Context: an optimization exercise on an open-source flow, tuned for small area. The choices shown serve that exercise and are no tape-out recipe.
Where RTL was checked, it was by simulation tests only, not by an equivalence proof against the original.
Some runs may be left out. An edit can pass the tests and still lose a function that they never use.
Function not checked in runs 4 and 5: the RTL went through the layout flow alone.

==> run_1/gate_families.png <==
The bar under the picture is 50 microns long.
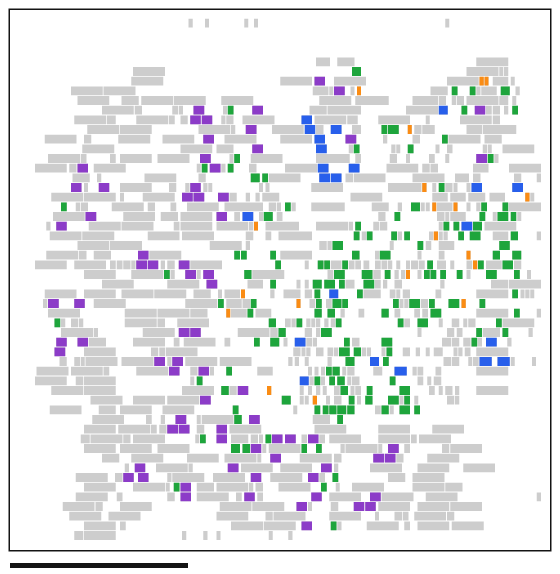
==> run_1/final_routing.png <==
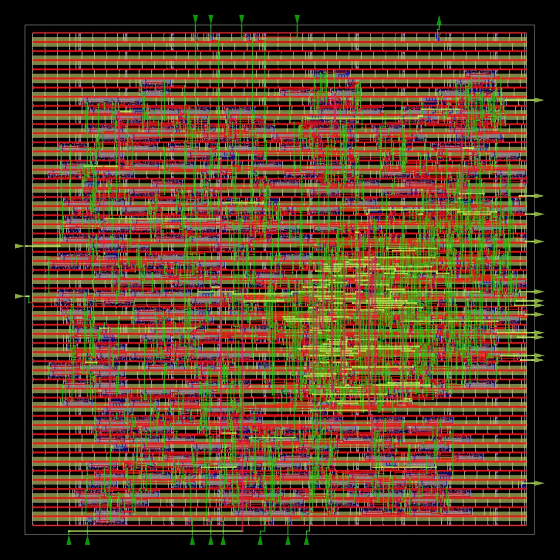
==> run_1/drive_strength.png <==
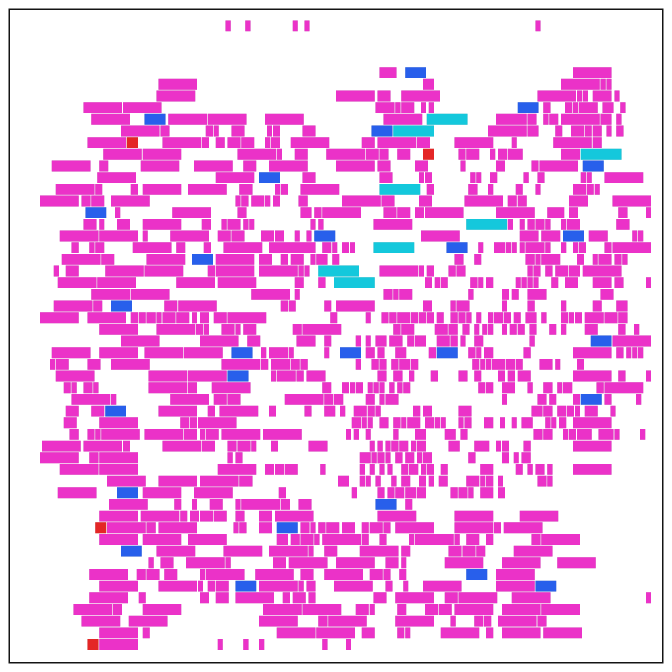
==> run_1/hierarchy.png <==
The bar under the picture is 50 microns long. Other sequential cells in the stronger gray, the rest of the logic in the fainter gray.
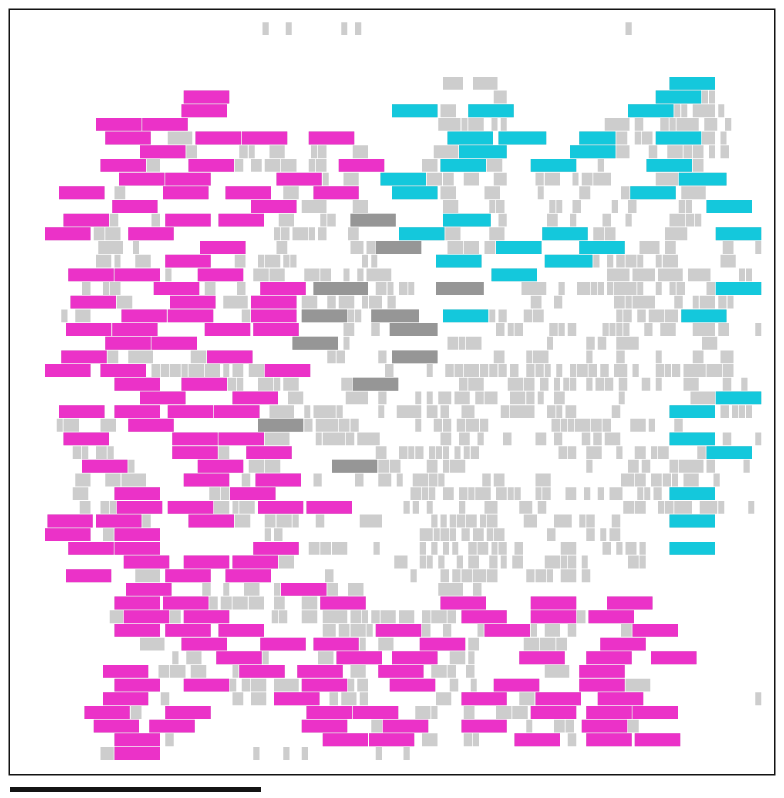
**design/flow/design.v**
```verilog
module	Reset_Delay( input iCLK, input iRST_N, input iWrap, output reg oRESET);
reg	[2:0]	Cont;
always@(posedge iCLK or negedge iRST_N)
begin
	if(!iRST_N)
	begin
		Cont	<=	3'd0;
		oRESET	<=	1'b0;
	end
	else if(!oRESET && iWrap)
	begin
		Cont	<=	Cont + 1'b1;
		if(Cont[2])
			oRESET	<=	1'b1;
	end
end
endmodule
module LCD_Controller (
input [7:0] iDATA,
input iRS,
input iStart,
output reg oDone,
input iCLK,iRST_N,
output [7:0] LCD_DATA,
output LCD_RW,
output LCD_EN,
output LCD_RS	);
reg		[4:0]	Cont;
reg		preStart;
wire	rise = iStart & ~preStart;
always@(posedge iCLK)
	preStart	<=	iStart;
assign	LCD_DATA	=	iDATA;
assign	LCD_RW		=	1'b0;
assign	LCD_RS		=	iRS;
assign	LCD_EN		=	Cont[4] | (&Cont[3:1]);
always@(posedge iCLK or negedge iRST_N)
begin
	if(!iRST_N)
	begin
		oDone	<=	1'b0;
		Cont	<=	5'd0;
	end
	else
	begin
		if(Cont != 5'd0)
			Cont	<=	Cont + 1'b1;
		else if(rise)
			Cont	<=	5'd12;
		if(&Cont)
			oDone	<=	1'b1;
		else if(rise)
			oDone	<=	1'b0;
	end
end
endmodule
module    LCD_TEST (
	input rst, Pulse,
	input [1:0]Kind,
	input [4:0]Qn,
  input iCLK,iRST_N,
  output oWrap,
  output [7:0]     LCD_DATA,
  output LCD_RW,LCD_EN,LCD_RS
);
reg    [5:0]    LUT_INDEX;
wire   [8:0]    LUT_DATA;
reg    [1:0]    mLCD_ST;
reg    [9:0]    mDLY;
reg    [7:0]    mLCD_DATA;
reg        mLCD_RS;
wire        mLCD_Done;
wire        mLCD_Start = (mLCD_ST == 2'd1);
wire        run = ~(LUT_INDEX[5] & LUT_INDEX[4]);
wire   [9:0]    mDLY_next = {mDLY[8:0], mDLY[9] ^ mDLY[6]};
wire        dly_end = (mDLY == 10'h200);
assign oWrap = dly_end;
always@(posedge iCLK or negedge iRST_N)
begin
    if(!iRST_N)
    begin
        LUT_INDEX    <=    6'd10;
        mLCD_ST      <=    2'd0;
        mLCD_DATA    <=    8'd0;
        mLCD_RS      <=    1'b0;
    end
    else
    begin
        if(Pulse)
        begin
            LUT_INDEX    <=    6'd10;
            mLCD_ST      <=    2'd0;
            mLCD_DATA    <=    8'd0;
            mLCD_RS      <=    1'b0;
        end
        if(run)
        begin
            case(mLCD_ST)
            2'd0:    begin
                    mLCD_DATA    <=    LUT_DATA[7:0];
                    mLCD_RS      <=    LUT_DATA[8];
                    mLCD_ST      <=    2'd1;
                end
            2'd1:    if(mLCD_Done) mLCD_ST <= 2'd2;
            2'd2:    if(dly_end) mLCD_ST <= 2'd3;
            2'd3:    begin
                    LUT_INDEX    <=    LUT_INDEX + 1'b1;
                    mLCD_ST      <=    2'd0;
                end
            endcase
        end
    end
end
always@(posedge iCLK or negedge rst)
begin
    if(!rst)
        mDLY    <=    10'h240;
    else if(!iRST_N)
        mDLY    <=    mDLY_next;
    else
    begin
        if(Pulse)
            mDLY    <=    10'h001;
        if(run && mLCD_ST == 2'd2)
            mDLY    <=    mDLY_next;
    end
end
LCD_LUT lut(.idx(LUT_INDEX), .kind(Kind), .qn(Qn), .data(LUT_DATA));
LCD_Controller u0(
.iDATA(mLCD_DATA),
.iRS(mLCD_RS),
.iStart(mLCD_Start),
.oDone(mLCD_Done),
.iCLK(iCLK),
.iRST_N(iRST_N),
.LCD_DATA(LCD_DATA),
.LCD_RW(LCD_RW),
.LCD_EN(LCD_EN),
.LCD_RS(LCD_RS)    );
endmodule
module LCD_LUT(input [5:0] idx, input [1:0] kind, input [4:0] qn, output reg [8:0] data);
always @(*) begin
  if (idx[5]) begin
    data[8] = 1'b1;
    casez ({kind, qn, idx[3:0]})
      {2'b01, 5'b?????, 4'd0}: data[7:0] = 8'h20;
      {2'b01, 5'b?????, 4'd1}: data[7:0] = 8'h20;
      {2'b01, 5'b?????, 4'd2}: data[7:0] = 8'h20;
      {2'b01, 5'b?????, 4'd3}: data[7:0] = 8'h20;
      {2'b01, 5'b?????, 4'd4}: data[7:0] = 8'h20;
      {2'b01, 5'b?????, 4'd5}: data[7:0] = 8'h57;
      {2'b01, 5'b?????, 4'd6}: data[7:0] = 8'h72;
      {2'b01, 5'b?????, 4'd7}: data[7:0] = 8'h6F;
      {2'b01, 5'b?????, 4'd8}: data[7:0] = 8'h6E;
      {2'b01, 5'b?????, 4'd9}: data[7:0] = 8'h67;
      {2'b01, 5'b?????, 4'd10}: data[7:0] = 8'h21;
      {2'b01, 5'b?????, 4'd11}: data[7:0] = 8'h20;
      {2'b01, 5'b?????, 4'd12}: data[7:0] = 8'h20;
      {2'b01, 5'b?????, 4'd13}: data[7:0] = 8'h20;
      {2'b01, 5'b?????, 4'd14}: data[7:0] = 8'h20;
      {2'b01, 5'b?????, 4'd15}: data[7:0] = 8'h20;
      {2'b10, 5'b?????, 4'd0}: data[7:0] = 8'h20;
      {2'b10, 5'b?????, 4'd1}: data[7:0] = 8'h20;
      {2'b10, 5'b?????, 4'd2}: data[7:0] = 8'h20;
      {2'b10, 5'b?????, 4'd3}: data[7:0] = 8'h20;
      {2'b10, 5'b?????, 4'd4}: data[7:0] = 8'h43;
      {2'b10, 5'b?????, 4'd5}: data[7:0] = 8'h6F;
      {2'b10, 5'b?????, 4'd6}: data[7:0] = 8'h72;
      {2'b10, 5'b?????, 4'd7}: data[7:0] = 8'h72;
      {2'b10, 5'b?????, 4'd8}: data[7:0] = 8'h65;
      {2'b10, 5'b?????, 4'd9}: data[7:0] = 8'h63;
      {2'b10, 5'b?????, 4'd10}: data[7:0] = 8'h74;
      {2'b10, 5'b?????, 4'd11}: data[7:0] = 8'h21;
      {2'b10, 5'b?????, 4'd12}: data[7:0] = 8'h20;
      {2'b10, 5'b?????, 4'd13}: data[7:0] = 8'h20;
      {2'b10, 5'b?????, 4'd14}: data[7:0] = 8'h20;
      {2'b10, 5'b?????, 4'd15}: data[7:0] = 8'h20;
      {2'b11, 5'b?????, 4'd0}: data[7:0] = 8'h4E;
      {2'b11, 5'b?????, 4'd1}: data[7:0] = 8'h69;
      {2'b11, 5'b?????, 4'd2}: data[7:0] = 8'h63;
      {2'b11, 5'b?????, 4'd3}: data[7:0] = 8'h65;
      {2'b11, 5'b?????, 4'd4}: data[7:0] = 8'h20;
      {2'b11, 5'b?????, 4'd5}: data[7:0] = 8'h54;
      {2'b11, 5'b?????, 4'd6}: data[7:0] = 8'h6F;
      {2'b11, 5'b?????, 4'd7}: data[7:0] = 8'h20;
      {2'b11, 5'b?????, 4'd8}: data[7:0] = 8'h53;
      {2'b11, 5'b?????, 4'd9}: data[7:0] = 8'h65;
      {2'b11, 5'b?????, 4'd10}: data[7:0] = 8'h65;
      {2'b11, 5'b?????, 4'd11}: data[7:0] = 8'h20;
      {2'b11, 5'b?????, 4'd12}: data[7:0] = 8'h59;
      {2'b11, 5'b?????, 4'd13}: data[7:0] = 8'h6F;
      {2'b11, 5'b?????, 4'd14}: data[7:0] = 8'h75;
      {2'b11, 5'b?????, 4'd15}: data[7:0] = 8'h21;
      {2'b00, 5'd0, 4'd0}: data[7:0] = 8'h20;
      {2'b00, 5'd0, 4'd1}: data[7:0] = 8'h20;
      {2'b00, 5'd0, 4'd2}: data[7:0] = 8'h20;
      {2'b00, 5'd0, 4'd3}: data[7:0] = 8'h20;
      {2'b00, 5'd0, 4'd4}: data[7:0] = 8'h20;
      {2'b00, 5'd0, 4'd5}: data[7:0] = 8'h20;
      {2'b00, 5'd0, 4'd6}: data[7:0] = 8'h43;
      {2'b00, 5'd0, 4'd7}: data[7:0] = 8'h65;
      {2'b00, 5'd0, 4'd8}: data[7:0] = 8'h72;
      {2'b00, 5'd0, 4'd9}: data[7:0] = 8'h6F;
      {2'b00, 5'd0, 4'd10}: data[7:0] = 8'h3F;
      {2'b00, 5'd0, 4'd11}: data[7:0] = 8'h20;
      {2'b00, 5'd0, 4'd12}: data[7:0] = 8'h20;
      {2'b00, 5'd0, 4'd13}: data[7:0] = 8'h20;
      {2'b00, 5'd0, 4'd14}: data[7:0] = 8'h20;
      {2'b00, 5'd0, 4'd15}: data[7:0] = 8'h20;
      {2'b00, 5'd1, 4'd0}: data[7:0] = 8'h20;
      {2'b00, 5'd1, 4'd1}: data[7:0] = 8'h20;
      {2'b00, 5'd1, 4'd2}: data[7:0] = 8'h20;
      {2'b00, 5'd1, 4'd3}: data[7:0] = 8'h20;
      {2'b00, 5'd1, 4'd4}: data[7:0] = 8'h20;
      {2'b00, 5'd1, 4'd5}: data[7:0] = 8'h20;
      {2'b00, 5'd1, 4'd6}: data[7:0] = 8'h55;
      {2'b00, 5'd1, 4'd7}: data[7:0] = 8'h6E;
      {2'b00, 5'd1, 4'd8}: data[7:0] = 8'h6F;
      {2'b00, 5'd1, 4'd9}: data[7:0] = 8'h3F;
      {2'b00, 5'd1, 4'd10}: data[7:0] = 8'h20;
      {2'b00, 5'd1, 4'd11}: data[7:0] = 8'h20;
      {2'b00, 5'd1, 4'd12}: data[7:0] = 8'h20;
      {2'b00, 5'd1, 4'd13}: data[7:0] = 8'h20;
      {2'b00, 5'd1, 4'd14}: data[7:0] = 8'h20;
      {2'b00, 5'd1, 4'd15}: data[7:0] = 8'h20;
      {2'b00, 5'd2, 4'd0}: data[7:0] = 8'h20;
      {2'b00, 5'd2, 4'd1}: data[7:0] = 8'h20;
      {2'b00, 5'd2, 4'd2}: data[7:0] = 8'h20;
      {2'b00, 5'd2, 4'd3}: data[7:0] = 8'h20;
      {2'b00, 5'd2, 4'd4}: data[7:0] = 8'h20;
      {2'b00, 5'd2, 4'd5}: data[7:0] = 8'h20;
      {2'b00, 5'd2, 4'd6}: data[7:0] = 8'h44;
      {2'b00, 5'd2, 4'd7}: data[7:0] = 8'h6F;
      {2'b00, 5'd2, 4'd8}: data[7:0] = 8'h73;
      {2'b00, 5'd2, 4'd9}: data[7:0] = 8'h3F;
      {2'b00, 5'd2, 4'd10}: data[7:0] = 8'h20;
      {2'b00, 5'd2, 4'd11}: data[7:0] = 8'h20;
      {2'b00, 5'd2, 4'd12}: data[7:0] = 8'h20;
      {2'b00, 5'd2, 4'd13}: data[7:0] = 8'h20;
      {2'b00, 5'd2, 4'd14}: data[7:0] = 8'h20;
      {2'b00, 5'd2, 4'd15}: data[7:0] = 8'h20;
      {2'b00, 5'd3, 4'd0}: data[7:0] = 8'h20;
      {2'b00, 5'd3, 4'd1}: data[7:0] = 8'h20;
      {2'b00, 5'd3, 4'd2}: data[7:0] = 8'h20;
      {2'b00, 5'd3, 4'd3}: data[7:0] = 8'h20;
      {2'b00, 5'd3, 4'd4}: data[7:0] = 8'h20;
      {2'b00, 5'd3, 4'd5}: data[7:0] = 8'h54;
      {2'b00, 5'd3, 4'd6}: data[7:0] = 8'h72;
      {2'b00, 5'd3, 4'd7}: data[7:0] = 8'h65;
      {2'b00, 5'd3, 4'd8}: data[7:0] = 8'h73;
      {2'b00, 5'd3, 4'd9}: data[7:0] = 8'h3F;
      {2'b00, 5'd3, 4'd10}: data[7:0] = 8'h20;
      {2'b00, 5'd3, 4'd11}: data[7:0] = 8'h20;
      {2'b00, 5'd3, 4'd12}: data[7:0] = 8'h20;
      {2'b00, 5'd3, 4'd13}: data[7:0] = 8'h20;
      {2'b00, 5'd3, 4'd14}: data[7:0] = 8'h20;
      {2'b00, 5'd3, 4'd15}: data[7:0] = 8'h20;
      {2'b00, 5'd4, 4'd0}: data[7:0] = 8'h20;
      {2'b00, 5'd4, 4'd1}: data[7:0] = 8'h20;
      {2'b00, 5'd4, 4'd2}: data[7:0] = 8'h20;
      {2'b00, 5'd4, 4'd3}: data[7:0] = 8'h20;
      {2'b00, 5'd4, 4'd4}: data[7:0] = 8'h20;
      {2'b00, 5'd4, 4'd5}: data[7:0] = 8'h43;
      {2'b00, 5'd4, 4'd6}: data[7:0] = 8'h75;
      {2'b00, 5'd4, 4'd7}: data[7:0] = 8'h61;
      {2'b00, 5'd4, 4'd8}: data[7:0] = 8'h74;
      {2'b00, 5'd4, 4'd9}: data[7:0] = 8'h72;
      {2'b00, 5'd4, 4'd10}: data[7:0] = 8'h6F;
      {2'b00, 5'd4, 4'd11}: data[7:0] = 8'h3F;
      {2'b00, 5'd4, 4'd12}: data[7:0] = 8'h20;
      {2'b00, 5'd4, 4'd13}: data[7:0] = 8'h20;
      {2'b00, 5'd4, 4'd14}: data[7:0] = 8'h20;
      {2'b00, 5'd4, 4'd15}: data[7:0] = 8'h20;
      {2'b00, 5'd5, 4'd0}: data[7:0] = 8'h20;
      {2'b00, 5'd5, 4'd1}: data[7:0] = 8'h20;
      {2'b00, 5'd5, 4'd2}: data[7:0] = 8'h20;
      {2'b00, 5'd5, 4'd3}: data[7:0] = 8'h20;
      {2'b00, 5'd5, 4'd4}: data[7:0] = 8'h20;
      {2'b00, 5'd5, 4'd5}: data[7:0] = 8'h43;
      {2'b00, 5'd5, 4'd6}: data[7:0] = 8'h69;
      {2'b00, 5'd5, 4'd7}: data[7:0] = 8'h6E;
      {2'b00, 5'd5, 4'd8}: data[7:0] = 8'h63;
      {2'b00, 5'd5, 4'd9}: data[7:0] = 8'h6F;
      {2'b00, 5'd5, 4'd10}: data[7:0] = 8'h3F;
      {2'b00, 5'd5, 4'd11}: data[7:0] = 8'h20;
      {2'b00, 5'd5, 4'd12}: data[7:0] = 8'h20;
      {2'b00, 5'd5, 4'd13}: data[7:0] = 8'h20;
      {2'b00, 5'd5, 4'd14}: data[7:0] = 8'h20;
      {2'b00, 5'd5, 4'd15}: data[7:0] = 8'h20;
      {2'b00, 5'd6, 4'd0}: data[7:0] = 8'h20;
      {2'b00, 5'd6, 4'd1}: data[7:0] = 8'h20;
      {2'b00, 5'd6, 4'd2}: data[7:0] = 8'h20;
      {2'b00, 5'd6, 4'd3}: data[7:0] = 8'h20;
      {2'b00, 5'd6, 4'd4}: data[7:0] = 8'h20;
      {2'b00, 5'd6, 4'd5}: data[7:0] = 8'h20;
      {2'b00, 5'd6, 4'd6}: data[7:0] = 8'h53;
      {2'b00, 5'd6, 4'd7}: data[7:0] = 8'h65;
      {2'b00, 5'd6, 4'd8}: data[7:0] = 8'h69;
      {2'b00, 5'd6, 4'd9}: data[7:0] = 8'h73;
      {2'b00, 5'd6, 4'd10}: data[7:0] = 8'h3F;
      {2'b00, 5'd6, 4'd11}: data[7:0] = 8'h20;
      {2'b00, 5'd6, 4'd12}: data[7:0] = 8'h20;
      {2'b00, 5'd6, 4'd13}: data[7:0] = 8'h20;
      {2'b00, 5'd6, 4'd14}: data[7:0] = 8'h20;
      {2'b00, 5'd6, 4'd15}: data[7:0] = 8'h20;
      {2'b00, 5'd7, 4'd0}: data[7:0] = 8'h20;
      {2'b00, 5'd7, 4'd1}: data[7:0] = 8'h20;
      {2'b00, 5'd7, 4'd2}: data[7:0] = 8'h20;
      {2'b00, 5'd7, 4'd3}: data[7:0] = 8'h20;
      {2'b00, 5'd7, 4'd4}: data[7:0] = 8'h20;
      {2'b00, 5'd7, 4'd5}: data[7:0] = 8'h53;
      {2'b00, 5'd7, 4'd6}: data[7:0] = 8'h69;
      {2'b00, 5'd7, 4'd7}: data[7:0] = 8'h65;
      {2'b00, 5'd7, 4'd8}: data[7:0] = 8'h74;
      {2'b00, 5'd7, 4'd9}: data[7:0] = 8'h65;
      {2'b00, 5'd7, 4'd10}: data[7:0] = 8'h3F;
      {2'b00, 5'd7, 4'd11}: data[7:0] = 8'h20;
      {2'b00, 5'd7, 4'd12}: data[7:0] = 8'h20;
      {2'b00, 5'd7, 4'd13}: data[7:0] = 8'h20;
      {2'b00, 5'd7, 4'd14}: data[7:0] = 8'h20;
      {2'b00, 5'd7, 4'd15}: data[7:0] = 8'h20;
      {2'b00, 5'd8, 4'd0}: data[7:0] = 8'h20;
      {2'b00, 5'd8, 4'd1}: data[7:0] = 8'h20;
      {2'b00, 5'd8, 4'd2}: data[7:0] = 8'h20;
      {2'b00, 5'd8, 4'd3}: data[7:0] = 8'h20;
      {2'b00, 5'd8, 4'd4}: data[7:0] = 8'h20;
      {2'b00, 5'd8, 4'd5}: data[7:0] = 8'h4F;
      {2'b00, 5'd8, 4'd6}: data[7:0] = 8'h63;
      {2'b00, 5'd8, 4'd7}: data[7:0] = 8'h68;
      {2'b00, 5'd8, 4'd8}: data[7:0] = 8'h6F;
      {2'b00, 5'd8, 4'd9}: data[7:0] = 8'h3F;
      {2'b00, 5'd8, 4'd10}: data[7:0] = 8'h20;
      {2'b00, 5'd8, 4'd11}: data[7:0] = 8'h20;
      {2'b00, 5'd8, 4'd12}: data[7:0] = 8'h20;
      {2'b00, 5'd8, 4'd13}: data[7:0] = 8'h20;
      {2'b00, 5'd8, 4'd14}: data[7:0] = 8'h20;
      {2'b00, 5'd8, 4'd15}: data[7:0] = 8'h20;
      {2'b00, 5'd9, 4'd0}: data[7:0] = 8'h20;
      {2'b00, 5'd9, 4'd1}: data[7:0] = 8'h20;
      {2'b00, 5'd9, 4'd2}: data[7:0] = 8'h20;
      {2'b00, 5'd9, 4'd3}: data[7:0] = 8'h20;
      {2'b00, 5'd9, 4'd4}: data[7:0] = 8'h20;
      {2'b00, 5'd9, 4'd5}: data[7:0] = 8'h4E;
      {2'b00, 5'd9, 4'd6}: data[7:0] = 8'h75;
      {2'b00, 5'd9, 4'd7}: data[7:0] = 8'h65;
      {2'b00, 5'd9, 4'd8}: data[7:0] = 8'h76;
      {2'b00, 5'd9, 4'd9}: data[7:0] = 8'h65;
      {2'b00, 5'd9, 4'd10}: data[7:0] = 8'h3F;
      {2'b00, 5'd9, 4'd11}: data[7:0] = 8'h20;
      {2'b00, 5'd9, 4'd12}: data[7:0] = 8'h20;
      {2'b00, 5'd9, 4'd13}: data[7:0] = 8'h20;
      {2'b00, 5'd9, 4'd14}: data[7:0] = 8'h20;
      {2'b00, 5'd9, 4'd15}: data[7:0] = 8'h20;
      {2'b00, 5'd10, 4'd0}: data[7:0] = 8'h20;
      {2'b00, 5'd10, 4'd1}: data[7:0] = 8'h20;
      {2'b00, 5'd10, 4'd2}: data[7:0] = 8'h20;
      {2'b00, 5'd10, 4'd3}: data[7:0] = 8'h20;
      {2'b00, 5'd10, 4'd4}: data[7:0] = 8'h20;
      {2'b00, 5'd10, 4'd5}: data[7:0] = 8'h44;
      {2'b00, 5'd10, 4'd6}: data[7:0] = 8'h69;
      {2'b00, 5'd10, 4'd7}: data[7:0] = 8'h65;
      {2'b00, 5'd10, 4'd8}: data[7:0] = 8'h7A;
      {2'b00, 5'd10, 4'd9}: data[7:0] = 8'h3F;
      {2'b00, 5'd10, 4'd10}: data[7:0] = 8'h20;
      {2'b00, 5'd10, 4'd11}: data[7:0] = 8'h20;
      {2'b00, 5'd10, 4'd12}: data[7:0] = 8'h20;
      {2'b00, 5'd10, 4'd13}: data[7:0] = 8'h20;
      {2'b00, 5'd10, 4'd14}: data[7:0] = 8'h20;
      {2'b00, 5'd10, 4'd15}: data[7:0] = 8'h20;
      {2'b00, 5'd11, 4'd0}: data[7:0] = 8'h20;
      {2'b00, 5'd11, 4'd1}: data[7:0] = 8'h20;
      {2'b00, 5'd11, 4'd2}: data[7:0] = 8'h20;
      {2'b00, 5'd11, 4'd3}: data[7:0] = 8'h20;
      {2'b00, 5'd11, 4'd4}: data[7:0] = 8'h20;
      {2'b00, 5'd11, 4'd5}: data[7:0] = 8'h4F;
      {2'b00, 5'd11, 4'd6}: data[7:0] = 8'h6E;
      {2'b00, 5'd11, 4'd7}: data[7:0] = 8'h63;
      {2'b00, 5'd11, 4'd8}: data[7:0] = 8'h65;
      {2'b00, 5'd11, 4'd9}: data[7:0] = 8'h3F;
      {2'b00, 5'd11, 4'd10}: data[7:0] = 8'h20;
      {2'b00, 5'd11, 4'd11}: data[7:0] = 8'h20;
      {2'b00, 5'd11, 4'd12}: data[7:0] = 8'h20;
      {2'b00, 5'd11, 4'd13}: data[7:0] = 8'h20;
      {2'b00, 5'd11, 4'd14}: data[7:0] = 8'h20;
      {2'b00, 5'd11, 4'd15}: data[7:0] = 8'h20;
      {2'b00, 5'd12, 4'd0}: data[7:0] = 8'h20;
      {2'b00, 5'd12, 4'd1}: data[7:0] = 8'h20;
      {2'b00, 5'd12, 4'd2}: data[7:0] = 8'h20;
      {2'b00, 5'd12, 4'd3}: data[7:0] = 8'h20;
      {2'b00, 5'd12, 4'd4}: data[7:0] = 8'h20;
      {2'b00, 5'd12, 4'd5}: data[7:0] = 8'h44;
      {2'b00, 5'd12, 4'd6}: data[7:0] = 8'h6F;
      {2'b00, 5'd12, 4'd7}: data[7:0] = 8'h63;
      {2'b00, 5'd12, 4'd8}: data[7:0] = 8'h65;
      {2'b00, 5'd12, 4'd9}: data[7:0] = 8'h3F;
      {2'b00, 5'd12, 4'd10}: data[7:0] = 8'h20;
      {2'b00, 5'd12, 4'd11}: data[7:0] = 8'h20;
      {2'b00, 5'd12, 4'd12}: data[7:0] = 8'h20;
      {2'b00, 5'd12, 4'd13}: data[7:0] = 8'h20;
      {2'b00, 5'd12, 4'd14}: data[7:0] = 8'h20;
      {2'b00, 5'd12, 4'd15}: data[7:0] = 8'h20;
      {2'b00, 5'd13, 4'd0}: data[7:0] = 8'h20;
      {2'b00, 5'd13, 4'd1}: data[7:0] = 8'h20;
      {2'b00, 5'd13, 4'd2}: data[7:0] = 8'h20;
      {2'b00, 5'd13, 4'd3}: data[7:0] = 8'h20;
      {2'b00, 5'd13, 4'd4}: data[7:0] = 8'h20;
      {2'b00, 5'd13, 4'd5}: data[7:0] = 8'h54;
      {2'b00, 5'd13, 4'd6}: data[7:0] = 8'h72;
      {2'b00, 5'd13, 4'd7}: data[7:0] = 8'h65;
      {2'b00, 5'd13, 4'd8}: data[7:0] = 8'h63;
      {2'b00, 5'd13, 4'd9}: data[7:0] = 8'h65;
      {2'b00, 5'd13, 4'd10}: data[7:0] = 8'h3F;
      {2'b00, 5'd13, 4'd11}: data[7:0] = 8'h20;
      {2'b00, 5'd13, 4'd12}: data[7:0] = 8'h20;
      {2'b00, 5'd13, 4'd13}: data[7:0] = 8'h20;
      {2'b00, 5'd13, 4'd14}: data[7:0] = 8'h20;
      {2'b00, 5'd13, 4'd15}: data[7:0] = 8'h20;
      {2'b00, 5'd14, 4'd0}: data[7:0] = 8'h20;
      {2'b00, 5'd14, 4'd1}: data[7:0] = 8'h20;
      {2'b00, 5'd14, 4'd2}: data[7:0] = 8'h20;
      {2'b00, 5'd14, 4'd3}: data[7:0] = 8'h20;
      {2'b00, 5'd14, 4'd4}: data[7:0] = 8'h43;
      {2'b00, 5'd14, 4'd5}: data[7:0] = 8'h61;
      {2'b00, 5'd14, 4'd6}: data[7:0] = 8'h74;
      {2'b00, 5'd14, 4'd7}: data[7:0] = 8'h6F;
      {2'b00, 5'd14, 4'd8}: data[7:0] = 8'h72;
      {2'b00, 5'd14, 4'd9}: data[7:0] = 8'h63;
      {2'b00, 5'd14, 4'd10}: data[7:0] = 8'h65;
      {2'b00, 5'd14, 4'd11}: data[7:0] = 8'h3F;
      {2'b00, 5'd14, 4'd12}: data[7:0] = 8'h20;
      {2'b00, 5'd14, 4'd13}: data[7:0] = 8'h20;
      {2'b00, 5'd14, 4'd14}: data[7:0] = 8'h20;
      {2'b00, 5'd14, 4'd15}: data[7:0] = 8'h20;
      {2'b00, 5'd15, 4'd0}: data[7:0] = 8'h20;
      {2'b00, 5'd15, 4'd1}: data[7:0] = 8'h20;
      {2'b00, 5'd15, 4'd2}: data[7:0] = 8'h20;
      {2'b00, 5'd15, 4'd3}: data[7:0] = 8'h20;
      {2'b00, 5'd15, 4'd4}: data[7:0] = 8'h51;
      {2'b00, 5'd15, 4'd5}: data[7:0] = 8'h75;
      {2'b00, 5'd15, 4'd6}: data[7:0] = 8'h69;
      {2'b00, 5'd15, 4'd7}: data[7:0] = 8'h6E;
      {2'b00, 5'd15, 4'd8}: data[7:0] = 8'h63;
      {2'b00, 5'd15, 4'd9}: data[7:0] = 8'h65;
      {2'b00, 5'd15, 4'd10}: data[7:0] = 8'h3F;
      {2'b00, 5'd15, 4'd11}: data[7:0] = 8'h20;
      {2'b00, 5'd15, 4'd12}: data[7:0] = 8'h20;
      {2'b00, 5'd15, 4'd13}: data[7:0] = 8'h20;
      {2'b00, 5'd15, 4'd14}: data[7:0] = 8'h20;
      {2'b00, 5'd15, 4'd15}: data[7:0] = 8'h20;
      {2'b00, 5'd16, 4'd0}: data[7:0] = 8'h20;
      {2'b00, 5'd16, 4'd1}: data[7:0] = 8'h20;
      {2'b00, 5'd16, 4'd2}: data[7:0] = 8'h20;
      {2'b00, 5'd16, 4'd3}: data[7:0] = 8'h20;
      {2'b00, 5'd16, 4'd4}: data[7:0] = 8'h56;
      {2'b00, 5'd16, 4'd5}: data[7:0] = 8'h65;
      {2'b00, 5'd16, 4'd6}: data[7:0] = 8'h69;
      {2'b00, 5'd16, 4'd7}: data[7:0] = 8'h6E;
      {2'b00, 5'd16, 4'd8}: data[7:0] = 8'h74;
      {2'b00, 5'd16, 4'd9}: data[7:0] = 8'h65;
      {2'b00, 5'd16, 4'd10}: data[7:0] = 8'h3F;
      {2'b00, 5'd16, 4'd11}: data[7:0] = 8'h20;
      {2'b00, 5'd16, 4'd12}: data[7:0] = 8'h20;
      {2'b00, 5'd16, 4'd13}: data[7:0] = 8'h20;
      {2'b00, 5'd16, 4'd14}: data[7:0] = 8'h20;
      {2'b00, 5'd16, 4'd15}: data[7:0] = 8'h20;
      {2'b00, 5'd17, 4'd0}: data[7:0] = 8'h20;
      {2'b00, 5'd17, 4'd1}: data[7:0] = 8'h20;
      {2'b00, 5'd17, 4'd2}: data[7:0] = 8'h20;
      {2'b00, 5'd17, 4'd3}: data[7:0] = 8'h54;
      {2'b00, 5'd17, 4'd4}: data[7:0] = 8'h72;
      {2'b00, 5'd17, 4'd5}: data[7:0] = 8'h65;
      {2'b00, 5'd17, 4'd6}: data[7:0] = 8'h69;
      {2'b00, 5'd17, 4'd7}: data[7:0] = 8'h6E;
      {2'b00, 5'd17, 4'd8}: data[7:0] = 8'h74;
      {2'b00, 5'd17, 4'd9}: data[7:0] = 8'h61;
      {2'b00, 5'd17, 4'd10}: data[7:0] = 8'h3F;
      {2'b00, 5'd17, 4'd11}: data[7:0] = 8'h20;
      {2'b00, 5'd17, 4'd12}: data[7:0] = 8'h20;
      {2'b00, 5'd17, 4'd13}: data[7:0] = 8'h20;
      {2'b00, 5'd17, 4'd14}: data[7:0] = 8'h20;
      {2'b00, 5'd17, 4'd15}: data[7:0] = 8'h20;
      {2'b00, 5'd18, 4'd0}: data[7:0] = 8'h20;
      {2'b00, 5'd18, 4'd1}: data[7:0] = 8'h20;
      {2'b00, 5'd18, 4'd2}: data[7:0] = 8'h20;
      {2'b00, 5'd18, 4'd3}: data[7:0] = 8'h20;
      {2'b00, 5'd18, 4'd4}: data[7:0] = 8'h43;
      {2'b00, 5'd18, 4'd5}: data[7:0] = 8'h61;
      {2'b00, 5'd18, 4'd6}: data[7:0] = 8'h75;
      {2'b00, 5'd18, 4'd7}: data[7:0] = 8'h72;
      {2'b00, 5'd18, 4'd8}: data[7:0] = 8'h65;
      {2'b00, 5'd18, 4'd9}: data[7:0] = 8'h6E;
      {2'b00, 5'd18, 4'd10}: data[7:0] = 8'h74;
      {2'b00, 5'd18, 4'd11}: data[7:0] = 8'h61;
      {2'b00, 5'd18, 4'd12}: data[7:0] = 8'h3F;
      {2'b00, 5'd18, 4'd13}: data[7:0] = 8'h20;
      {2'b00, 5'd18, 4'd14}: data[7:0] = 8'h20;
      {2'b00, 5'd18, 4'd15}: data[7:0] = 8'h20;
      {2'b00, 5'd19, 4'd0}: data[7:0] = 8'h20;
      {2'b00, 5'd19, 4'd1}: data[7:0] = 8'h20;
      {2'b00, 5'd19, 4'd2}: data[7:0] = 8'h20;
      {2'b00, 5'd19, 4'd3}: data[7:0] = 8'h43;
      {2'b00, 5'd19, 4'd4}: data[7:0] = 8'h69;
      {2'b00, 5'd19, 4'd5}: data[7:0] = 8'h6E;
      {2'b00, 5'd19, 4'd6}: data[7:0] = 8'h63;
      {2'b00, 5'd19, 4'd7}: data[7:0] = 8'h75;
      {2'b00, 5'd19, 4'd8}: data[7:0] = 8'h65;
      {2'b00, 5'd19, 4'd9}: data[7:0] = 8'h6E;
      {2'b00, 5'd19, 4'd10}: data[7:0] = 8'h74;
      {2'b00, 5'd19, 4'd11}: data[7:0] = 8'h61;
      {2'b00, 5'd19, 4'd12}: data[7:0] = 8'h3F;
      {2'b00, 5'd19, 4'd13}: data[7:0] = 8'h20;
      {2'b00, 5'd19, 4'd14}: data[7:0] = 8'h20;
      {2'b00, 5'd19, 4'd15}: data[7:0] = 8'h20;
      {2'b00, 5'd20, 4'd0}: data[7:0] = 8'h20;
      {2'b00, 5'd20, 4'd1}: data[7:0] = 8'h20;
      {2'b00, 5'd20, 4'd2}: data[7:0] = 8'h20;
      {2'b00, 5'd20, 4'd3}: data[7:0] = 8'h53;
      {2'b00, 5'd20, 4'd4}: data[7:0] = 8'h65;
      {2'b00, 5'd20, 4'd5}: data[7:0] = 8'h73;
      {2'b00, 5'd20, 4'd6}: data[7:0] = 8'h65;
      {2'b00, 5'd20, 4'd7}: data[7:0] = 8'h6E;
      {2'b00, 5'd20, 4'd8}: data[7:0] = 8'h74;
      {2'b00, 5'd20, 4'd9}: data[7:0] = 8'h61;
      {2'b00, 5'd20, 4'd10}: data[7:0] = 8'h3F;
      {2'b00, 5'd20, 4'd11}: data[7:0] = 8'h20;
      {2'b00, 5'd20, 4'd12}: data[7:0] = 8'h20;
      {2'b00, 5'd20, 4'd13}: data[7:0] = 8'h20;
      {2'b00, 5'd20, 4'd14}: data[7:0] = 8'h20;
      {2'b00, 5'd20, 4'd15}: data[7:0] = 8'h20;
      {2'b00, 5'd21, 4'd0}: data[7:0] = 8'h20;
      {2'b00, 5'd21, 4'd1}: data[7:0] = 8'h20;
      {2'b00, 5'd21, 4'd2}: data[7:0] = 8'h20;
      {2'b00, 5'd21, 4'd3}: data[7:0] = 8'h53;
      {2'b00, 5'd21, 4'd4}: data[7:0] = 8'h65;
      {2'b00, 5'd21, 4'd5}: data[7:0] = 8'h74;
      {2'b00, 5'd21, 4'd6}: data[7:0] = 8'h65;
      {2'b00, 5'd21, 4'd7}: data[7:0] = 8'h6E;
      {2'b00, 5'd21, 4'd8}: data[7:0] = 8'h74;
      {2'b00, 5'd21, 4'd9}: data[7:0] = 8'h61;
      {2'b00, 5'd21, 4'd10}: data[7:0] = 8'h3F;
      {2'b00, 5'd21, 4'd11}: data[7:0] = 8'h20;
      {2'b00, 5'd21, 4'd12}: data[7:0] = 8'h20;
      {2'b00, 5'd21, 4'd13}: data[7:0] = 8'h20;
      {2'b00, 5'd21, 4'd14}: data[7:0] = 8'h20;
      {2'b00, 5'd21, 4'd15}: data[7:0] = 8'h20;
      {2'b00, 5'd22, 4'd0}: data[7:0] = 8'h20;
      {2'b00, 5'd22, 4'd1}: data[7:0] = 8'h20;
      {2'b00, 5'd22, 4'd2}: data[7:0] = 8'h20;
      {2'b00, 5'd22, 4'd3}: data[7:0] = 8'h20;
      {2'b00, 5'd22, 4'd4}: data[7:0] = 8'h20;
      {2'b00, 5'd22, 4'd5}: data[7:0] = 8'h4F;
      {2'b00, 5'd22, 4'd6}: data[7:0] = 8'h63;
      {2'b00, 5'd22, 4'd7}: data[7:0] = 8'h68;
      {2'b00, 5'd22, 4'd8}: data[7:0] = 8'h65;
      {2'b00, 5'd22, 4'd9}: data[7:0] = 8'h6E;
      {2'b00, 5'd22, 4'd10}: data[7:0] = 8'h74;
      {2'b00, 5'd22, 4'd11}: data[7:0] = 8'h61;
      {2'b00, 5'd22, 4'd12}: data[7:0] = 8'h3F;
      {2'b00, 5'd22, 4'd13}: data[7:0] = 8'h20;
      {2'b00, 5'd22, 4'd14}: data[7:0] = 8'h20;
      {2'b00, 5'd22, 4'd15}: data[7:0] = 8'h20;
      {2'b00, 5'd23, 4'd0}: data[7:0] = 8'h20;
      {2'b00, 5'd23, 4'd1}: data[7:0] = 8'h20;
      {2'b00, 5'd23, 4'd2}: data[7:0] = 8'h20;
      {2'b00, 5'd23, 4'd3}: data[7:0] = 8'h20;
      {2'b00, 5'd23, 4'd4}: data[7:0] = 8'h20;
      {2'b00, 5'd23, 4'd5}: data[7:0] = 8'h4E;
      {2'b00, 5'd23, 4'd6}: data[7:0] = 8'h6F;
      {2'b00, 5'd23, 4'd7}: data[7:0] = 8'h76;
      {2'b00, 5'd23, 4'd8}: data[7:0] = 8'h65;
      {2'b00, 5'd23, 4'd9}: data[7:0] = 8'h6E;
      {2'b00, 5'd23, 4'd10}: data[7:0] = 8'h74;
      {2'b00, 5'd23, 4'd11}: data[7:0] = 8'h61;
      {2'b00, 5'd23, 4'd12}: data[7:0] = 8'h3F;
      {2'b00, 5'd23, 4'd13}: data[7:0] = 8'h20;
      {2'b00, 5'd23, 4'd14}: data[7:0] = 8'h20;
      {2'b00, 5'd23, 4'd15}: data[7:0] = 8'h20;
      default: data[7:0] = 8'h20;
    endcase
  end else begin
    case (idx[4:0])
      5'd10: data = 9'h038;
      5'd11: data = 9'h00C;
      5'd12: data = 9'h001;
      5'd13: data = 9'h006;
      5'd14: data = 9'h080;
      5'd15: data = 9'h153;
      5'd16: data = 9'h170;
      5'd17: data = 9'h161;
      5'd18: data = 9'h16E;
      5'd19: data = 9'h169;
      5'd20: data = 9'h173;
      5'd21: data = 9'h168;
      5'd22: data = 9'h13E;
      5'd23: data = 9'h145;
      5'd24: data = 9'h16E;
      5'd25: data = 9'h167;
      5'd26: data = 9'h16C;
      5'd27: data = 9'h169;
      5'd28: data = 9'h173;
      5'd29: data = 9'h168;
      5'd30: data = 9'h120;
      5'd31: data = 9'h0C0;
      default: data = 9'h038;
    endcase
  end
end
endmodule
module lcdlab1(
	input rst,
  input CLOCK_50,
  output LCD_ON,	 
  output LCD_RW,	 
  output LCD_EN,	 
  output LCD_RS,	 
  output [7:0] LCD_DATA,	 
  input [1:0] Kind,
  input [4:0] Qn,
  input Pulse
);
wire DLY_RST;
wire DLY_WRAP;
Reset_Delay r0(.iCLK(CLOCK_50), .iRST_N(rst), .iWrap(DLY_WRAP), .oRESET(DLY_RST));
assign	LCD_ON		=	1'b1;
LCD_TEST u1(
	.rst(rst),
	.Pulse(Pulse),
	.Kind(Kind),
	.Qn(Qn),
   .iCLK(CLOCK_50),
   .iRST_N(DLY_RST),
   .oWrap(DLY_WRAP),
   .LCD_DATA(LCD_DATA),
   .LCD_RW(LCD_RW),
   .LCD_EN(LCD_EN),
   .LCD_RS(LCD_RS)
);
endmodule
module FinalProject(answer, submit, clk, rst, redOut, greenOut, LCD_ON, LCD_RW, LCD_EN, LCD_RS, LCD_DATA);
output LCD_ON;	 
output LCD_RW;	 
output LCD_EN;	 
output LCD_RS;	 
output [7:0] LCD_DATA;	 
input [10:0] answer;
input submit, clk, rst;
output redOut, greenOut;
localparam	Start   = 3'd0,
		pulseS  = 3'd1,
		Q       = 3'd2,
		check   = 3'd3,
		wrong   = 3'd4,
		correct = 3'd5,
		pulseW  = 3'd6,
		pulseC  = 3'd7;
localparam	K_Q       = 2'b00,
		K_WRONG   = 2'b01,
		K_CORRECT = 2'b10,
		K_START   = 2'b11;
reg [2:0] S;
reg [4:0] q;
reg Pulse;
reg Match;	 
reg [1:0] Kind;
assign greenOut = Kind[1] & ~Kind[0];
assign redOut = Kind[0] & ~Kind[1];
wire [10:0] SWO;
debounce_DE2_SW deb(clk, rst, answer, SWO);
reg [10:0] Key;
always @(*)
begin
	case (q)
	5'd0:  Key = 11'b00000000001;
	5'd1:  Key = 11'b00000000010;
	5'd2:  Key = 11'b00000000100;
	5'd3:  Key = 11'b00000001000;
	5'd4:  Key = 11'b00000010000;
	5'd5:  Key = 11'b00000100000;
	5'd6:  Key = 11'b00001000000;
	5'd7:  Key = 11'b00010000000;
	5'd8:  Key = 11'b00100000000;
	5'd9:  Key = 11'b01000000000;
	5'd10: Key = 11'b10000000000;
	5'd11: Key = 11'b10000000010;
	5'd12: Key = 11'b10000000100;
	5'd13: Key = 11'b10000001000;
	5'd14: Key = 11'b10000010000;
	5'd15: Key = 11'b10000100000;
	5'd16: Key = 11'b00000000101;
	5'd17: Key = 11'b00000001001;
	5'd18: Key = 11'b00000010001;
	5'd19: Key = 11'b00000100001;
	5'd20: Key = 11'b00001000001;
	5'd21: Key = 11'b00010000001;
	5'd22: Key = 11'b00100000001;
	default: Key = 11'b01000000001;
	endcase
end
always @ (posedge clk or negedge rst)
begin
	if (rst == 1'b0)
	begin
		S <= Start;
		q <= 5'd0;
		Pulse <= 1'b1;
		Kind <= K_START;
	end
	else
	begin
		case (S)
		Start:
		begin
			Kind <= K_START;
			Pulse <= 1'b0;
			if (submit) S <= pulseS;
		end
		pulseS:
		begin
			Pulse <= 1'b1;
			if (!submit) S <= Q;
		end
		Q:
		begin
			Pulse <= 1'b0;
			Kind <= K_Q;
			if (submit) S <= check;
		end
		check:
		begin
			Pulse <= 1'b1;
			if (!submit) S <= Q;
			else if (Match) S <= correct;
			else S <= wrong;
		end
		wrong:
		begin
			Kind <= K_WRONG;
			Pulse <= 1'b0;
			if (!submit) S <= pulseW;
		end
		correct:
		begin
			Kind <= K_CORRECT;
			Pulse <= 1'b0;
			if (!submit) S <= pulseC;
		end
		pulseW:
		begin
			Pulse <= 1'b1;
			S <= Q;
		end
		pulseC:
		begin
			Pulse <= 1'b1;
			if (q == 5'd23)
			begin
				q <= 5'd0;
				S <= Start;
			end
			else
			begin
				q <= q + 1'b1;
				S <= Q;
			end
		end
		endcase
	end
end
always @ (posedge clk)
begin
	if (S == Q)
		Match <= (SWO == Key);
end
lcdlab1 info(
	.rst(rst),
  .CLOCK_50(clk),
  .LCD_ON(LCD_ON),
  .LCD_RW(LCD_RW),
  .LCD_EN(LCD_EN),
  .LCD_RS(LCD_RS),
  .LCD_DATA(LCD_DATA),
  .Kind(Kind),
  .Qn(q),
  .Pulse(Pulse)
);
endmodule
module debounce_DE2_SW (clk, rst_n, answer, SWO);
input rst_n, clk;
input [10:0]answer;
output [10:0]SWO;
wire [10:0]SWO;
debouncer sw0(clk, rst_n, answer[0], SWO[0]);
debouncer sw1(clk, rst_n, answer[1], SWO[1]);
debouncer sw2(clk, rst_n, answer[2], SWO[2]);
debouncer sw3(clk, rst_n, answer[3], SWO[3]);
debouncer sw4(clk, rst_n, answer[4], SWO[4]);
debouncer sw5(clk, rst_n, answer[5], SWO[5]);
debouncer sw6(clk, rst_n, answer[6], SWO[6]);
debouncer sw7(clk, rst_n, answer[7], SWO[7]);
debouncer sw8(clk, rst_n, answer[8], SWO[8]);
debouncer sw9(clk, rst_n, answer[9], SWO[9]);
debouncer sw10(clk, rst_n, answer[10], SWO[10]);
endmodule
module debouncer (clk, rst_n, noisy, clean);
input rst_n, clk, noisy;
output clean;
reg lvl;
reg [12:0] cnt;
wire low0 = ~|cnt[10:0];
wire settled = low0 & ~cnt[11];
wire fresh = settled & cnt[12];
wire last = low0 & cnt[11] & ~cnt[12];
wire fb = cnt[12] ^ cnt[10] ^ cnt[3] ^ (cnt[8] & cnt[0]);
assign clean = lvl ^ fresh;
always @ (posedge clk or negedge rst_n)
begin
	if (rst_n == 1'b0)
	begin
		lvl <= 1'b0;
		cnt <= 13'd0;
	end
	else
	begin
		cnt <= {cnt[11:0], settled ? (noisy ^ lvl) : fb};
		if (last)
			lvl <= ~lvl;
	end
end
endmodule
```
**design/flow/flow/run.sh**
```bash
#!/bin/bash
# Own layout flow: the standard ORFS flow (standard.sh), with two
# changes: synthesis maps the logic with an area-oriented ABC script
# (flow/abc_area.script, in a copy of ORFS's scripts folder), and clock tree
# synthesis uses fewer, larger clusters and no dummy loads.
set -euo pipefail
W=$PWD
rm -rf "$W/scr"
cp -r "$FLOW_HOME/scripts" "$W/scr"
cp "$W/flow/abc_area.script" "$W/scr/abc_area.script"
CTS="$(cat "$W/flow/cts_args.txt")"
EXTRA=()
if [[ -f "$W/flow/buffer_ports_args.txt" ]]; then EXTRA+=("BUFFER_PORTS_ARGS=$(cat "$W/flow/buffer_ports_args.txt")"); fi
bash "$W/standard.sh" SCRIPTS_DIR="$W/scr" ABC_AREA=1 "CTS_ARGS=$CTS" "${EXTRA[@]}" finish > "$W/orfs_make.log" 2>&1
```
**design/flow/flow/abc_area.script**
```
strash
&get -n
&deepsyn -T 30
&dch
&nf -R 1000
&put
topo
```
**design/flow/flow/buffer_ports_args.txt**
```
-buffer_cell sky130_fd_sc_hd__buf_1
```
**design/flow/flow/cts_args.txt**
```
-sink_clustering_enable -repair_clock_nets -dont_use_dummy_load -buf_list {sky130_fd_sc_hd__clkbuf_4 sky130_fd_sc_hd__clkbuf_8} -sink_clustering_size 12 -sink_clustering_max_diameter 50
```
**design/flow/standard.sh**
```bash
#!/bin/bash
# synth_recipe.tcl (not shown) runs the flow's synth.tcl, then flattens the netlist and writes it again
# the make line also repeats each setting of config.mk as NAME=value (left out here)
make -C /OpenROAD-flow-scripts/flow DESIGN_CONFIG=/design/flow/config.mk WORK_HOME=/design/flow/orfs CLKGATE_MAP_FILE= SYNTH_SCRIPT=/design/flow/synth_recipe.tcl "${@:-finish}"
```
**design/flow/config.mk**
```make
export PLATFORM = sky130hd
export DESIGN_NAME = FinalProject
export DESIGN_NICKNAME = FinalProject
export VERILOG_FILES = /design/flow/design.v
export SDC_FILE = /design/flow/constraint.sdc
export NUM_CORES = 4
export LEC_CHECK = 0
export CAP_MARGIN = 20
export CORE_MARGIN = 2
export CORE_UTILIZATION = 40
export SLEW_MARGIN = 20
```
**design/flow/constraint.sdc**
```tcl
create_clock -name core_clock -period 10.0 [get_ports {clk}]
set_input_delay 2.0000 -clock core_clock [delete_from_list [all_inputs] [get_ports {clk}]]
set_output_delay 2.0000 -clock core_clock [all_outputs]
set_load 0.01 [all_outputs]
```
==> results.yml, run 1 <==
status:
  status: "no timing/DRC/antenna violations"
logic_synthesis:
  syn-instance-count: 820
  synth.top_cell.area_share: 0.557
  synth_edf_count: 1
  syn_avg_cell_area_sq_um: 10.7
  yosysUniqueCellTypes: 52
  yosys-top-cells-area: "dfrtp_1 (56%), xnor2_1 (4.5%), nand2_1 (3.6%), nor2_1 (3.5%), a21oi_1 (3.3%)"
  netlist_area_sq_mm: 0.00876
  yosysSeqAreaShare: 0.584
  synth_fp_nets: 853
  postSynth.asyncResetShare: 0.990
  yosys_warnings: 6
  synth_ff_type: "dfrtp_1"
  synth-seq-cells: 204
  synth_top_area_cell: "dfrtp_1"
floorplan:
  rows: 54
  die_y_microns: 152
  ios: 28
  initial_core_util: 0.405
  die-area_sq_mm: 0.0231
  die_w_microns: 152
  core_sq_mm: 0.0216
detailed_routing:
  via_per_inst: 5.58
  dr.first_iter.drc_count: 571
  num_vias: 6425
  finalWirelength_mm: 19.7
  dr.pass1.iters: 6
  ant_nets: 0
  post-route-drc-count: 0
critical_path:
  critPathArrivalTime_ps: 4490
  r2r_cells: 12
  critPathMaxFanout: 25
  r2r-start: "q[4]"
  regToRegEndpoint: "info.u1.mLCD_DATA[0]"
  rrSetupSlack_ps: 5900
  cp-start-kind: "flip-flop"
  path_class: "reg -> reg"
  cp.required_ps: 10390
  cp-end-kind: "flip-flop"
placed_design:
  dpl.cell_count: 1126
  portBuffers: 25
  dp_slack_ps: 5780
  globalplace.congestion: 0.961
  dpl.hpwl_mm: 14.0
final_layout:
  drive_gt1_frac: 0.0436
  fillerInstances: 2070
  antenna_cells: 0
  final_nets: 907
  final_util: 0.443
clock_tree:
  ctsHoldBuffers: 0
  cts_repair_resize_count: 0
  cts.path.max_buffers: 3
  insertion_delay_ps: 540
  post_cts_buffers: 0
  cts_buffers: 26
  cts_root_buf: "clkbuf_8"
  cts.sinks: 204
  cts_tree: "built"
  h-tree-depth: 1
  clk_pin_slew_ps: 60
flow_run:
  drv_cap: 0
global_route:
  grt_pass1_vias: 6217
  grt_max_degree: 68
  grt_pass1_wl_mm: 32.6
  track_usage: 0.170
  global_route.overflow_total: 0
  antenna_found_initial: 0
timing:
  finalCriticalPeriod_ps: 4100
  worst_pin_slew_ps: 843
  tns_ps: 0
  grt_setup_unrepaired: "no"
  fin_worst_skew_ps: 47.3
  fin_crit_sh: 0.410
  fmax_mhz: 244
  drv_slew: 0
  hold_viol_final: 0
  slew-limit-headroom: 0.430
  setup_viol: 0
worst_hold_path:
  hp-class: "reg -> async"
-- gate_families.png (at the start) --
| color | family | cells | most used |
|---|---|---|---|
| orange | inverters | 19 | clkinv_1 |
| green | inverting AOI/OAI gates | 151 | a21oi_1 |
| purple | XOR/XNOR gates | 74 | xnor2_1 |
| blue | AND-OR and OR-AND gates | 22 | a22o_1 |
multi-input gate share of total cell area: 0.372
commonest non-fill, non-tap cell in the layout: dfrtp_1
Layout Cells excl Fill: 1152

-- final_routing.png (at the start) --
DR top layer: met4
average wire per standard cell: 17.1 microns

-- drive_strength.png (at the start) --
| color | size | cells | share |
|---|---|---|---|
| cyan | drive 2 | 8 | 0.92% |
| blue | drive 6 and up | 26 | 3.0% |
| magenta | drive 1 or less | 834 | 96% |
| red | drive 3 to 4 | 4 | 0.46% |
final instance area: 0.00957 sq mm
fin worst setup slack: 5900 ps
Syn-to-layout area delta: 9.30%
Non-clock buffers: 28

-- hierarchy.png (at the start) --
| color | scope | placed flops |
|---|---|---|
| magenta | deb | 154 |
| cyan | info | 38 |

[run 1: worst max path at each step]
stage / start / slack [ps] / end
after detailed placement: rst / 5780 / deb.sw1.cnt[0]
after global placement: rst / 5810 / deb.sw1.lvl
final: q[4] / 5900 / info.u1.mLCD_DATA[0]
after floorplan: q[4] / 7100 / info.u1.mLCD_DATA[0]
after global routing: q[2] / 5820 / info.u1.mLCD_DATA[0]
after CTS: q[4] / 6110 / info.u1.mLCD_DATA[0]
[run 1: critical path, cell delays in order, from the launching register on]
cell and delay, ps:
dfrtp_1 830, nor2_1 230, a22o_1 320, nand2_1 240, a21oi_1 120, o21ai_0 160, nor4b_1 700, clkinv_1 170
nor2_1 230, o2111ai_1 180, nor4_1 370, nand3_1 130, a32o_1 260
[run 1: layout make-up]
| type | instances | area [sq um] | share of cell area |
|---|---|---|---|
| flip-flops and latches | 204 | 5110 | 0.534 |
| multi-input cells | 595 | 3560 | 0.372 |
| clock buffers | 26 | 358 | 0.0374 |
| well taps | 280 | 350 | 0.0366 |
| repair buffers | 28 | 120 | 0.0126 |
| inverters | 19 | 71.3 | 0.00745 |
[run 1: metrics by stage]
| step | hold slack, ps | cell area [sq um] |
|---|---|---|
| 2_1_floorplan | 314 | 8760 |
| 3_3_place_gp | 356 | 9210 |
| 3_5_place_dp | 360 | 9210 |
| 4_1_cts | 372 | 9570 |
| 5_1_grt | 319 | 9570 |
| 6_report | 259 | 9570 |
[run 1: cells by family after synthesis]
logic type | Yosys count | share of synthesized area
flops | 204 | 0.584
simple gates | 324 | 0.176
compound gates | 173 | 0.124
buf+inv | 21 | 0.00986
fa+ha+maj | 19 | 0.0272
xor+xnor | 74 | 0.0740
other cells | 2 | 0.000858
mux | 3 | 0.00372
[run 1: cells in the final DEF, fill, tap and decap left out, types with 26 or more instances in the layout]
cell type,Yosys,routed
dfrtp_1,195,194
nand2_1,85,85
nor2_1,81,81
a21oi_1,58,58
xnor2_1,45,45
o21ai_0,37,37
nand3_1,36,36
nor3_1,31,31
nor4_1,30,30
xor2_1,29,29
clkbuf_8,0,26
[run 1: state kept, by name, indices dropped and copies added, names as in the netlist, 2 cells and up]
name and flops:
deb.sw0.cnt 13, deb.sw1.cnt 13, deb.sw10.cnt 13, deb.sw2.cnt 13
deb.sw3.cnt 13, deb.sw4.cnt 13, deb.sw5.cnt 13, deb.sw6.cnt 13
deb.sw7.cnt 13, deb.sw8.cnt 13, deb.sw9.cnt 13, info.u1.mDLY 10
info.u1.mLCD_DATA 8, info.u1.LUT_INDEX 6, info.u1.u0.Cont 5, q 5
S 3, info.r0.Cont 3, Kind 2, info.u1.mLCD_ST 2
[run 1: Yosys cell counts (3+ instances only)]
| cell | n |
|---|---|
| nor2_1 | 81 |
| and3_1 | 6 |
| a22oi_1 | 5 |
| o2111ai_1 | 3 |
| a211oi_1 | 4 |
| a32oi_1 | 3 |
| o21ai_0 | 37 |
| a211o_1 | 3 |
| dfstp_2 | 7 |
| nand4_1 | 10 |
| ha_1 | 19 |
| nand3b_1 | 3 |
| o32ai_1 | 5 |
| dfrtp_1 | 195 |
| nand3_1 | 36 |
| o21a_1 | 3 |
| nor2b_1 | 7 |
| xor2_1 | 29 |
| a31oi_1 | 11 |
| nor4_1 | 30 |
| and2_0 | 6 |
| o22ai_1 | 9 |
| nand2b_1 | 6 |
| a21oi_1 | 58 |
| nand2_1 | 85 |
| nor3_1 | 31 |
| clkinv_1 | 19 |
| or3_1 | 18 |
| a22o_1 | 11 |
| a311oi_1 | 6 |
| xnor2_1 | 45 |
[run 1: routing by layer]
layer	GRT usage	part of all wire	vias to the layer above
met4	0.0592	0.032	0
met1	0.253	0.47	3104
met5	0	0	-
met3	0.0288	0.056	48
li1	-	-	3062
met2	0.252	0.44	211
==> run 2: changes to the inputs <==
--- a/design/flow/design.v
+++ b/design/flow/design.v
@@ -1,3 +1,2 @@
-module	Reset_Delay( input iCLK, input iRST_N, input iWrap, output reg oRESET);
-reg	[2:0]	Cont;
+module	Reset_Delay( input iCLK, input iRST_N, input iEnd, output reg oRESET);
 always@(posedge iCLK or negedge iRST_N)
@@ -5,12 +4,5 @@
 	if(!iRST_N)
-	begin
-		Cont	<=	3'd0;
 		oRESET	<=	1'b0;
-	end
-	else if(!oRESET && iWrap)
-	begin
-		Cont	<=	Cont + 1'b1;
-		if(Cont[2])
-			oRESET	<=	1'b1;
-	end
+	else if(iEnd)
+		oRESET	<=	1'b1;
 end
@@ -61,3 +53,3 @@
   input iCLK,iRST_N,
-  output oWrap,
+  output oEnd,
   output [7:0]     LCD_DATA,
@@ -66,3 +58,3 @@
 reg    [5:0]    LUT_INDEX;
-wire   [8:0]    LUT_DATA;
+wire   [7:0]    LUT_DATA;
 reg    [1:0]    mLCD_ST;
@@ -70,3 +62,3 @@
 reg    [7:0]    mLCD_DATA;
-reg        mLCD_RS;
+wire        mLCD_RS = ~mLCD_DATA[7] & (mLCD_DATA[6] | (mLCD_DATA[5] & (~mLCD_DATA[4] | mLCD_DATA[1])));
 wire        mLCD_Done;
@@ -76,3 +68,3 @@
 wire        dly_end = (mDLY == 10'h200);
-assign oWrap = dly_end;
+assign oEnd = ~iRST_N & dly_end & (LUT_INDEX == 6'd9);
 always@(posedge iCLK or negedge iRST_N)
@@ -81,6 +73,4 @@
     begin
-        LUT_INDEX    <=    6'd10;
         mLCD_ST      <=    2'd0;
         mLCD_DATA    <=    8'd0;
-        mLCD_RS      <=    1'b0;
     end
@@ -90,6 +80,4 @@
         begin
-            LUT_INDEX    <=    6'd10;
             mLCD_ST      <=    2'd0;
             mLCD_DATA    <=    8'd0;
-            mLCD_RS      <=    1'b0;
         end
@@ -99,4 +87,3 @@
             2'd0:    begin
-                    mLCD_DATA    <=    LUT_DATA[7:0];
-                    mLCD_RS      <=    LUT_DATA[8];
+                    mLCD_DATA    <=    LUT_DATA;
                     mLCD_ST      <=    2'd1;
@@ -105,6 +92,3 @@
             2'd2:    if(dly_end) mLCD_ST <= 2'd3;
-            2'd3:    begin
-                    LUT_INDEX    <=    LUT_INDEX + 1'b1;
-                    mLCD_ST      <=    2'd0;
-                end
+            2'd3:    mLCD_ST      <=    2'd0;
             endcase
@@ -116,2 +100,19 @@
     if(!rst)
+        LUT_INDEX    <=    6'd5;
+    else if(!iRST_N)
+    begin
+        if(dly_end)
+            LUT_INDEX    <=    LUT_INDEX + 1'b1;
+    end
+    else
+    begin
+        if(Pulse)
+            LUT_INDEX    <=    6'd10;
+        if(run && mLCD_ST == 2'd3)
+            LUT_INDEX    <=    LUT_INDEX + 1'b1;
+    end
+end
+always@(posedge iCLK or negedge rst)
+begin
+    if(!rst)
         mDLY    <=    10'h240;
@@ -140,6 +141,5 @@
 endmodule
-module LCD_LUT(input [5:0] idx, input [1:0] kind, input [4:0] qn, output reg [8:0] data);
+module LCD_LUT(input [5:0] idx, input [1:0] kind, input [4:0] qn, output reg [7:0] data);
 always @(*) begin
   if (idx[5]) begin
-    data[8] = 1'b1;
     casez ({kind, qn, idx[3:0]})
@@ -581,25 +581,25 @@
     case (idx[4:0])
-      5'd10: data = 9'h038;
-      5'd11: data = 9'h00C;
-      5'd12: data = 9'h001;
-      5'd13: data = 9'h006;
-      5'd14: data = 9'h080;
-      5'd15: data = 9'h153;
-      5'd16: data = 9'h170;
-      5'd17: data = 9'h161;
-      5'd18: data = 9'h16E;
-      5'd19: data = 9'h169;
-      5'd20: data = 9'h173;
-      5'd21: data = 9'h168;
-      5'd22: data = 9'h13E;
-      5'd23: data = 9'h145;
-      5'd24: data = 9'h16E;
-      5'd25: data = 9'h167;
-      5'd26: data = 9'h16C;
-      5'd27: data = 9'h169;
-      5'd28: data = 9'h173;
-      5'd29: data = 9'h168;
-      5'd30: data = 9'h120;
-      5'd31: data = 9'h0C0;
-      default: data = 9'h038;
+      5'd10: data = 8'h38;
+      5'd11: data = 8'h0C;
+      5'd12: data = 8'h01;
+      5'd13: data = 8'h06;
+      5'd14: data = 8'h80;
+      5'd15: data = 8'h53;
+      5'd16: data = 8'h70;
+      5'd17: data = 8'h61;
+      5'd18: data = 8'h6E;
+      5'd19: data = 8'h69;
+      5'd20: data = 8'h73;
+      5'd21: data = 8'h68;
+      5'd22: data = 8'h3E;
+      5'd23: data = 8'h45;
+      5'd24: data = 8'h6E;
+      5'd25: data = 8'h67;
+      5'd26: data = 8'h6C;
+      5'd27: data = 8'h69;
+      5'd28: data = 8'h73;
+      5'd29: data = 8'h68;
+      5'd30: data = 8'h20;
+      5'd31: data = 8'hC0;
+      default: data = 8'h38;
     endcase
@@ -621,4 +621,4 @@
 wire DLY_RST;
-wire DLY_WRAP;
-Reset_Delay r0(.iCLK(CLOCK_50), .iRST_N(rst), .iWrap(DLY_WRAP), .oRESET(DLY_RST));
+wire DLY_END;
+Reset_Delay r0(.iCLK(CLOCK_50), .iRST_N(rst), .iEnd(DLY_END), .oRESET(DLY_RST));
 assign	LCD_ON		=	1'b1;
@@ -631,3 +631,3 @@
    .iRST_N(DLY_RST),
-   .oWrap(DLY_WRAP),
+   .oEnd(DLY_END),
    .LCD_DATA(LCD_DATA),
==> design/flow/flow/cts_args.txt (replaced) <==
-sink_clustering_enable -repair_clock_nets -dont_use_dummy_load -buf_list sky130_fd_sc_hd__clkbuf_16 -sink_clustering_size 32 -sink_clustering_max_diameter 60
--- a/design/flow/config.mk
+++ b/design/flow/config.mk
@@ -9,3 +9,3 @@
 export CORE_MARGIN = 2
-export CORE_UTILIZATION = 40
+export CORE_UTILIZATION = 65
 export SLEW_MARGIN = 20
==> run_2/drive_strength.png <==
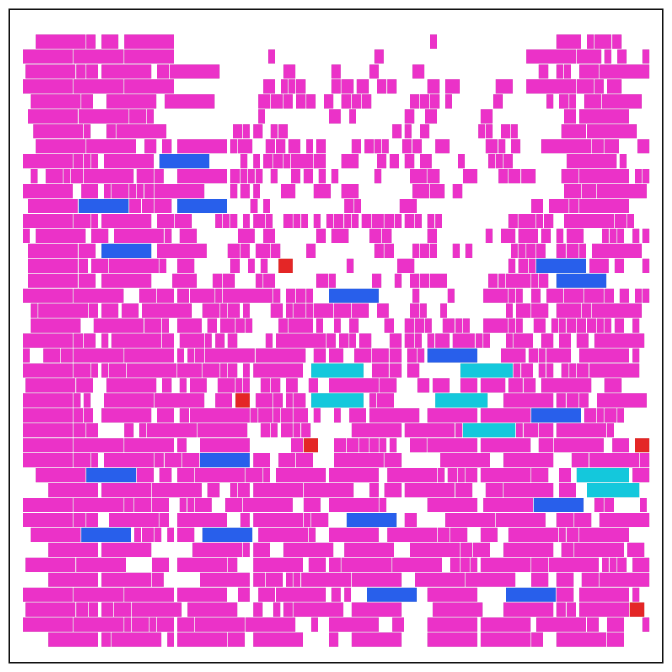
| color | size | cells | share |
|---|---|---|---|
| magenta | drive 1 or less | 810 | 97% |
| red | drive 3 to 4 | 5 | 0.60% |
| blue | drive 6 and up | 17 | 2.0% |
| cyan | drive 2 | 7 | 0.83% |

==> run_2/met4.png <==
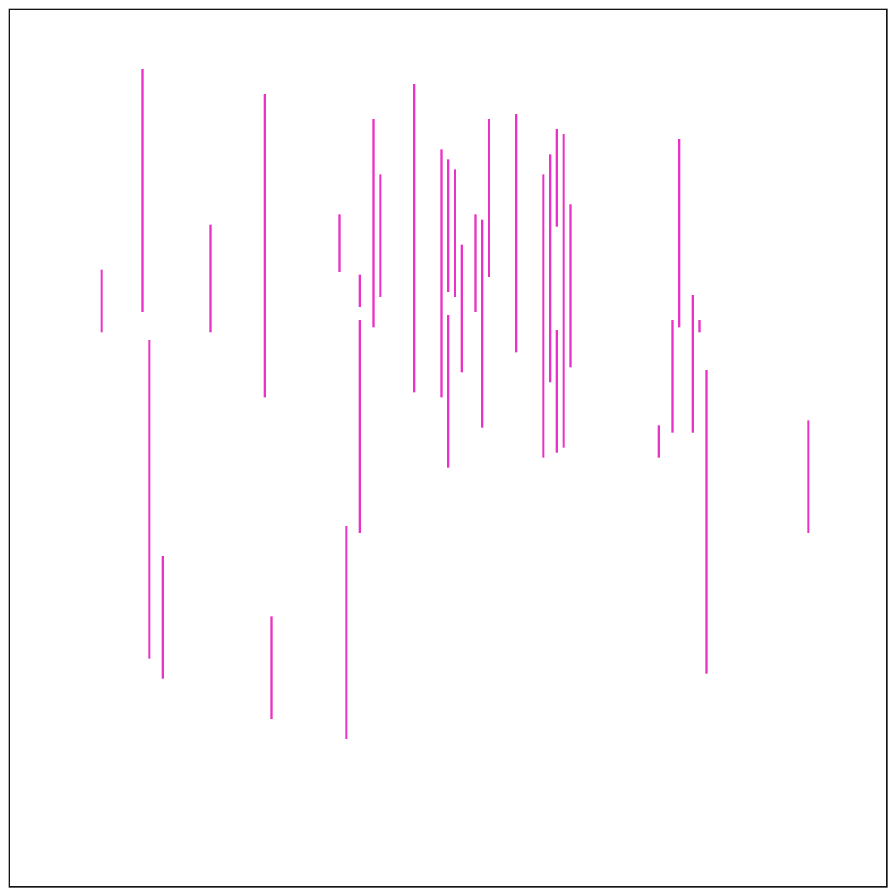
nets with wire on the layer: 32
share of all routed wire: 3.6%
main direction: vertical
longest straight run: 42.8 microns
Total Routed Length: 22.3 mm
via count: 6574

==> results.yml, run 2 <==
floorplan:
  initial_core_util: 0.671
  core_sq_mm: 0.0127
  die_y_microns: 119
  die_w_microns: 119
  rows: 41
  ios: 28
  die-area_sq_mm: 0.0141
timing:
  tns_ps: 0
  fin_worst_skew_ps: 27.2
  slew-limit-headroom: 0.388
  fmax_mhz: 254
  grt_setup_unrepaired: "no"
  setup_viol: 0
  hold_viol_final: 0
  fin_crit_sh: 0.393
  worst_pin_slew_ps: 918
logic_synthesis:
  yosys-top-cells-area: "dfrtp_1 (56%), xnor2_1 (5.3%), nand2_1 (3.6%), nor2_1 (3.5%), xor2_1 (2.9%)"
  yosysSeqAreaShare: 0.587
  synth_fp_nets: 825
  synth-seq-cells: 200
  syn-instance-count: 795
  synth_compound_area_frac: 0.122
  muxShareOfSynthArea: 0.00132
  yosysMostFrequentCell: "dfrtp_1"
  postSynth.asyncResetShare: 0.990
  synthAdderAreaFrac: 0.0234
  synth_ff_type: "dfrtp_1"
  synth_top_area_cell: "dfrtp_1"
  netlist_area_sq_mm: 0.00854
critical_path:
  regToRegEndpoint: "info.u1.mLCD_DATA[1]"
  slowest_delay_ps: 840
  path_cells: "nand2b_1, o21ai_0, nand2_1, a21oi_1, a21oi_1, nand3_1, or4_1, nor2_1, nand2_1, or4_1, a222oi_1, o21ai_0"
  crit_buf_inv: 0
  path_class: "reg -> reg"
  crit_slowest_cell: "dfrtp_1"
  r2r-start: "q[3]"
  critPathMaxFanout: 23
  critPathArrivalTime_ps: 4220
  cp.required_ps: 10290
global_route:
  met1_usage: 0.431
  grt_use_met2: 0.559
  grt_pass1_wl_mm: 36.2
  grt_use_met3: 0.0623
  grt.busiest_layer: "met2"
  grt_pass1_vias: 6776
status:
  status: "no timing/DRC/antenna violations"
placed_design:
  globalplace.congestion: 1.01
  dpl.hpwl_mm: 15.3
clock_tree:
  cts_tree: "built"
  clk_pin_slew_ps: 60
  cts_buffers: 17
  cts.path.max_buffers: 2
  insertion_delay_ps: 430
final_layout:
  stdcell_count: 1011
  antenna_cells: 0
  stdcell_area_sq_mm: 0.00929
  areaGrowthSynthToFinish_pct: 8.82
  final_cell_mix: "dfrtp_1 (191), nand2_1 (81), nor2_1 (79)"
  final_util: 0.730
worst_hold_path:
  hp-class: "reg -> async"
detailed_routing:
  via_per_inst: 6.50
  ant_nets: 0
  dr.first_iter.drc_count: 875
  avgRoutedWirePerCell_microns: 22.1
  dr.pass1.iters: 8
flow_run:
  drv_cap: 0
-- run 2: cell types whose count changed after synthesis, moves of 4 or more --
cell	before	now
a21oi_1	58	48
a311oi_1	6	1
dfrtp_1	195	191
nand2_1	85	81
nand4_1	10	6
or3_1	18	14
xnor2_1	45	52
-- run 2: per-stage QoR --
stage,worst slack [ps],hold slack (ps)
3_3_place_gp,5950,316
2_1_floorplan,6850,239
3_5_place_dp,5840,328
6_report,6070,319
4_1_cts,6220,335
5_1_grt,5870,374
-- run 2: kinds of logic after synthesis --
group	after synthesis
simple gates	311
other cells	2
flops	200
compound gates	163
buf+inv	22
xor+xnor	80
mux	1
fa+ha+maj	16
-- run 2: worst max path at each step --
stage,from,end,slack (ps),cells past startpoint
2_1_floorplan,info.u1.LUT_INDEX[0],info.u1.mLCD_DATA[1],6850,12
3_3_place_gp,rst,deb.sw3.cnt[2],5950,3
3_5_place_dp,rst,deb.sw3.cnt[2],5840,3
4_1_cts,q[3],info.u1.mLCD_DATA[1],6220,12
5_1_grt,q[3],info.u1.mLCD_DATA[1],5870,12
6_report,q[3],info.u1.mLCD_DATA[1],6070,12
-- run 2: worst reg2reg max path, stage by stage (launching register included) --
cell	delay (ps)
dfrtp_1	840
nand2b_1	290
o21ai_0	270
nand2_1	330
a21oi_1	110
a21oi_1	150
nand3_1	140
or4_1	600
nor2_1	130
nand2_1	80
or4_1	500
a222oi_1	260
o21ai_0	120
-- run 2: routing by layer --
layer,vias up,share of wire
met5,-,0
met4,0,0.036
met1,3275,0.41
li1,2935,-
met2,288,0.50
met3,76,0.055
-- run 2: cell type report --
type,count,area (sq um)
sequential,200,5010
multi-input combinational,573,3440
fill,835,3430
clock buffer,17,425
tap,172,215
timing repair buffer,29,128
inverter,20,75.1
==> run 3: changes to the inputs <==
==> design/flow/flow/cts_args.txt (replaced) <==
-sink_clustering_enable -repair_clock_nets -dont_use_dummy_load -buf_list sky130_fd_sc_hd__clkbuf_8 -sink_clustering_size 20 -sink_clustering_max_diameter 50
==> run_3/final_routing.png <==
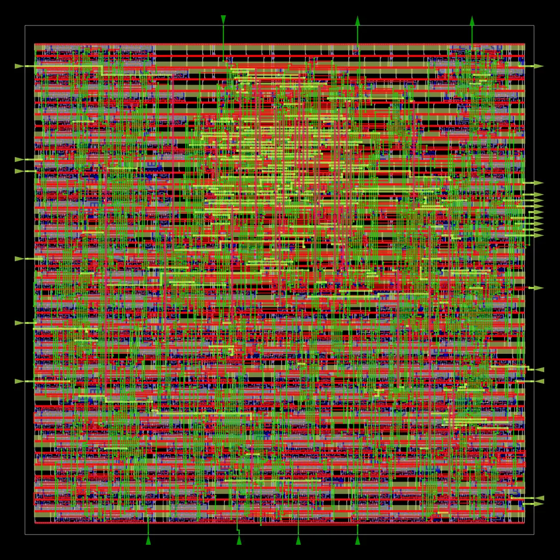
metal2 WL: 10.2 mm
met3 WL: 1.34 mm

==> run_3/drive_strength.png <==
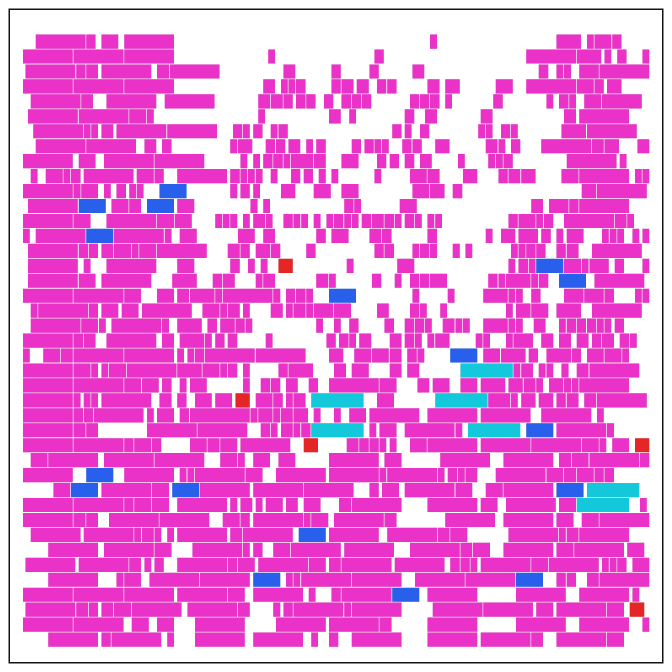
| color | size | cells | share |
|---|---|---|---|
| magenta | drive 1 or less | 810 | 97% |
| cyan | drive 2 | 7 | 0.83% |
| red | drive 3 to 4 | 5 | 0.60% |
| blue | drive 6 and up | 17 | 2.0% |

==> results.yml, run 3 <==
status:
  status: "no timing/DRC/antenna violations"
placed_design:
  dpl.hpwl_mm: 15.3
global_route:
  grt_pass1_vias: 6613
  grt_pass1_wl_mm: 34.7
  global_route.overflow_total: 0
  track_usage: 0.320
  antenna_found_initial: 0
floorplan:
  ios: 28
  die-area_sq_mm: 0.0141
  die_w_microns: 119
  core_sq_mm: 0.0127
  rows: 41
detailed_routing:
  via_per_inst: 6.36
  avgRoutedWirePerCell_microns: 20.8
  post-route-drc-count: 0
  dr.first_iter.drc_count: 710
  finalWirelength_mm: 21.0
timing:
  fin_worst_skew_ps: 35.9
  tns_ps: 0
  slew-limit-headroom: 0.389
  fmax_mhz: 255
  finalCriticalPeriod_ps: 3920
  worst_pin_slew_ps: 917
  worst_slack_ps: 6080
  setup_viol: 0
final_layout:
  final_cell_mix: "dfrtp_1 (191), nand2_1 (81), nor2_1 (79)"
  seq_area_sq_mm: 0.00501
  areaGrowthSynthToFinish_pct: 6.58
  drive_gt1_frac: 0.0346
  multi_input_area_sq_mm: 0.00344
  fillerInstances: 877
  final_common_cell: "dfrtp_1"
  final_nets: 871
clock_tree:
  insertion_delay_ps: 470
  cts.sinks: 200
  cts_buffers: 17
  h-tree-depth: 4
  cts_repair_resize_count: 0
  post_cts_buffers: 0
  clk_pin_slew_ps: 70
  cts.path.max_buffers: 2
logic_synthesis:
  syn-instance-count: 795
  synth_fp_nets: 825
  syn_avg_cell_area_sq_um: 10.7
  yosysSeqAreaShare: 0.587
  synth_ff_type: "dfrtp_1"
  yosys_warnings: 6
  synth.top_cell.area_share: 0.560
  synth_xor_area_frac: 0.0821
  synth_compound_area_frac: 0.122
  ys_top_cells_by_count: "dfrtp_1 (191), nand2_1 (81), nor2_1 (79)"
  synth_top_family_by_area: "simple AND/OR/NAND/NOR gates"
  synth-seq-cells: 200
  synth-simple-area-share: 0.172
  yosysUniqueCellTypes: 54
  muxShareOfSynthArea: 0.00132
critical_path:
  critPathArrivalTime_ps: 4240
  path_class: "reg -> reg"
  critPathMaxFanout: 23
worst_hold_path:
  hp-class: "reg -> async"
==> run 3: layer usage <==
metal	part of all wire	vias to the layer above	wire length (microns)	global-route usage
met4	0.038	0	788	0.146
met2	0.49	305	10200	0.514
li1	-	2935	-	-
met1	0.41	3114	8640	0.423
met5	0	-	0	0
met3	0.064	73	1340	0.0632
==> run 3: kinds of logic after synthesis <==
group,count (synthesis)
compound gates,163
flops,200
fa+ha+maj,16
mux,1
xor+xnor,80
buf+inv,22
simple gates,311
other cells,2
==> run 3: final timing paths <==
check,from,endpoint,slack (ps),cells after the start
max in group asynchronous,rst,deb.sw8.cnt[3],6430,3
max reg2reg,q[3],info.u1.mLCD_DATA[1],6080,12
max,q[3],info.u1.mLCD_DATA[1],6080,12
min reg2reg,info.r0.oRESET,info.u1.mLCD_ST[1],320,0
min in group core_clock,deb.sw7.cnt[7],deb.sw7.cnt[8],360,0
min,info.r0.oRESET,info.u1.mLCD_ST[1],320,0
==> run 3: critical path: stages (launching register included) <==
cell      delay [ps]
dfrtp_1          840
nand2b_1         300
o21ai_0          260
nand2_1          330
a21oi_1          110
a21oi_1          140
nand3_1          140
or4_1            600
nor2_1           130
nand2_1           80
or4_1            490
a222oi_1         250
o21ai_0          120
==> run 3: area by class of cell <==
| cell class | count | area share |
|---|---|---|
| clock buffers | 17 | 0.0257 |
| inverters | 20 | 0.00825 |
| multi-input cells | 573 | 0.378 |
| flip-flops and latches | 200 | 0.551 |
| well taps | 172 | 0.0236 |
| repair buffers | 29 | 0.0140 |
==> run 3: stage by stage <==
| step | hold slack (ps) | cells | utilization |
|---|---|---|---|
| detailed placement | 328 | 994 | 0.697 |
| global route | 367 | 1011 | 0.715 |
| CTS | 336 | 1011 | 0.715 |
| finish | 320 | 1011 | 0.715 |
| floorplan | 239 | 795 | - |
| global placement | 316 | 994 | 0.697 |
==> run 4: changes to the inputs <==
--- a/design/flow/design.v
+++ b/design/flow/design.v
@@ -647,14 +647,10 @@
 output redOut, greenOut;
-localparam	Start   = 3'd0,
-		pulseS  = 3'd1,
-		Q       = 3'd2,
-		check   = 3'd3,
-		wrong   = 3'd4,
-		correct = 3'd5,
-		pulseW  = 3'd6,
-		pulseC  = 3'd7;
-localparam	K_Q       = 2'b00,
-		K_WRONG   = 2'b01,
-		K_CORRECT = 2'b10,
-		K_START   = 2'b11;
+localparam	Q       = 3'b000,
+		wrong   = 3'b001,
+		correct = 3'b010,
+		Start   = 3'b011,
+		check   = 3'b100,
+		pulseW  = 3'b101,
+		pulseC  = 3'b110,
+		pulseS  = 3'b111;
 reg [2:0] S;
@@ -705,3 +701,3 @@
 		Pulse <= 1'b1;
-		Kind <= K_START;
+		Kind <= Start[1:0];
 	end
@@ -709,23 +705,11 @@
 	begin
+		Pulse <= S[2];
+		if (!S[2])
+			Kind <= S[1:0];
 		case (S)
-		Start:
-		begin
-			Kind <= K_START;
-			Pulse <= 1'b0;
-			if (submit) S <= pulseS;
-		end
-		pulseS:
-		begin
-			Pulse <= 1'b1;
-			if (!submit) S <= Q;
-		end
-		Q:
-		begin
-			Pulse <= 1'b0;
-			Kind <= K_Q;
-			if (submit) S <= check;
-		end
+		Start:   if (submit) S <= pulseS;
+		pulseS:  if (!submit) S <= Q;
+		Q:       if (submit) S <= check;
 		check:
 		begin
-			Pulse <= 1'b1;
 			if (!submit) S <= Q;
@@ -734,22 +718,7 @@
 		end
-		wrong:
-		begin
-			Kind <= K_WRONG;
-			Pulse <= 1'b0;
-			if (!submit) S <= pulseW;
-		end
-		correct:
-		begin
-			Kind <= K_CORRECT;
-			Pulse <= 1'b0;
-			if (!submit) S <= pulseC;
-		end
-		pulseW:
-		begin
-			Pulse <= 1'b1;
-			S <= Q;
-		end
+		wrong:   if (!submit) S <= pulseW;
+		correct: if (!submit) S <= pulseC;
+		pulseW:  S <= Q;
 		pulseC:
 		begin
-			Pulse <= 1'b1;
 			if (q == 5'd23)
==> design/flow/flow/cts_args.txt (replaced) <==
-sink_clustering_enable -repair_clock_nets -dont_use_dummy_load -buf_list sky130_fd_sc_hd__clkbuf_8 -sink_clustering_size 26 -sink_clustering_max_diameter 60
==> run_4/hierarchy.png <==
The bar under the picture is 20 microns long. Other sequential cells in the stronger gray, the rest of the logic in the fainter gray.
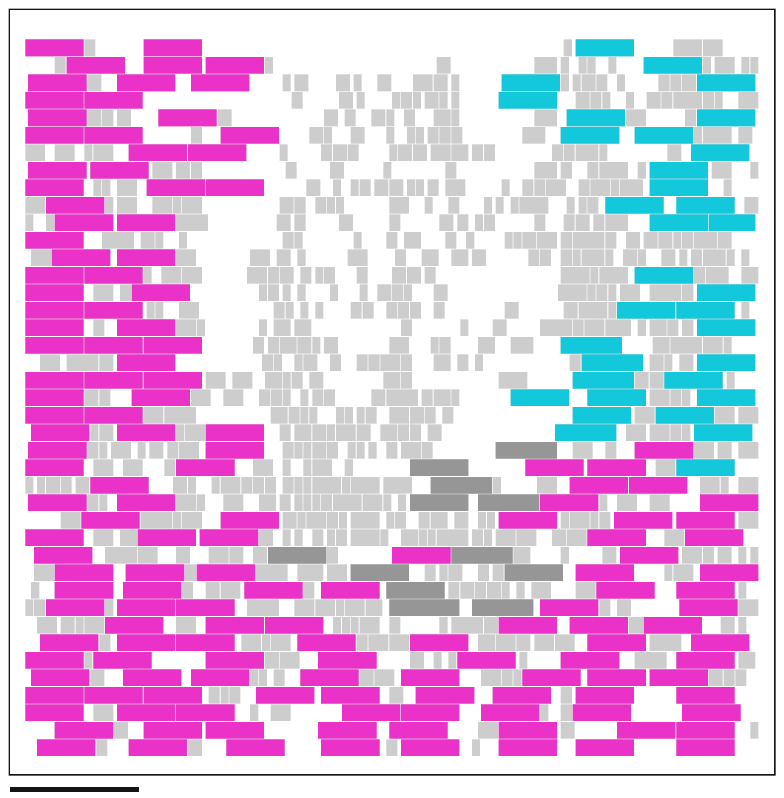
| color | scope | placed flops |
|---|---|---|
| magenta | deb | 154 |
| cyan | info | 34 |
not colored: 12
Layout Cells excl Fill: 1005
fin util: 0.716

==> run_4/drive_strength.png <==
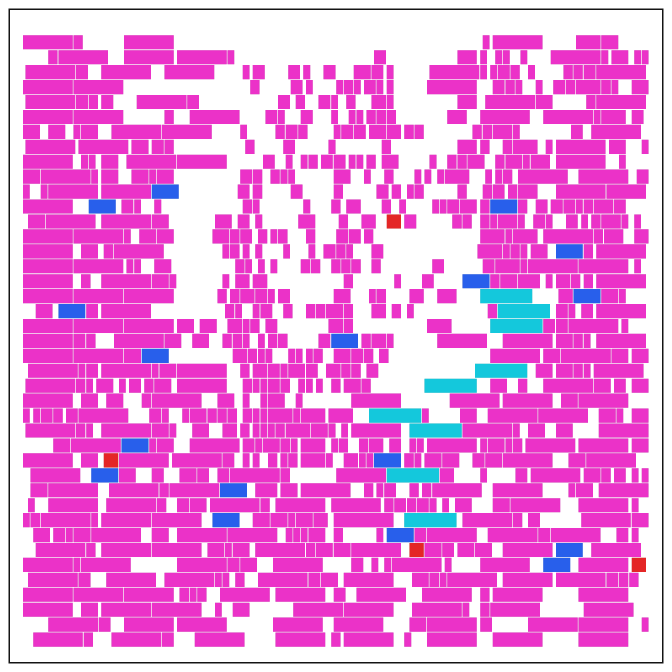
| color | size | cells | share |
|---|---|---|---|
| cyan | drive 2 | 9 | 1.1% |
| magenta | drive 1 or less | 803 | 96% |
| red | drive 3 to 4 | 4 | 0.48% |
| blue | drive 6 and up | 17 | 2.0% |
Syn-to-layout area delta: 6.47%
final instance area: 0.00911 sq mm
fin worst setup slack: 6130 ps

==> results.yml, run 4 <==
status:
  status: "no timing/DRC/antenna violations"
critical_path:
  cpMostUsedCell: "o21ai_0"
  cp-end-kind: "flip-flop"
  r2r_cells: 10
  cp-start-kind: "flip-flop"
  slowest_delay_ps: 810
  rrSetupSlack_ps: 6130
  path_cells: "clkinv_1, nor2_1, nand2_1, o211ai_1, o221ai_1, a31oi_1, o21ai_0, or4_1, a222oi_1, o21ai_0"
  path_class: "reg -> reg"
  regToRegEndpoint: "info.u1.mLCD_DATA[1]"
  r2r-start: "q[2]"
final_layout:
  final_nets: 865
  fillerInstances: 894
  multi_input_area_sq_mm: 0.00347
  drive_gt1_frac: 0.0360
  final_cell_mix: "dfrtp_1 (189), nand2_1 (87), nor2_1 (63)"
timing:
  hold_viol_final: 0
  grt_setup_unrepaired: "no"
  drv_slew: 0
  worst_pin_slew_ps: 990
  fmax_mhz: 259
  fin_worst_skew_ps: 38.7
  setup_viol: 0
  finalCriticalPeriod_ps: 3870
logic_synthesis:
  syn_avg_cell_area_sq_um: 10.8
  synth-seq-cells: 200
  synth_edf_count: 1
  yosysUniqueCellTypes: 54
  syn-instance-count: 790
  synth.top_cell.area_share: 0.552
  yosysSeqAreaShare: 0.586
  synth_top_area_cell: "dfrtp_1"
  postSynth.asyncResetShare: 0.990
  ys_top_cells_by_count: "dfrtp_1 (189), nand2_1 (87), nor2_1 (63)"
  yosys-top-cells-area: "dfrtp_1 (55%), xnor2_1 (5.3%), nand2_1 (3.8%), dfstp_2 (2.8%), nor2_1 (2.8%)"
  netlist_area_sq_mm: 0.00856
floorplan:
  initial_core_util: 0.673
  die_y_microns: 119
  rows: 41
  core_sq_mm: 0.0127
clock_tree:
  cts_buffers: 17
  cts.sinks: 200
  insertion_delay_ps: 460
  clk_pin_slew_ps: 70
  post_cts_buffers: 0
  cts_root_buf: "clkbuf_8"
  cts_tree: "built"
  cts.path.max_buffers: 2
global_route:
  grt_max_degree: 69
  antenna_found_initial: 0
detailed_routing:
  via_per_inst: 6.46
  avgRoutedWirePerCell_microns: 20.6
  finalWirelength_mm: 20.7
  dr.first_iter.drc_count: 854
  post-route-drc-count: 0
placed_design:
  dpl.hpwl_mm: 15.0
  globalplace.congestion: 1.08
  portBuffers: 25
worst_hold_path:
  hp-class: "reg -> async"
run 4: per-layer routing:
layer | GRT usage | wire (microns)
met1 | 0.402 | 8390
met5 | 0 | 0
met3 | 0.0579 | 1290
met4 | 0.155 | 1120
met2 | 0.501 | 9930
run 4: worst reg2reg max path, cell delays in order (launching register included):
cell and delay, ps:
dfrtp_1 810, clkinv_1 490, nor2_1 530, nand2_1 300, o211ai_1 170, o221ai_1 180, a31oi_1 170, o21ai_0 160
or4_1 550, a222oi_1 280, o21ai_0 110
run 4: area by class of cell:
| type | count | share of cell area |
|---|---|---|
| tap | 172 | 0.0236 |
| sequential | 200 | 0.550 |
| multi-input combinational | 573 | 0.381 |
| clock buffer | 17 | 0.0257 |
| timing repair buffer | 28 | 0.0132 |
| inverter | 15 | 0.00618 |
run 4: worst max path at each step:
stage,end,startpoint,slack (ps),cells past startpoint
3_3_place_gp,deb.sw4.cnt[2],rst,5940,3
4_1_cts,redOut,Kind[1],6180,3
3_5_place_dp,deb.sw1.cnt[5],rst,5780,3
5_1_grt,info.u1.mLCD_DATA[1],q[2],5870,13
2_1_floorplan,info.u1.mLCD_DATA[1],info.u1.LUT_INDEX[0],6990,10
6_report,info.u1.mLCD_DATA[1],q[2],6130,10
run 4: per-stage QoR:
stage / hold slack (ps) / setup WS [ps] / instance area, sq um / util
global route: 379 / 5870 / 9110 / 0.716
global placement: 341 / 5940 / 8880 / 0.698
CTS: 349 / 6180 / 9110 / 0.716
finish: 335 / 6130 / 9110 / 0.716
detailed placement: 342 / 5780 / 8880 / 0.698
floorplan: 241 / 6990 / 8560 / -
run 4: cell families (layout without fill, tap and decap cells):
logic type / Yosys count / after routing / synth area share
xor gates and xnor gates: 79 / 79 / 0.0808
DFF: 200 / 200 / 0.586
adders and majority gates: 16 / 16 / 0.0234
buffers and inverters: 17 / 60 / 0.00833
and+or+nand+nor: 305 / 305 / 0.170
muxes: 4 / 4 / 0.00497
other: 2 / 2 / 0.000877
AOI/OAI and AO/OA: 167 / 167 / 0.126
==> run 5: changes to the inputs <==
--- a/design/flow/design.v
+++ b/design/flow/design.v
@@ -22,4 +22,4 @@
 wire	rise = iStart & ~preStart;
-always@(posedge iCLK)
-	preStart	<=	iStart;
+wire	idle = (Cont == 5'd0);
+wire	fb = Cont[4] ^ ~(Cont[3] | Cont[2]);
 assign	LCD_DATA	=	iDATA;
@@ -27,3 +27,5 @@
 assign	LCD_RS		=	iRS;
-assign	LCD_EN		=	Cont[4] | (&Cont[3:1]);
+assign	LCD_EN		=	Cont[4] | Cont[3] | Cont[2] | (Cont[1] & ~Cont[0]);
+always@(posedge iCLK)
+	preStart	<=	iStart;
 always@(posedge iCLK or negedge iRST_N)
@@ -37,7 +39,4 @@
 	begin
-		if(Cont != 5'd0)
-			Cont	<=	Cont + 1'b1;
-		else if(rise)
-			Cont	<=	5'd12;
-		if(&Cont)
+		Cont	<=	{Cont[3:0], idle ? rise : fb};
+		if(Cont == 5'b10000)
 			oDone	<=	1'b1;
==> design/flow/flow/cts_args.txt (replaced) <==
-sink_clustering_enable -repair_clock_nets -dont_use_dummy_load -buf_list {sky130_fd_sc_hd__clkbuf_2 sky130_fd_sc_hd__clkbuf_4 sky130_fd_sc_hd__clkbuf_8} -sink_clustering_size 20 -sink_clustering_max_diameter 80
==> run_5/gate_families.png <==
The bar under the picture is 20 microns long.
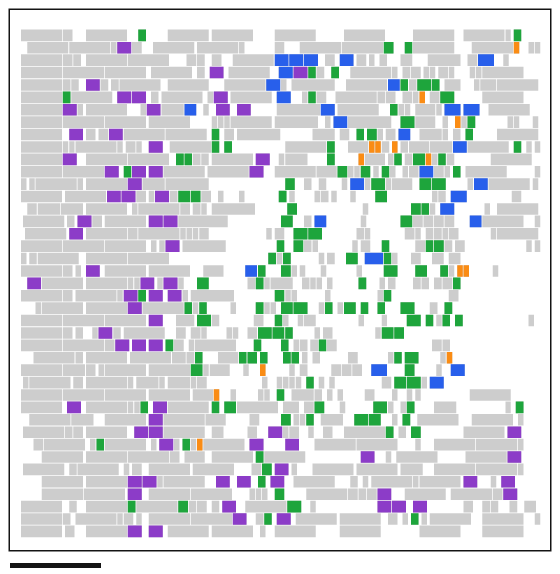
| color | family | cells | most used |
|---|---|---|---|
| orange | inverters | 14 | clkinv_1 |
| green | inverting AOI/OAI gates | 135 | a21oi_1 |
| blue | AND-OR and OR-AND gates | 28 | a22o_1 |
| purple | XOR/XNOR gates | 73 | xnor2_1 |

==> run_5/final_routing.png <==
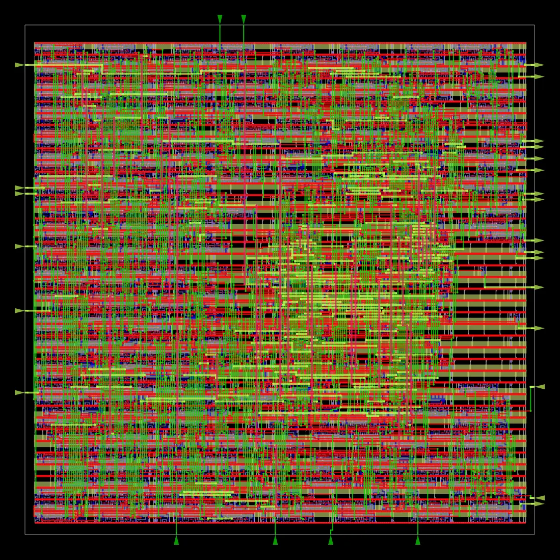
average wire per standard cell: 21.3 microns
metal2 WL: 10.5 mm
met1 WL: 8.66 mm
via count: 6596

==> results.yml, run 5 <==
status:
  status: "no timing/DRC/antenna violations"
detailed_routing:
  ant_nets: 0
  dr.first_iter.drc_count: 649
  finalWirelength_mm: 21.5
  dr.pass1.iters: 5
  post-route-drc-count: 0
  via_per_inst: 6.52
logic_synthesis:
  netlist_area_sq_mm: 0.00851
  ys_top_cells_by_count: "dfrtp_1 (189), nand2_1 (88), nor2_1 (85)"
  yosysSeqAreaShare: 0.589
  synth-seq-cells: 200
  yosysMostFrequentCell: "dfrtp_1"
clock_tree:
  insertion_delay_ps: 460
  cts_tree: "built"
  h-tree-depth: 4
  cts_repair_resize_count: 0
  cts_root_buf: "clkbuf_8"
  cts_buffers: 17
timing:
  fmax_mhz: 260
  fin_crit_sh: 0.384
  setup_viol: 0
  hold_viol_final: 0
  worst_pin_slew_ps: 1020
final_layout:
  final_common_cell: "dfrtp_1"
  antenna_cells: 0
  fillerInstances: 924
  final_util: 0.713
placed_design:
  dpl.hpwl_mm: 15.1
  globalplace.congestion: 1.00
  dp_slack_ps: 5760
floorplan:
  die_w_microns: 118
  ios: 28
  rows: 41
flow_run:
  drv_cap: 0
critical_path:
  critPathMaxFanout: 14
  rrSetupSlack_ps: 6160
  path_class: "reg -> reg"
global_route:
  grt_pass1_vias: 6683
  grt_pass1_wl_mm: 35.2
  antenna_found_initial: 0
-- run 5: layout make-up --
class | instances | area [sq um] | area share
Multi-Input combinational cell | 580 | 3430 | 0.378
Timing Repair Buffer | 28 | 124 | 0.0137
Tap cell | 172 | 215 | 0.0237
Inverter | 14 | 52.6 | 0.00579
Sequential cell | 200 | 5020 | 0.553
Clock buffer | 17 | 234 | 0.0258
-- run 5: logic make-up after synthesis --
family / Yosys count / share of synthesized area
flops: 200 / 0.589
fa+ha+maj: 13 / 0.0191
compound gates: 163 / 0.124
simple gates: 326 / 0.180
mux: 3 / 0.00353
xor+xnor: 73 / 0.0751
buf+inv: 16 / 0.00794
other cells: 2 / 0.000882
-- run 5: metal layers --
layer | part of all wire | track usage | wire [microns] | vias to the layer above
met5 | 0 | 0 | 0 | -
met4 | 0.039 | 0.134 | 836 | 0
met3 | 0.071 | 0.0623 | 1530 | 73
met2 | 0.49 | 0.522 | 10500 | 339
met1 | 0.40 | 0.437 | 8660 | 3243
li1 | - | - | - | 2941
-- run 5: worst max-delay path, cell delays in order (launching register included) --
cell	delay (ps)
dfrtp_1	480
clkinv_1	170
ha_1	400
nand2_1	230
nor2_1	130
a2111oi_0	500
o22ai_1	120
a211oi_1	300
o21ai_0	150
a21oi_1	150
o21ai_0	150
nor2_1	170
nand3_1	100
or3_1	380
a32o_1	260
-- run 5: per-stage QoR --
step	hold slack (ps)	std cells
floorplan	248	796
global placement	312	994
detailed placement	325	994
CTS	358	1011
global route	376	1011
finish	345	1011
-- run 5: worst paths after layout --
check,start,endpoint,depth (start not counted)
max,q[0],info.u1.mLCD_DATA[0],14
min,info.r0.oRESET,info.u1.mLCD_ST[0],0
max reg2reg,q[0],info.u1.mLCD_DATA[0],14
min reg2reg,info.r0.oRESET,info.u1.mLCD_ST[0],0
max in group asynchronous,rst,info.u1.LUT_INDEX[1],3
min in group core_clock,deb.sw2.cnt[7],deb.sw2.cnt[8],0
==> run 6: changes to the inputs <==
--- a/design/flow/design.v
+++ b/design/flow/design.v
@@ -737,6 +737,3 @@
 always @ (posedge clk)
-begin
-	if (S == Q)
-		Match <= (SWO == Key);
-end
+	Match <= (SWO == Key);
 lcdlab1 info(
==> design/flow/flow/run.sh (replaced) <==
#!/bin/bash
# Own layout flow: the standard ORFS flow (standard.sh), with these
# changes: synthesis leaves adders to ABC (no half/full-adder cells) and maps
# the logic with an area-oriented ABC script (flow/abc_area.script, in a copy
# of ORFS's scripts folder); clock tree synthesis uses the options in
# flow/cts_args.txt (larger clusters, no dummy loads); the ports get the
# buffer cell named in flow/buffer_ports_args.txt.
set -euo pipefail
W=$PWD
rm -rf "$W/scr"
cp -r "$FLOW_HOME/scripts" "$W/scr"
cp "$W/flow/abc_area.script" "$W/scr/abc_area.script"
CTS="$(cat "$W/flow/cts_args.txt")"
EXTRA=()
if [[ -f "$W/flow/buffer_ports_args.txt" ]]; then EXTRA+=("BUFFER_PORTS_ARGS=$(cat "$W/flow/buffer_ports_args.txt")"); fi
bash "$W/standard.sh" SCRIPTS_DIR="$W/scr" ABC_AREA=1 ADDER_MAP_FILE= "CTS_ARGS=$CTS" "${EXTRA[@]}" finish > "$W/orfs_make.log" 2>&1
==> design/flow/flow/cts_args.txt (replaced) <==
-sink_clustering_enable -repair_clock_nets -dont_use_dummy_load -buf_list sky130_fd_sc_hd__clkbuf_8 -sink_clustering_size 20 -sink_clustering_max_diameter 50
==> run_6/hierarchy.png <==
The bar under the picture is 20 microns long. Other sequential cells in the stronger gray, the rest of the logic in the fainter gray.
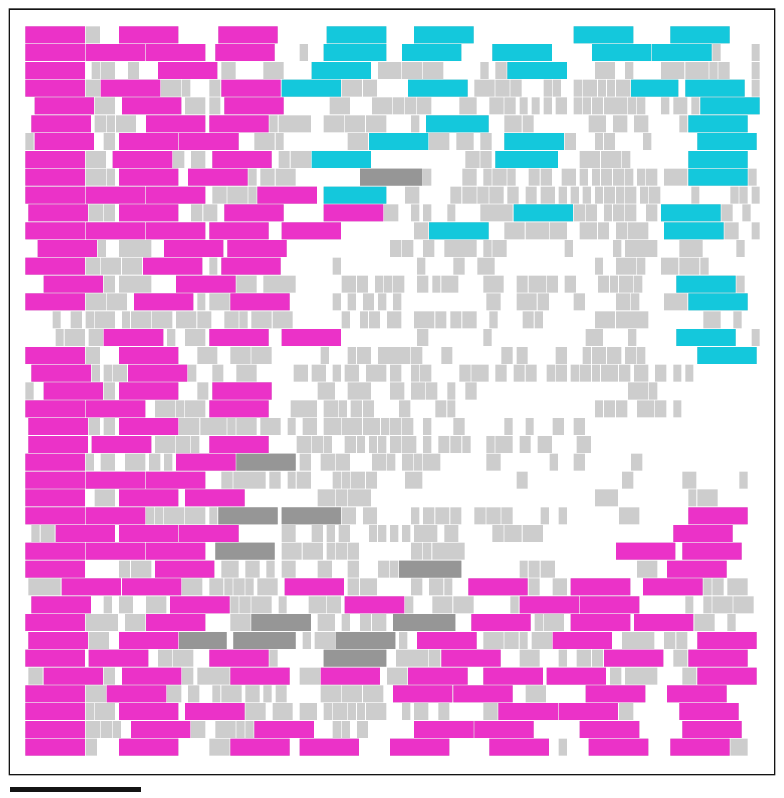
| color | scope | placed flops |
|---|---|---|
| cyan | info | 34 |
| magenta | deb | 154 |
not colored: 12

==> run_6/drive_strength.png <==
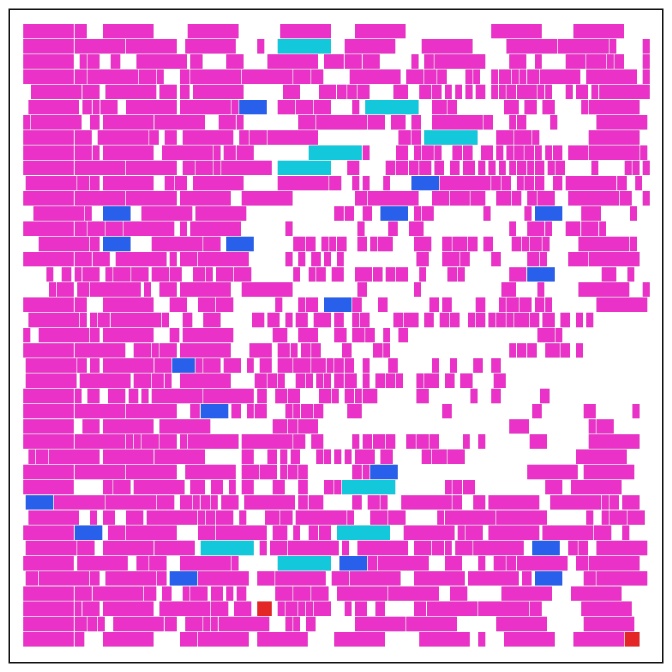
| color | size | cells | share |
|---|---|---|---|
| cyan | drive 2 | 9 | 1.1% |
| magenta | drive 1 or less | 773 | 96% |
| blue | drive 6 and up | 18 | 2.2% |
| red | drive 3 to 4 | 2 | 0.25% |

==> results.yml, run 6 <==
timing:
  worst_slack_ps: 4720
  setup_viol: 0
  fin_crit_sh: 0.528
  worst_pin_slew_ps: 907
  hold_viol_final: 0
  finalCriticalPeriod_ps: 5280
  fin_worst_skew_ps: 34.3
  fmax_mhz: 189
  slew-limit-headroom: 0.391
  drv_slew: 0
  tns_ps: 0
  grt_setup_unrepaired: "no"
logic_synthesis:
  yosys_warnings: 6
  yosys-top-cells-area: "dfrtp_1 (57%), xnor2_1 (5.1%), nand2_1 (3.7%), nor2_1 (3.4%), a21oi_1 (3.3%)"
  synth.top_cell.area_share: 0.573
  syn-instance-count: 760
  synth_fp_nets: 774
  synth_ff_type: "dfrtp_1"
  synth_top_area_cell: "dfrtp_1"
  syn_avg_cell_area_sq_um: 10.9
  ys_top_cells_by_count: "dfrtp_1 (189), nand2_1 (81), nor2_1 (74)"
  synth_edf_count: 0
  yosysSeqAreaShare: 0.607
  netlist_area_sq_mm: 0.00825
  synth-seq-cells: 200
  yosysMostFrequentCell: "dfrtp_1"
  postSynth.asyncResetShare: 0.990
  yosysUniqueCellTypes: 52
critical_path:
  critPathArrivalTime_ps: 5610
  cp-end-kind: "flip-flop"
  path_class: "reg -> reg"
  cp-start-kind: "flip-flop"
  cp.required_ps: 10330
  r2r_cells: 18
  r2r-start: "q[1]"
  rrSetupSlack_ps: 4720
  regToRegEndpoint: "info.u1.mLCD_DATA[6]"
  critPathMaxFanout: 15
final_layout:
  areaGrowthSynthToFinish_pct: 6.67
  multi_input_area_sq_mm: 0.00319
  drive_gt1_frac: 0.0362
  antenna_cells: 0
  final_nets: 818
  final_cell_mix: "dfrtp_1 (189), nand2_1 (81), nor2_1 (74)"
  seq_area_sq_mm: 0.00501
  final_common_cell: "dfrtp_1"
  fillerInstances: 927
placed_design:
  portBuffers: 25
  globalplace.congestion: 1.01
  dp_slack_ps: 4880
  dpl.hpwl_mm: 14.1
clock_tree:
  insertion_delay_ps: 470
  h-tree-depth: 4
  cts_root_buf: "clkbuf_8"
  clk_pin_slew_ps: 80
  cts_buffers: 17
  cts.sinks: 200
  ctsHoldBuffers: 0
  cts_tree: "built"
  post_cts_buffers: 0
  cts.path.max_buffers: 2
  cts_repair_resize_count: 0
detailed_routing:
  dr.pass1.iters: 7
  post-route-drc-count: 0
  num_vias: 6195
  wl_met1_mm: 8.27
  top_layer_used: "met4"
  ant_nets: 0
  via_per_inst: 6.36
  met3_length_mm: 1.37
  finalWirelength_mm: 19.7
  dr.first_iter.drc_count: 595
  met2WireLength_mm: 9.51
  avgRoutedWirePerCell_microns: 20.3
floorplan:
  initial_core_util: 0.659
  rows: 41
  die_y_microns: 117
  ios: 28
  die_w_microns: 117
  die-area_sq_mm: 0.0136
  core_sq_mm: 0.0125
worst_hold_path:
  hp-class: "reg -> async"
flow_run:
  drv_cap: 0
global_route:
  grt_max_degree: 89
  track_usage: 0.313
  grt_pass1_vias: 6133
  antenna_found_initial: 0
  grt_pass1_wl_mm: 32.0
  global_route.overflow_total: 0
status:
  status: "no timing/DRC/antenna violations"
==> run 6: changes by cell type after synthesis, sizes merged, moves of 5 or more <==
cell    delta
a21oi     +10
nor3       +8
ha        -13
nand2      -7
nand2b     +5
o21ai     -12
o22ai      -5
nor2      -11
==> run 6: critical path, stage by stage (launching register included) <==
cell and delay [ps]:
dfrtp_1 600, nor2b_1 480, nand2_1 140, nor3_1 720
nand3_1 230, o32a_1 260, nand2_1 90, a21oi_1 60
nor3_1 220, a211oi_1 90, nand2_1 120, nor3_1 50
and3_1 220, a21oi_1 210, nand2_1 100, or3_1 370
or4_1 560, or3_1 390, a32o_1 250
==> run 6: cell families after synthesis <==
logic type,synth area share
compound gates,0.110
xor+xnor,0.0828
buf+inv,0.00682
flops,0.607
mux,0.00501
other cells,0.000910
simple gates,0.187
==> run 6: how the worst max path moves through the flow <==
stage | cells past startpoint | endpoint | startpoint | slack, ps
6_report | 18 | info.u1.mLCD_DATA[6] | q[1] | 4720
2_1_floorplan | 18 | info.u1.mLCD_DATA[6] | q[1] | 5690
4_1_cts | 18 | info.u1.mLCD_DATA[6] | q[1] | 4850
3_5_place_dp | 18 | info.u1.mLCD_DATA[6] | q[1] | 4880
5_1_grt | 21 | info.u1.mLCD_DATA[2] | q[1] | 4320
3_3_place_gp | 18 | info.u1.mLCD_DATA[6] | q[1] | 4950
==> run 6: cell type report <==
class	count	share of cell area
sequential	200	0.569
multi-input combinational	547	0.362
clock buffer	17	0.0266
tap	172	0.0245
timing repair buffer	27	0.0132
inverter	11	0.00469
==> run 6: per-layer routing <==
layer | GRT usage | vias up
li1 | - | 2794
met5 | 0 | -
met3 | 0.0799 | 70
met2 | 0.505 | 296
met1 | 0.412 | 3035
met4 | 0.125 | 0
==> run 6: per-stage QoR <==
stage / util / std cells / area (sq um) / hold slack (ps)
floorplan: - / 760 / 8250 / 230
global placement: 0.684 / 957 / 8560 / 286
detailed placement: 0.684 / 957 / 8560 / 318
CTS: 0.703 / 974 / 8800 / 323
global route: 0.703 / 974 / 8800 / 360
finish: 0.703 / 974 / 8800 / 289
==> run 7: changes to the inputs <==
--- a/design/flow/design.v
+++ b/design/flow/design.v
@@ -771,10 +771,8 @@
 output clean;
-reg lvl;
+reg clean;
 reg [12:0] cnt;
-wire low0 = ~|cnt[10:0];
-wire settled = low0 & ~cnt[11];
+wire settled = ~|cnt[11:0];
 wire fresh = settled & cnt[12];
-wire last = low0 & cnt[11] & ~cnt[12];
-wire fb = cnt[12] ^ cnt[10] ^ cnt[3] ^ (cnt[8] & cnt[0]);
-assign clean = lvl ^ fresh;
+wire m = cnt[9] ? cnt[2] : cnt[5];
+wire in = cnt[12] ^ (settled ? (noisy ^ clean) : ~m);
 always @ (posedge clk or negedge rst_n)
@@ -783,3 +781,3 @@
 	begin
-		lvl <= 1'b0;
+		clean <= 1'b0;
 		cnt <= 13'd0;
@@ -788,5 +786,5 @@
 	begin
-		cnt <= {cnt[11:0], settled ? (noisy ^ lvl) : fb};
-		if (last)
-			lvl <= ~lvl;
+		cnt <= {cnt[11:0], in};
+		if (fresh)
+			clean <= ~clean;
 	end
==> run_7/hierarchy.png <==
The bar under the picture is 20 microns long. Other sequential cells in the stronger gray, the rest of the logic in the fainter gray.
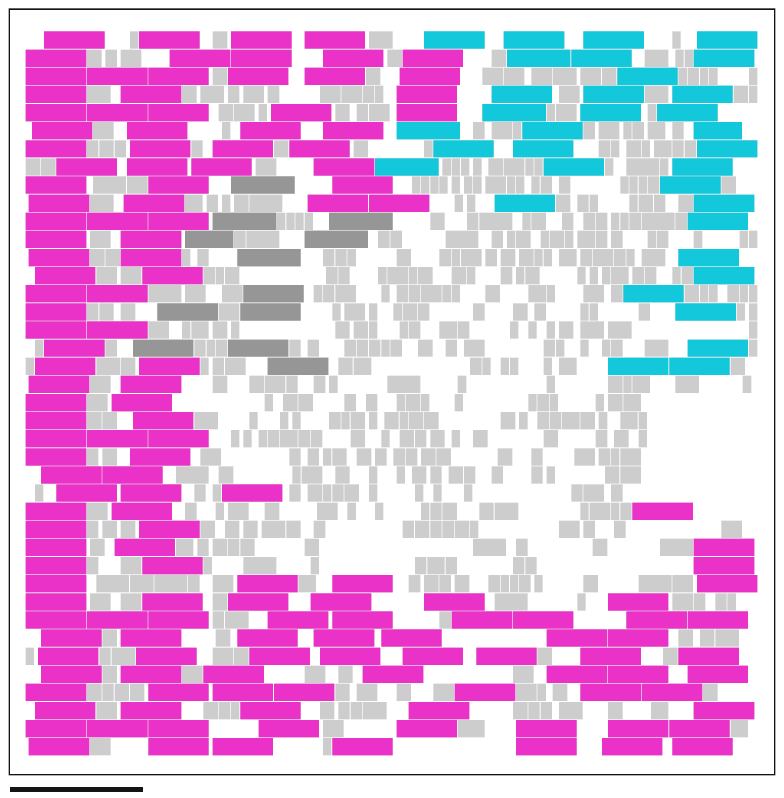
| color | scope | placed flops | where |
|---|---|---|---|
| magenta | deb | 154 | all over the die |
| cyan | info | 34 | top right |
not colored: 12

==> run_7/drive_strength.png <==
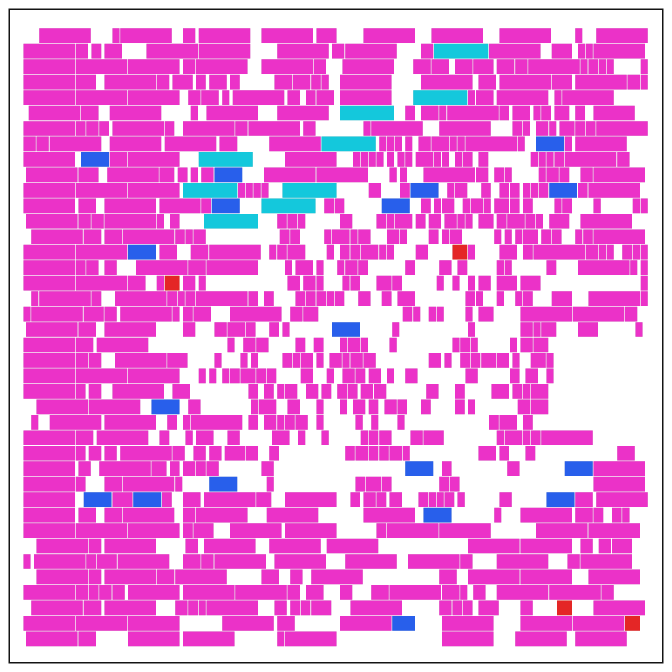
| color | size | cells | share |
|---|---|---|---|
| magenta | drive 1 or less | 728 | 96% |
| cyan | drive 2 | 9 | 1.2% |
| red | drive 3 to 4 | 4 | 0.53% |
| blue | drive 6 and up | 18 | 2.4% |

==> results.yml, run 7 <==
detailed_routing:
  via_per_inst: 6.64
  dr.first_iter.drc_count: 855
  dr.pass1.iters: 6
  avgRoutedWirePerCell_microns: 21.2
  ant_nets: 0
  num_vias: 6017
timing:
  worst_pin_slew_ps: 926
  fmax_mhz: 168
  holdWs_ps: 294
  fin_worst_skew_ps: 39.6
  fin_crit_sh: 0.596
logic_synthesis:
  yosys-top-cells-area: "dfrtp_1 (59%), nor4_1 (3.8%), nor2_1 (3.3%), o21ai_0 (3.3%), nand2_1 (3.1%)"
  yosysUniqueCellTypes: 52
  synth-seq-cells: 200
  yosysSeqAreaShare: 0.629
  synth_xor_area_frac: 0.0407
  synth_fp_nets: 729
  synth_top_family_by_area: "simple AND/OR/NAND/NOR gates"
  synth_ff_type: "dfrtp_1"
  ys_top_cells_by_count: "dfrtp_1 (189), nor2_1 (70), nand2_1 (65)"
  synth_compound_area_frac: 0.113
  postSynth.asyncResetShare: 0.990
  muxShareOfSynthArea: 0.0151
  syn_avg_cell_area_sq_um: 11.1
  syn-instance-count: 715
  synth.top_cell.area_share: 0.594
  synthAdderAreaFrac: 0
critical_path:
  path_cells: "nor2b_1, nor2b_1, nor2_1, o21ai_0, nand2b_1, nor3_1, a31o_1, nor3_1, o211a_1, nor4_1, o21ai_0, a211o_1, nor4b_1, o21ai_0, and3_1, nand2_1, or3_1, o31ai_1, or4_1, a32o_1"
  slowest_delay_ps: 890
  crit_slowest_cell: "dfrtp_1"
  regToRegEndpoint: "info.u1.mLCD_DATA[4]"
  r2r-start: "q[2]"
  cp-start-kind: "flip-flop"
  cp-end-kind: "flip-flop"
  r2r_cells: 20
  path_class: "reg -> reg"
  critPathMaxFanout: 24
global_route:
  grt_pass1_wl_mm: 31.0
  grt_pass1_vias: 5974
  antenna_found_initial: 0
  grt_max_degree: 93
final_layout:
  final_cell_mix: "dfrtp_1 (189), nor2_1 (70), nand2_1 (65)"
  multi_input_area_sq_mm: 0.00291
  areaGrowthSynthToFinish_pct: 6.71
  drive_gt1_frac: 0.0408
  fillerInstances: 835
  stdcell_area_sq_mm: 0.00850
  antenna_cells: 0
  final_common_cell: "dfrtp_1"
floorplan:
  ios: 28
  rows: 40
  initial_core_util: 0.666
worst_hold_path:
  hp-class: "reg -> async"
clock_tree:
  post_cts_buffers: 0
placed_design:
  placed_area_sq_mm: 0.00826
  dpl.hpwl_mm: 13.8
  globalplace.congestion: 1.08
status:
  status: "no timing/DRC/antenna violations"
-- run 7: cell count changes after synthesis, moves of 10 or more --
cell,delta
o21ai_0,+30
xnor2_1,-23
a21oi_1,-22
nor4_1,+18
xor2_1,-18
nand2_1,-16
nor3_1,-15
nand4_1,+10
-- run 7: logic make-up (layout without fill, tap and decap cells) --
| logic type | Yosys count | after routing |
|---|---|---|
| buffers and inverters | 10 | 54 |
| other | 2 | 2 |
| and+or+nand+nor | 311 | 311 |
| AOI/OAI and AO/OA | 143 | 143 |
| xor gates and xnor gates | 37 | 37 |
| DFF | 200 | 200 |
| muxes | 12 | 12 |
-- run 7: how the worst max path moves through the flow --
stage                                end  cells past startpoint  slack [ps]  from
CTS                 info.u1.mLCD_DATA[4]                     20        4250  q[2]
floorplan           info.u1.mLCD_DATA[4]                     19        5270  q[4]
global route        info.u1.mLCD_DATA[2]                     20        3710  q[2]
global placement    info.u1.mLCD_DATA[4]                     20        4460  q[2]
finish              info.u1.mLCD_DATA[4]                     20        4040  q[2]
detailed placement  info.u1.mLCD_DATA[4]                     20        4290  q[2]
-- run 7: through the flow --
| step | cells | util |
|---|---|---|
| 2_1_floorplan | 715 | - |
| 3_3_place_gp | 889 | 0.690 |
| 3_5_place_dp | 889 | 0.690 |
| 4_1_cts | 906 | 0.710 |
| 5_1_grt | 906 | 0.710 |
| 6_report | 906 | 0.710 |
-- run 7: per-layer routing --
| layer | GRT usage | wire length, microns | share of wire |
|---|---|---|---|
| met5 | 0 | 0 | 0 |
| met3 | 0.0858 | 1500 | 0.078 |
| met1 | 0.429 | 8080 | 0.42 |
| met4 | 0.124 | 596 | 0.031 |
| met2 | 0.473 | 8980 | 0.47 |
-- run 7: final cells by class --
| type | instances | share of cell area |
|---|---|---|
| Tap cell | 147 | 0.0216 |
| Timing Repair Buffer | 29 | 0.0155 |
| Sequential cell | 200 | 0.589 |
| Multi-Input combinational cell | 505 | 0.343 |
| Clock buffer | 17 | 0.0275 |
| Inverter | 8 | 0.00353 |
-- run 7: worst max-delay path: cells and delay by family, from the launching register on --
kind | cells | cell delay (ps)
AO/OA/AOI/OAI | 8 | 1840
flip-flops | 1 | 890
AND/OR/NAND/NOR | 12 | 3120
==> run 8: changes to the inputs <==
--- a/design/flow/design.v
+++ b/design/flow/design.v
@@ -699,3 +699,2 @@
 		q <= 5'd0;
-		Pulse <= 1'b1;
 		Kind <= Start[1:0];
@@ -704,3 +703,2 @@
 	begin
-		Pulse <= S[2];
 		if (!S[2])
@@ -737,2 +735,4 @@
 always @ (posedge clk)
+	Pulse <= S[2];
+always @ (posedge clk)
 	Match <= (SWO == Key);
==> run_8/met4.png <==
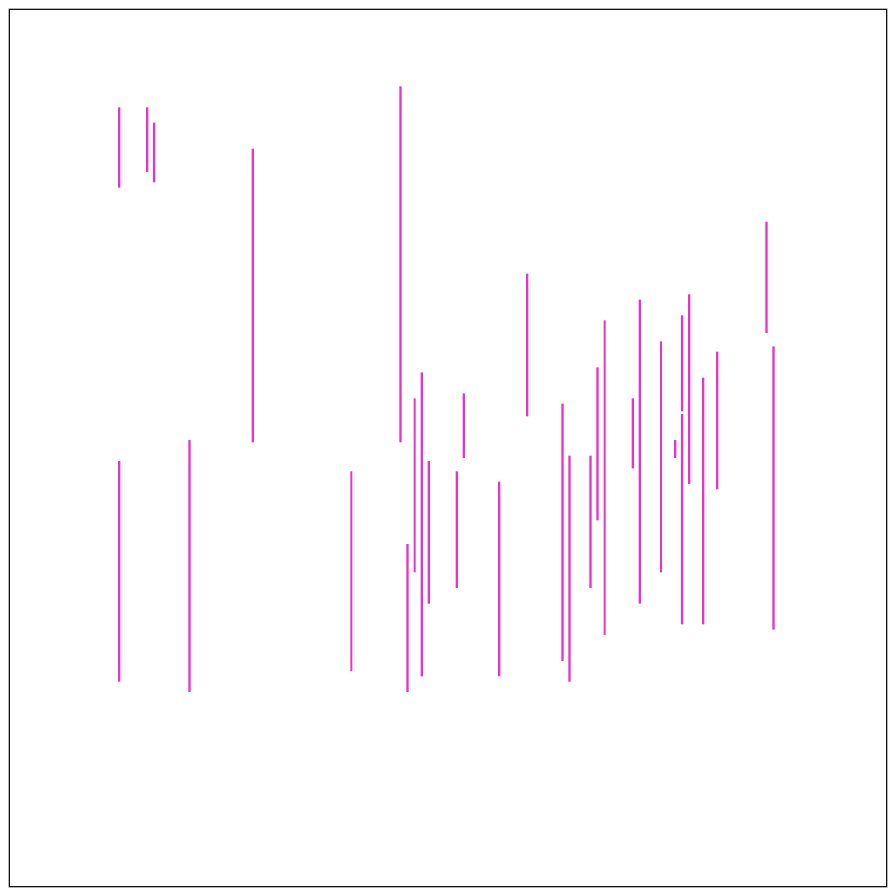
wire length on this layer: 748 microns
nets with wire on the layer: 29
main direction: vertical
longest straight run: 46.2 microns
share of all routed wire: 3.6%
via count: 6239
Total Routed Length: 21.1 mm

==> run_8/final_routing.png <==
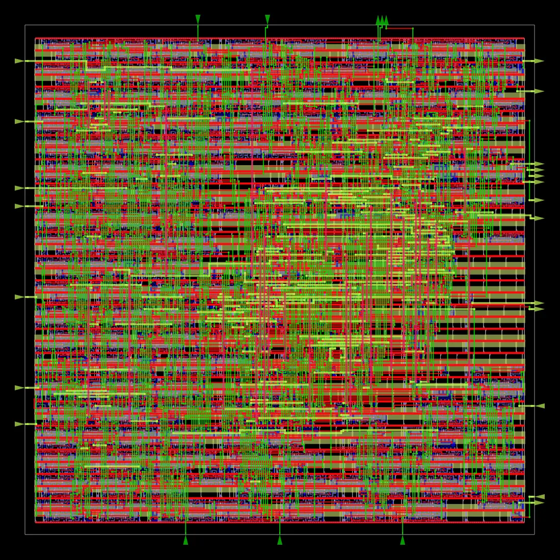
met3 WL: 1.58 mm
met1 WL: 8.65 mm

==> results.yml, run 8 <==
status:
  status: "no timing/DRC/antenna violations"
logic_synthesis:
  yosysMostFrequentCell: "dfrtp_1"
  synth.top_cell.area_share: 0.596
  yosys-top-cells-area: "dfrtp_1 (60%), nand2_1 (3.3%), nor4_1 (3.2%), nor2_1 (3.1%), o21ai_0 (2.8%)"
  yosysSeqAreaShare: 0.630
  syn_avg_cell_area_sq_um: 11.2
  synth_fp_nets: 726
  synth_top_area_cell: "dfrtp_1"
  synth_ff_type: "dfrtp_1"
  yosys_warnings: 6
  synth_edf_count: 0
detailed_routing:
  dr.first_iter.drc_count: 702
  avgRoutedWirePerCell_microns: 23.3
  via_per_inst: 6.91
floorplan:
  die_y_microns: 115
  die_w_microns: 115
  core_sq_mm: 0.0120
  initial_core_util: 0.664
timing:
  tns_ps: 0
  finalCriticalPeriod_ps: 5780
  slew-limit-headroom: 0.418
  fmax_mhz: 173
  fin_worst_skew_ps: 39.8
  setup_viol: 0
  fin_crit_sh: 0.578
  hold_viol_final: 0
  grt_setup_unrepaired: "no"
  worst_pin_slew_ps: 852
final_layout:
  areaGrowthSynthToFinish_pct: 6.73
  antenna_cells: 0
  final_util: 0.708
  final_nets: 772
  final_common_cell: "dfrtp_1"
clock_tree:
  post_cts_buffers: 0
  cts_root_buf: "clkbuf_8"
  ctsHoldBuffers: 0
  cts.sinks: 200
  clk_pin_slew_ps: 80
critical_path:
  critPathArrivalTime_ps: 6080
  crit_buf_inv: 0
  path_cells: "nor2b_1, o21ai_0, a21oi_1, a21oi_1, nand2b_1, o21ai_0, or4_1, nor2_1, nand4_1, a211oi_1, a211oi_1, nand2_1, or3_1, nor4_1, a31oi_1, and2_0, nand3_1, nor3_1, a211oi_1, nand4_1, nor4_1, o31ai_1"
  slowest_delay_ps: 700
global_route:
  grt_pass1_wl_mm: 34.6
  global_route.overflow_total: 0
  antenna_found_initial: 0
  track_usage: 0.350
  grt_pass1_vias: 6321
placed_design:
  portBuffers: 25
flow_run:
  drv_cap: 0
[run 8: changes by cell type after synthesis, moves of 6 or more]
cell | previous run | this run
a21oi_1 | 33 | 44
nor4_1 | 48 | 41
o21ai_0 | 52 | 45
or3_1 | 9 | 2
nand2b_1 | 16 | 10
nand3_1 | 32 | 38
[run 8: cells by family (layout without fill, tap and decap cells)]
logic type	count (synthesis)	count (layout)	share of synthesized area
simple gates	280	280	0.171
flops	200	200	0.630
compound gates	164	164	0.132
xor+xnor	39	39	0.0430
buf+inv	14	58	0.00756
mux	13	13	0.0165
other cells	2	2	0.000946
[run 8: area by class of cell]
| class | instances | area, sq um |
|---|---|---|
| Clock buffer | 17 | 234 |
| Fill cell | 822 | 3490 |
| Inverter | 12 | 45.0 |
| Multi-Input combinational cell | 498 | 2880 |
| Sequential cell | 200 | 5000 |
| Tap cell | 147 | 184 |
| Timing Repair Buffer | 29 | 131 |
[run 8: stage by stage]
step                std cells  instance area (sq um)  setup slack [ps]  hold slack (ps)
detailed placement        886                   8240              4600              316
global route              903                   8470              3830              356
global placement          886                   8240              4620              288
CTS                       903                   8470              4560              328
finish                    903                   8470              4220              303
floorplan                 712                   7940              5400              230
[run 8: path summary, 6_finish.rpt]
path | startpoint | end | slack (ps) | cells after the start
worst min-delay path | info.r0.oRESET | info.u1.mLCD_ST[1] | 300 | 0
min in group core_clock | deb.sw1.cnt[11] | deb.sw1.cnt[12] | 360 | 0
worst max-delay path | q[3] | info.u1.mLCD_DATA[1] | 4220 | 22
worst min register to register | info.r0.oRESET | info.u1.mLCD_ST[1] | 300 | 0
max in group asynchronous | rst | info.u1.mDLY[1] | 7140 | 2
worst max register to register | q[3] | info.u1.mLCD_DATA[1] | 4220 | 22
[run 8: metal layers]
layer  routed length (microns)  GRT usage  vias up  part of all wire
li1                          -          -     2698                 -
met1                      8650      0.486     3128              0.41
met2                     10100      0.544      339              0.48
met3                      1580     0.0810       74             0.075
met4                       748      0.141        0             0.036
met5                         0          0        -                 0

==> notes/layouts.md <==
Pictures saved along the way, in no particular order.

Hierarchy map of the flops.
The bar under the picture is 20 microns long. Other sequential cells in the stronger gray, the rest of the logic in the fainter gray.
picture 1
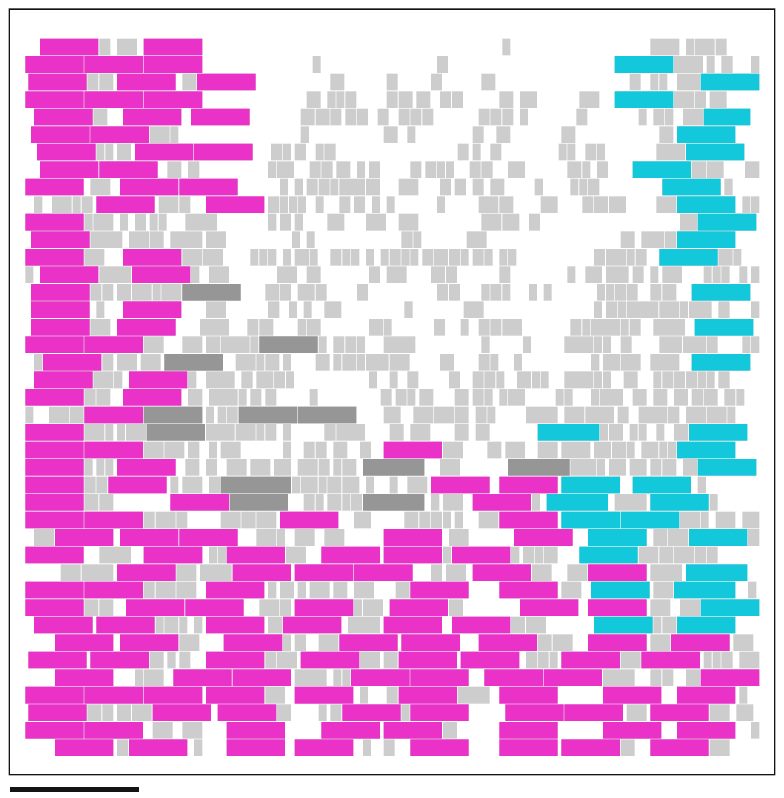
picture 2
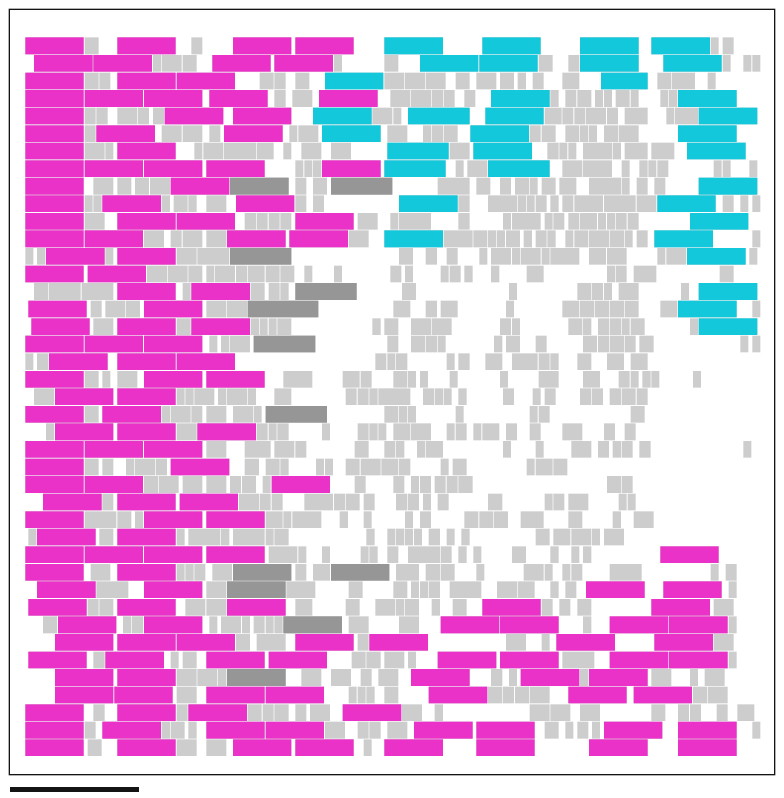
For run 5, see picture 2.
For run 3, see picture 1.

Key to picture 1:
| color | scope | placed flops | where |
|---|---|---|---|
| cyan | info | 34 | a column on the right |
| magenta | deb | 154 | all over the die |
not colored: 12

-- static timing again, ports no longer ideal --
Ports are ideal in the flow. The routed layouts listed here were re-timed in OpenROAD.
Step 1: set_driving_cell puts a clkbuf_16 on clk and a buf_2 on each other input, an assumption about the parent block.
Step 2 adds t to the input delays and takes it off the output delays; t is the mean of the earliest and latest rising clock arrival at the registers after step 1. Input paths then give back, and output paths get back, about the clock's delay inside the block.
Slacks: ideal / step 1 / step 2; pairs: ideal / step 1.
run | t, ns | setup WS [ns] | worst setup path at the end | slew at the worst register clock pin (ns) | pins driven straight from the clock port
run 1 | 0.554 | 5.900 / 5.900 / 5.900 | register to register | 0.09 / 0.09 | 1
run 2 | 0.464 | 6.065 / 6.065 / 5.922 | input, reset recovery | 0.07 / 0.07 | 1
run 3 | 0.489 | 6.080 / 6.080 / 5.959 | input, reset recovery | 0.09 / 0.09 | 1
run 4 | 0.476 | 6.134 / 6.127 / 5.917 | input, reset recovery | 0.10 / 0.10 | 1
run 5 | 0.478 | 6.158 / 6.158 / 6.158 | register to register | 0.10 / 0.10 | 1
run 6 | 0.494 | 4.721 / 4.721 / 4.721 | register to register | 0.10 / 0.10 | 1
run 7 | 0.473 | 4.038 / 4.038 / 4.038 | register to register | 0.10 / 0.10 | 1
run 8 | 0.491 | 4.225 / 4.225 / 4.225 | register to register | 0.11 / 0.11 | 1
After both steps setup and hold are still met in every run listed. For run 4, which loses most, drivers alone change the setup slack by -0.007 ns; drivers and shift together by -0.217 ns. Setup slack includes reset recovery checks.
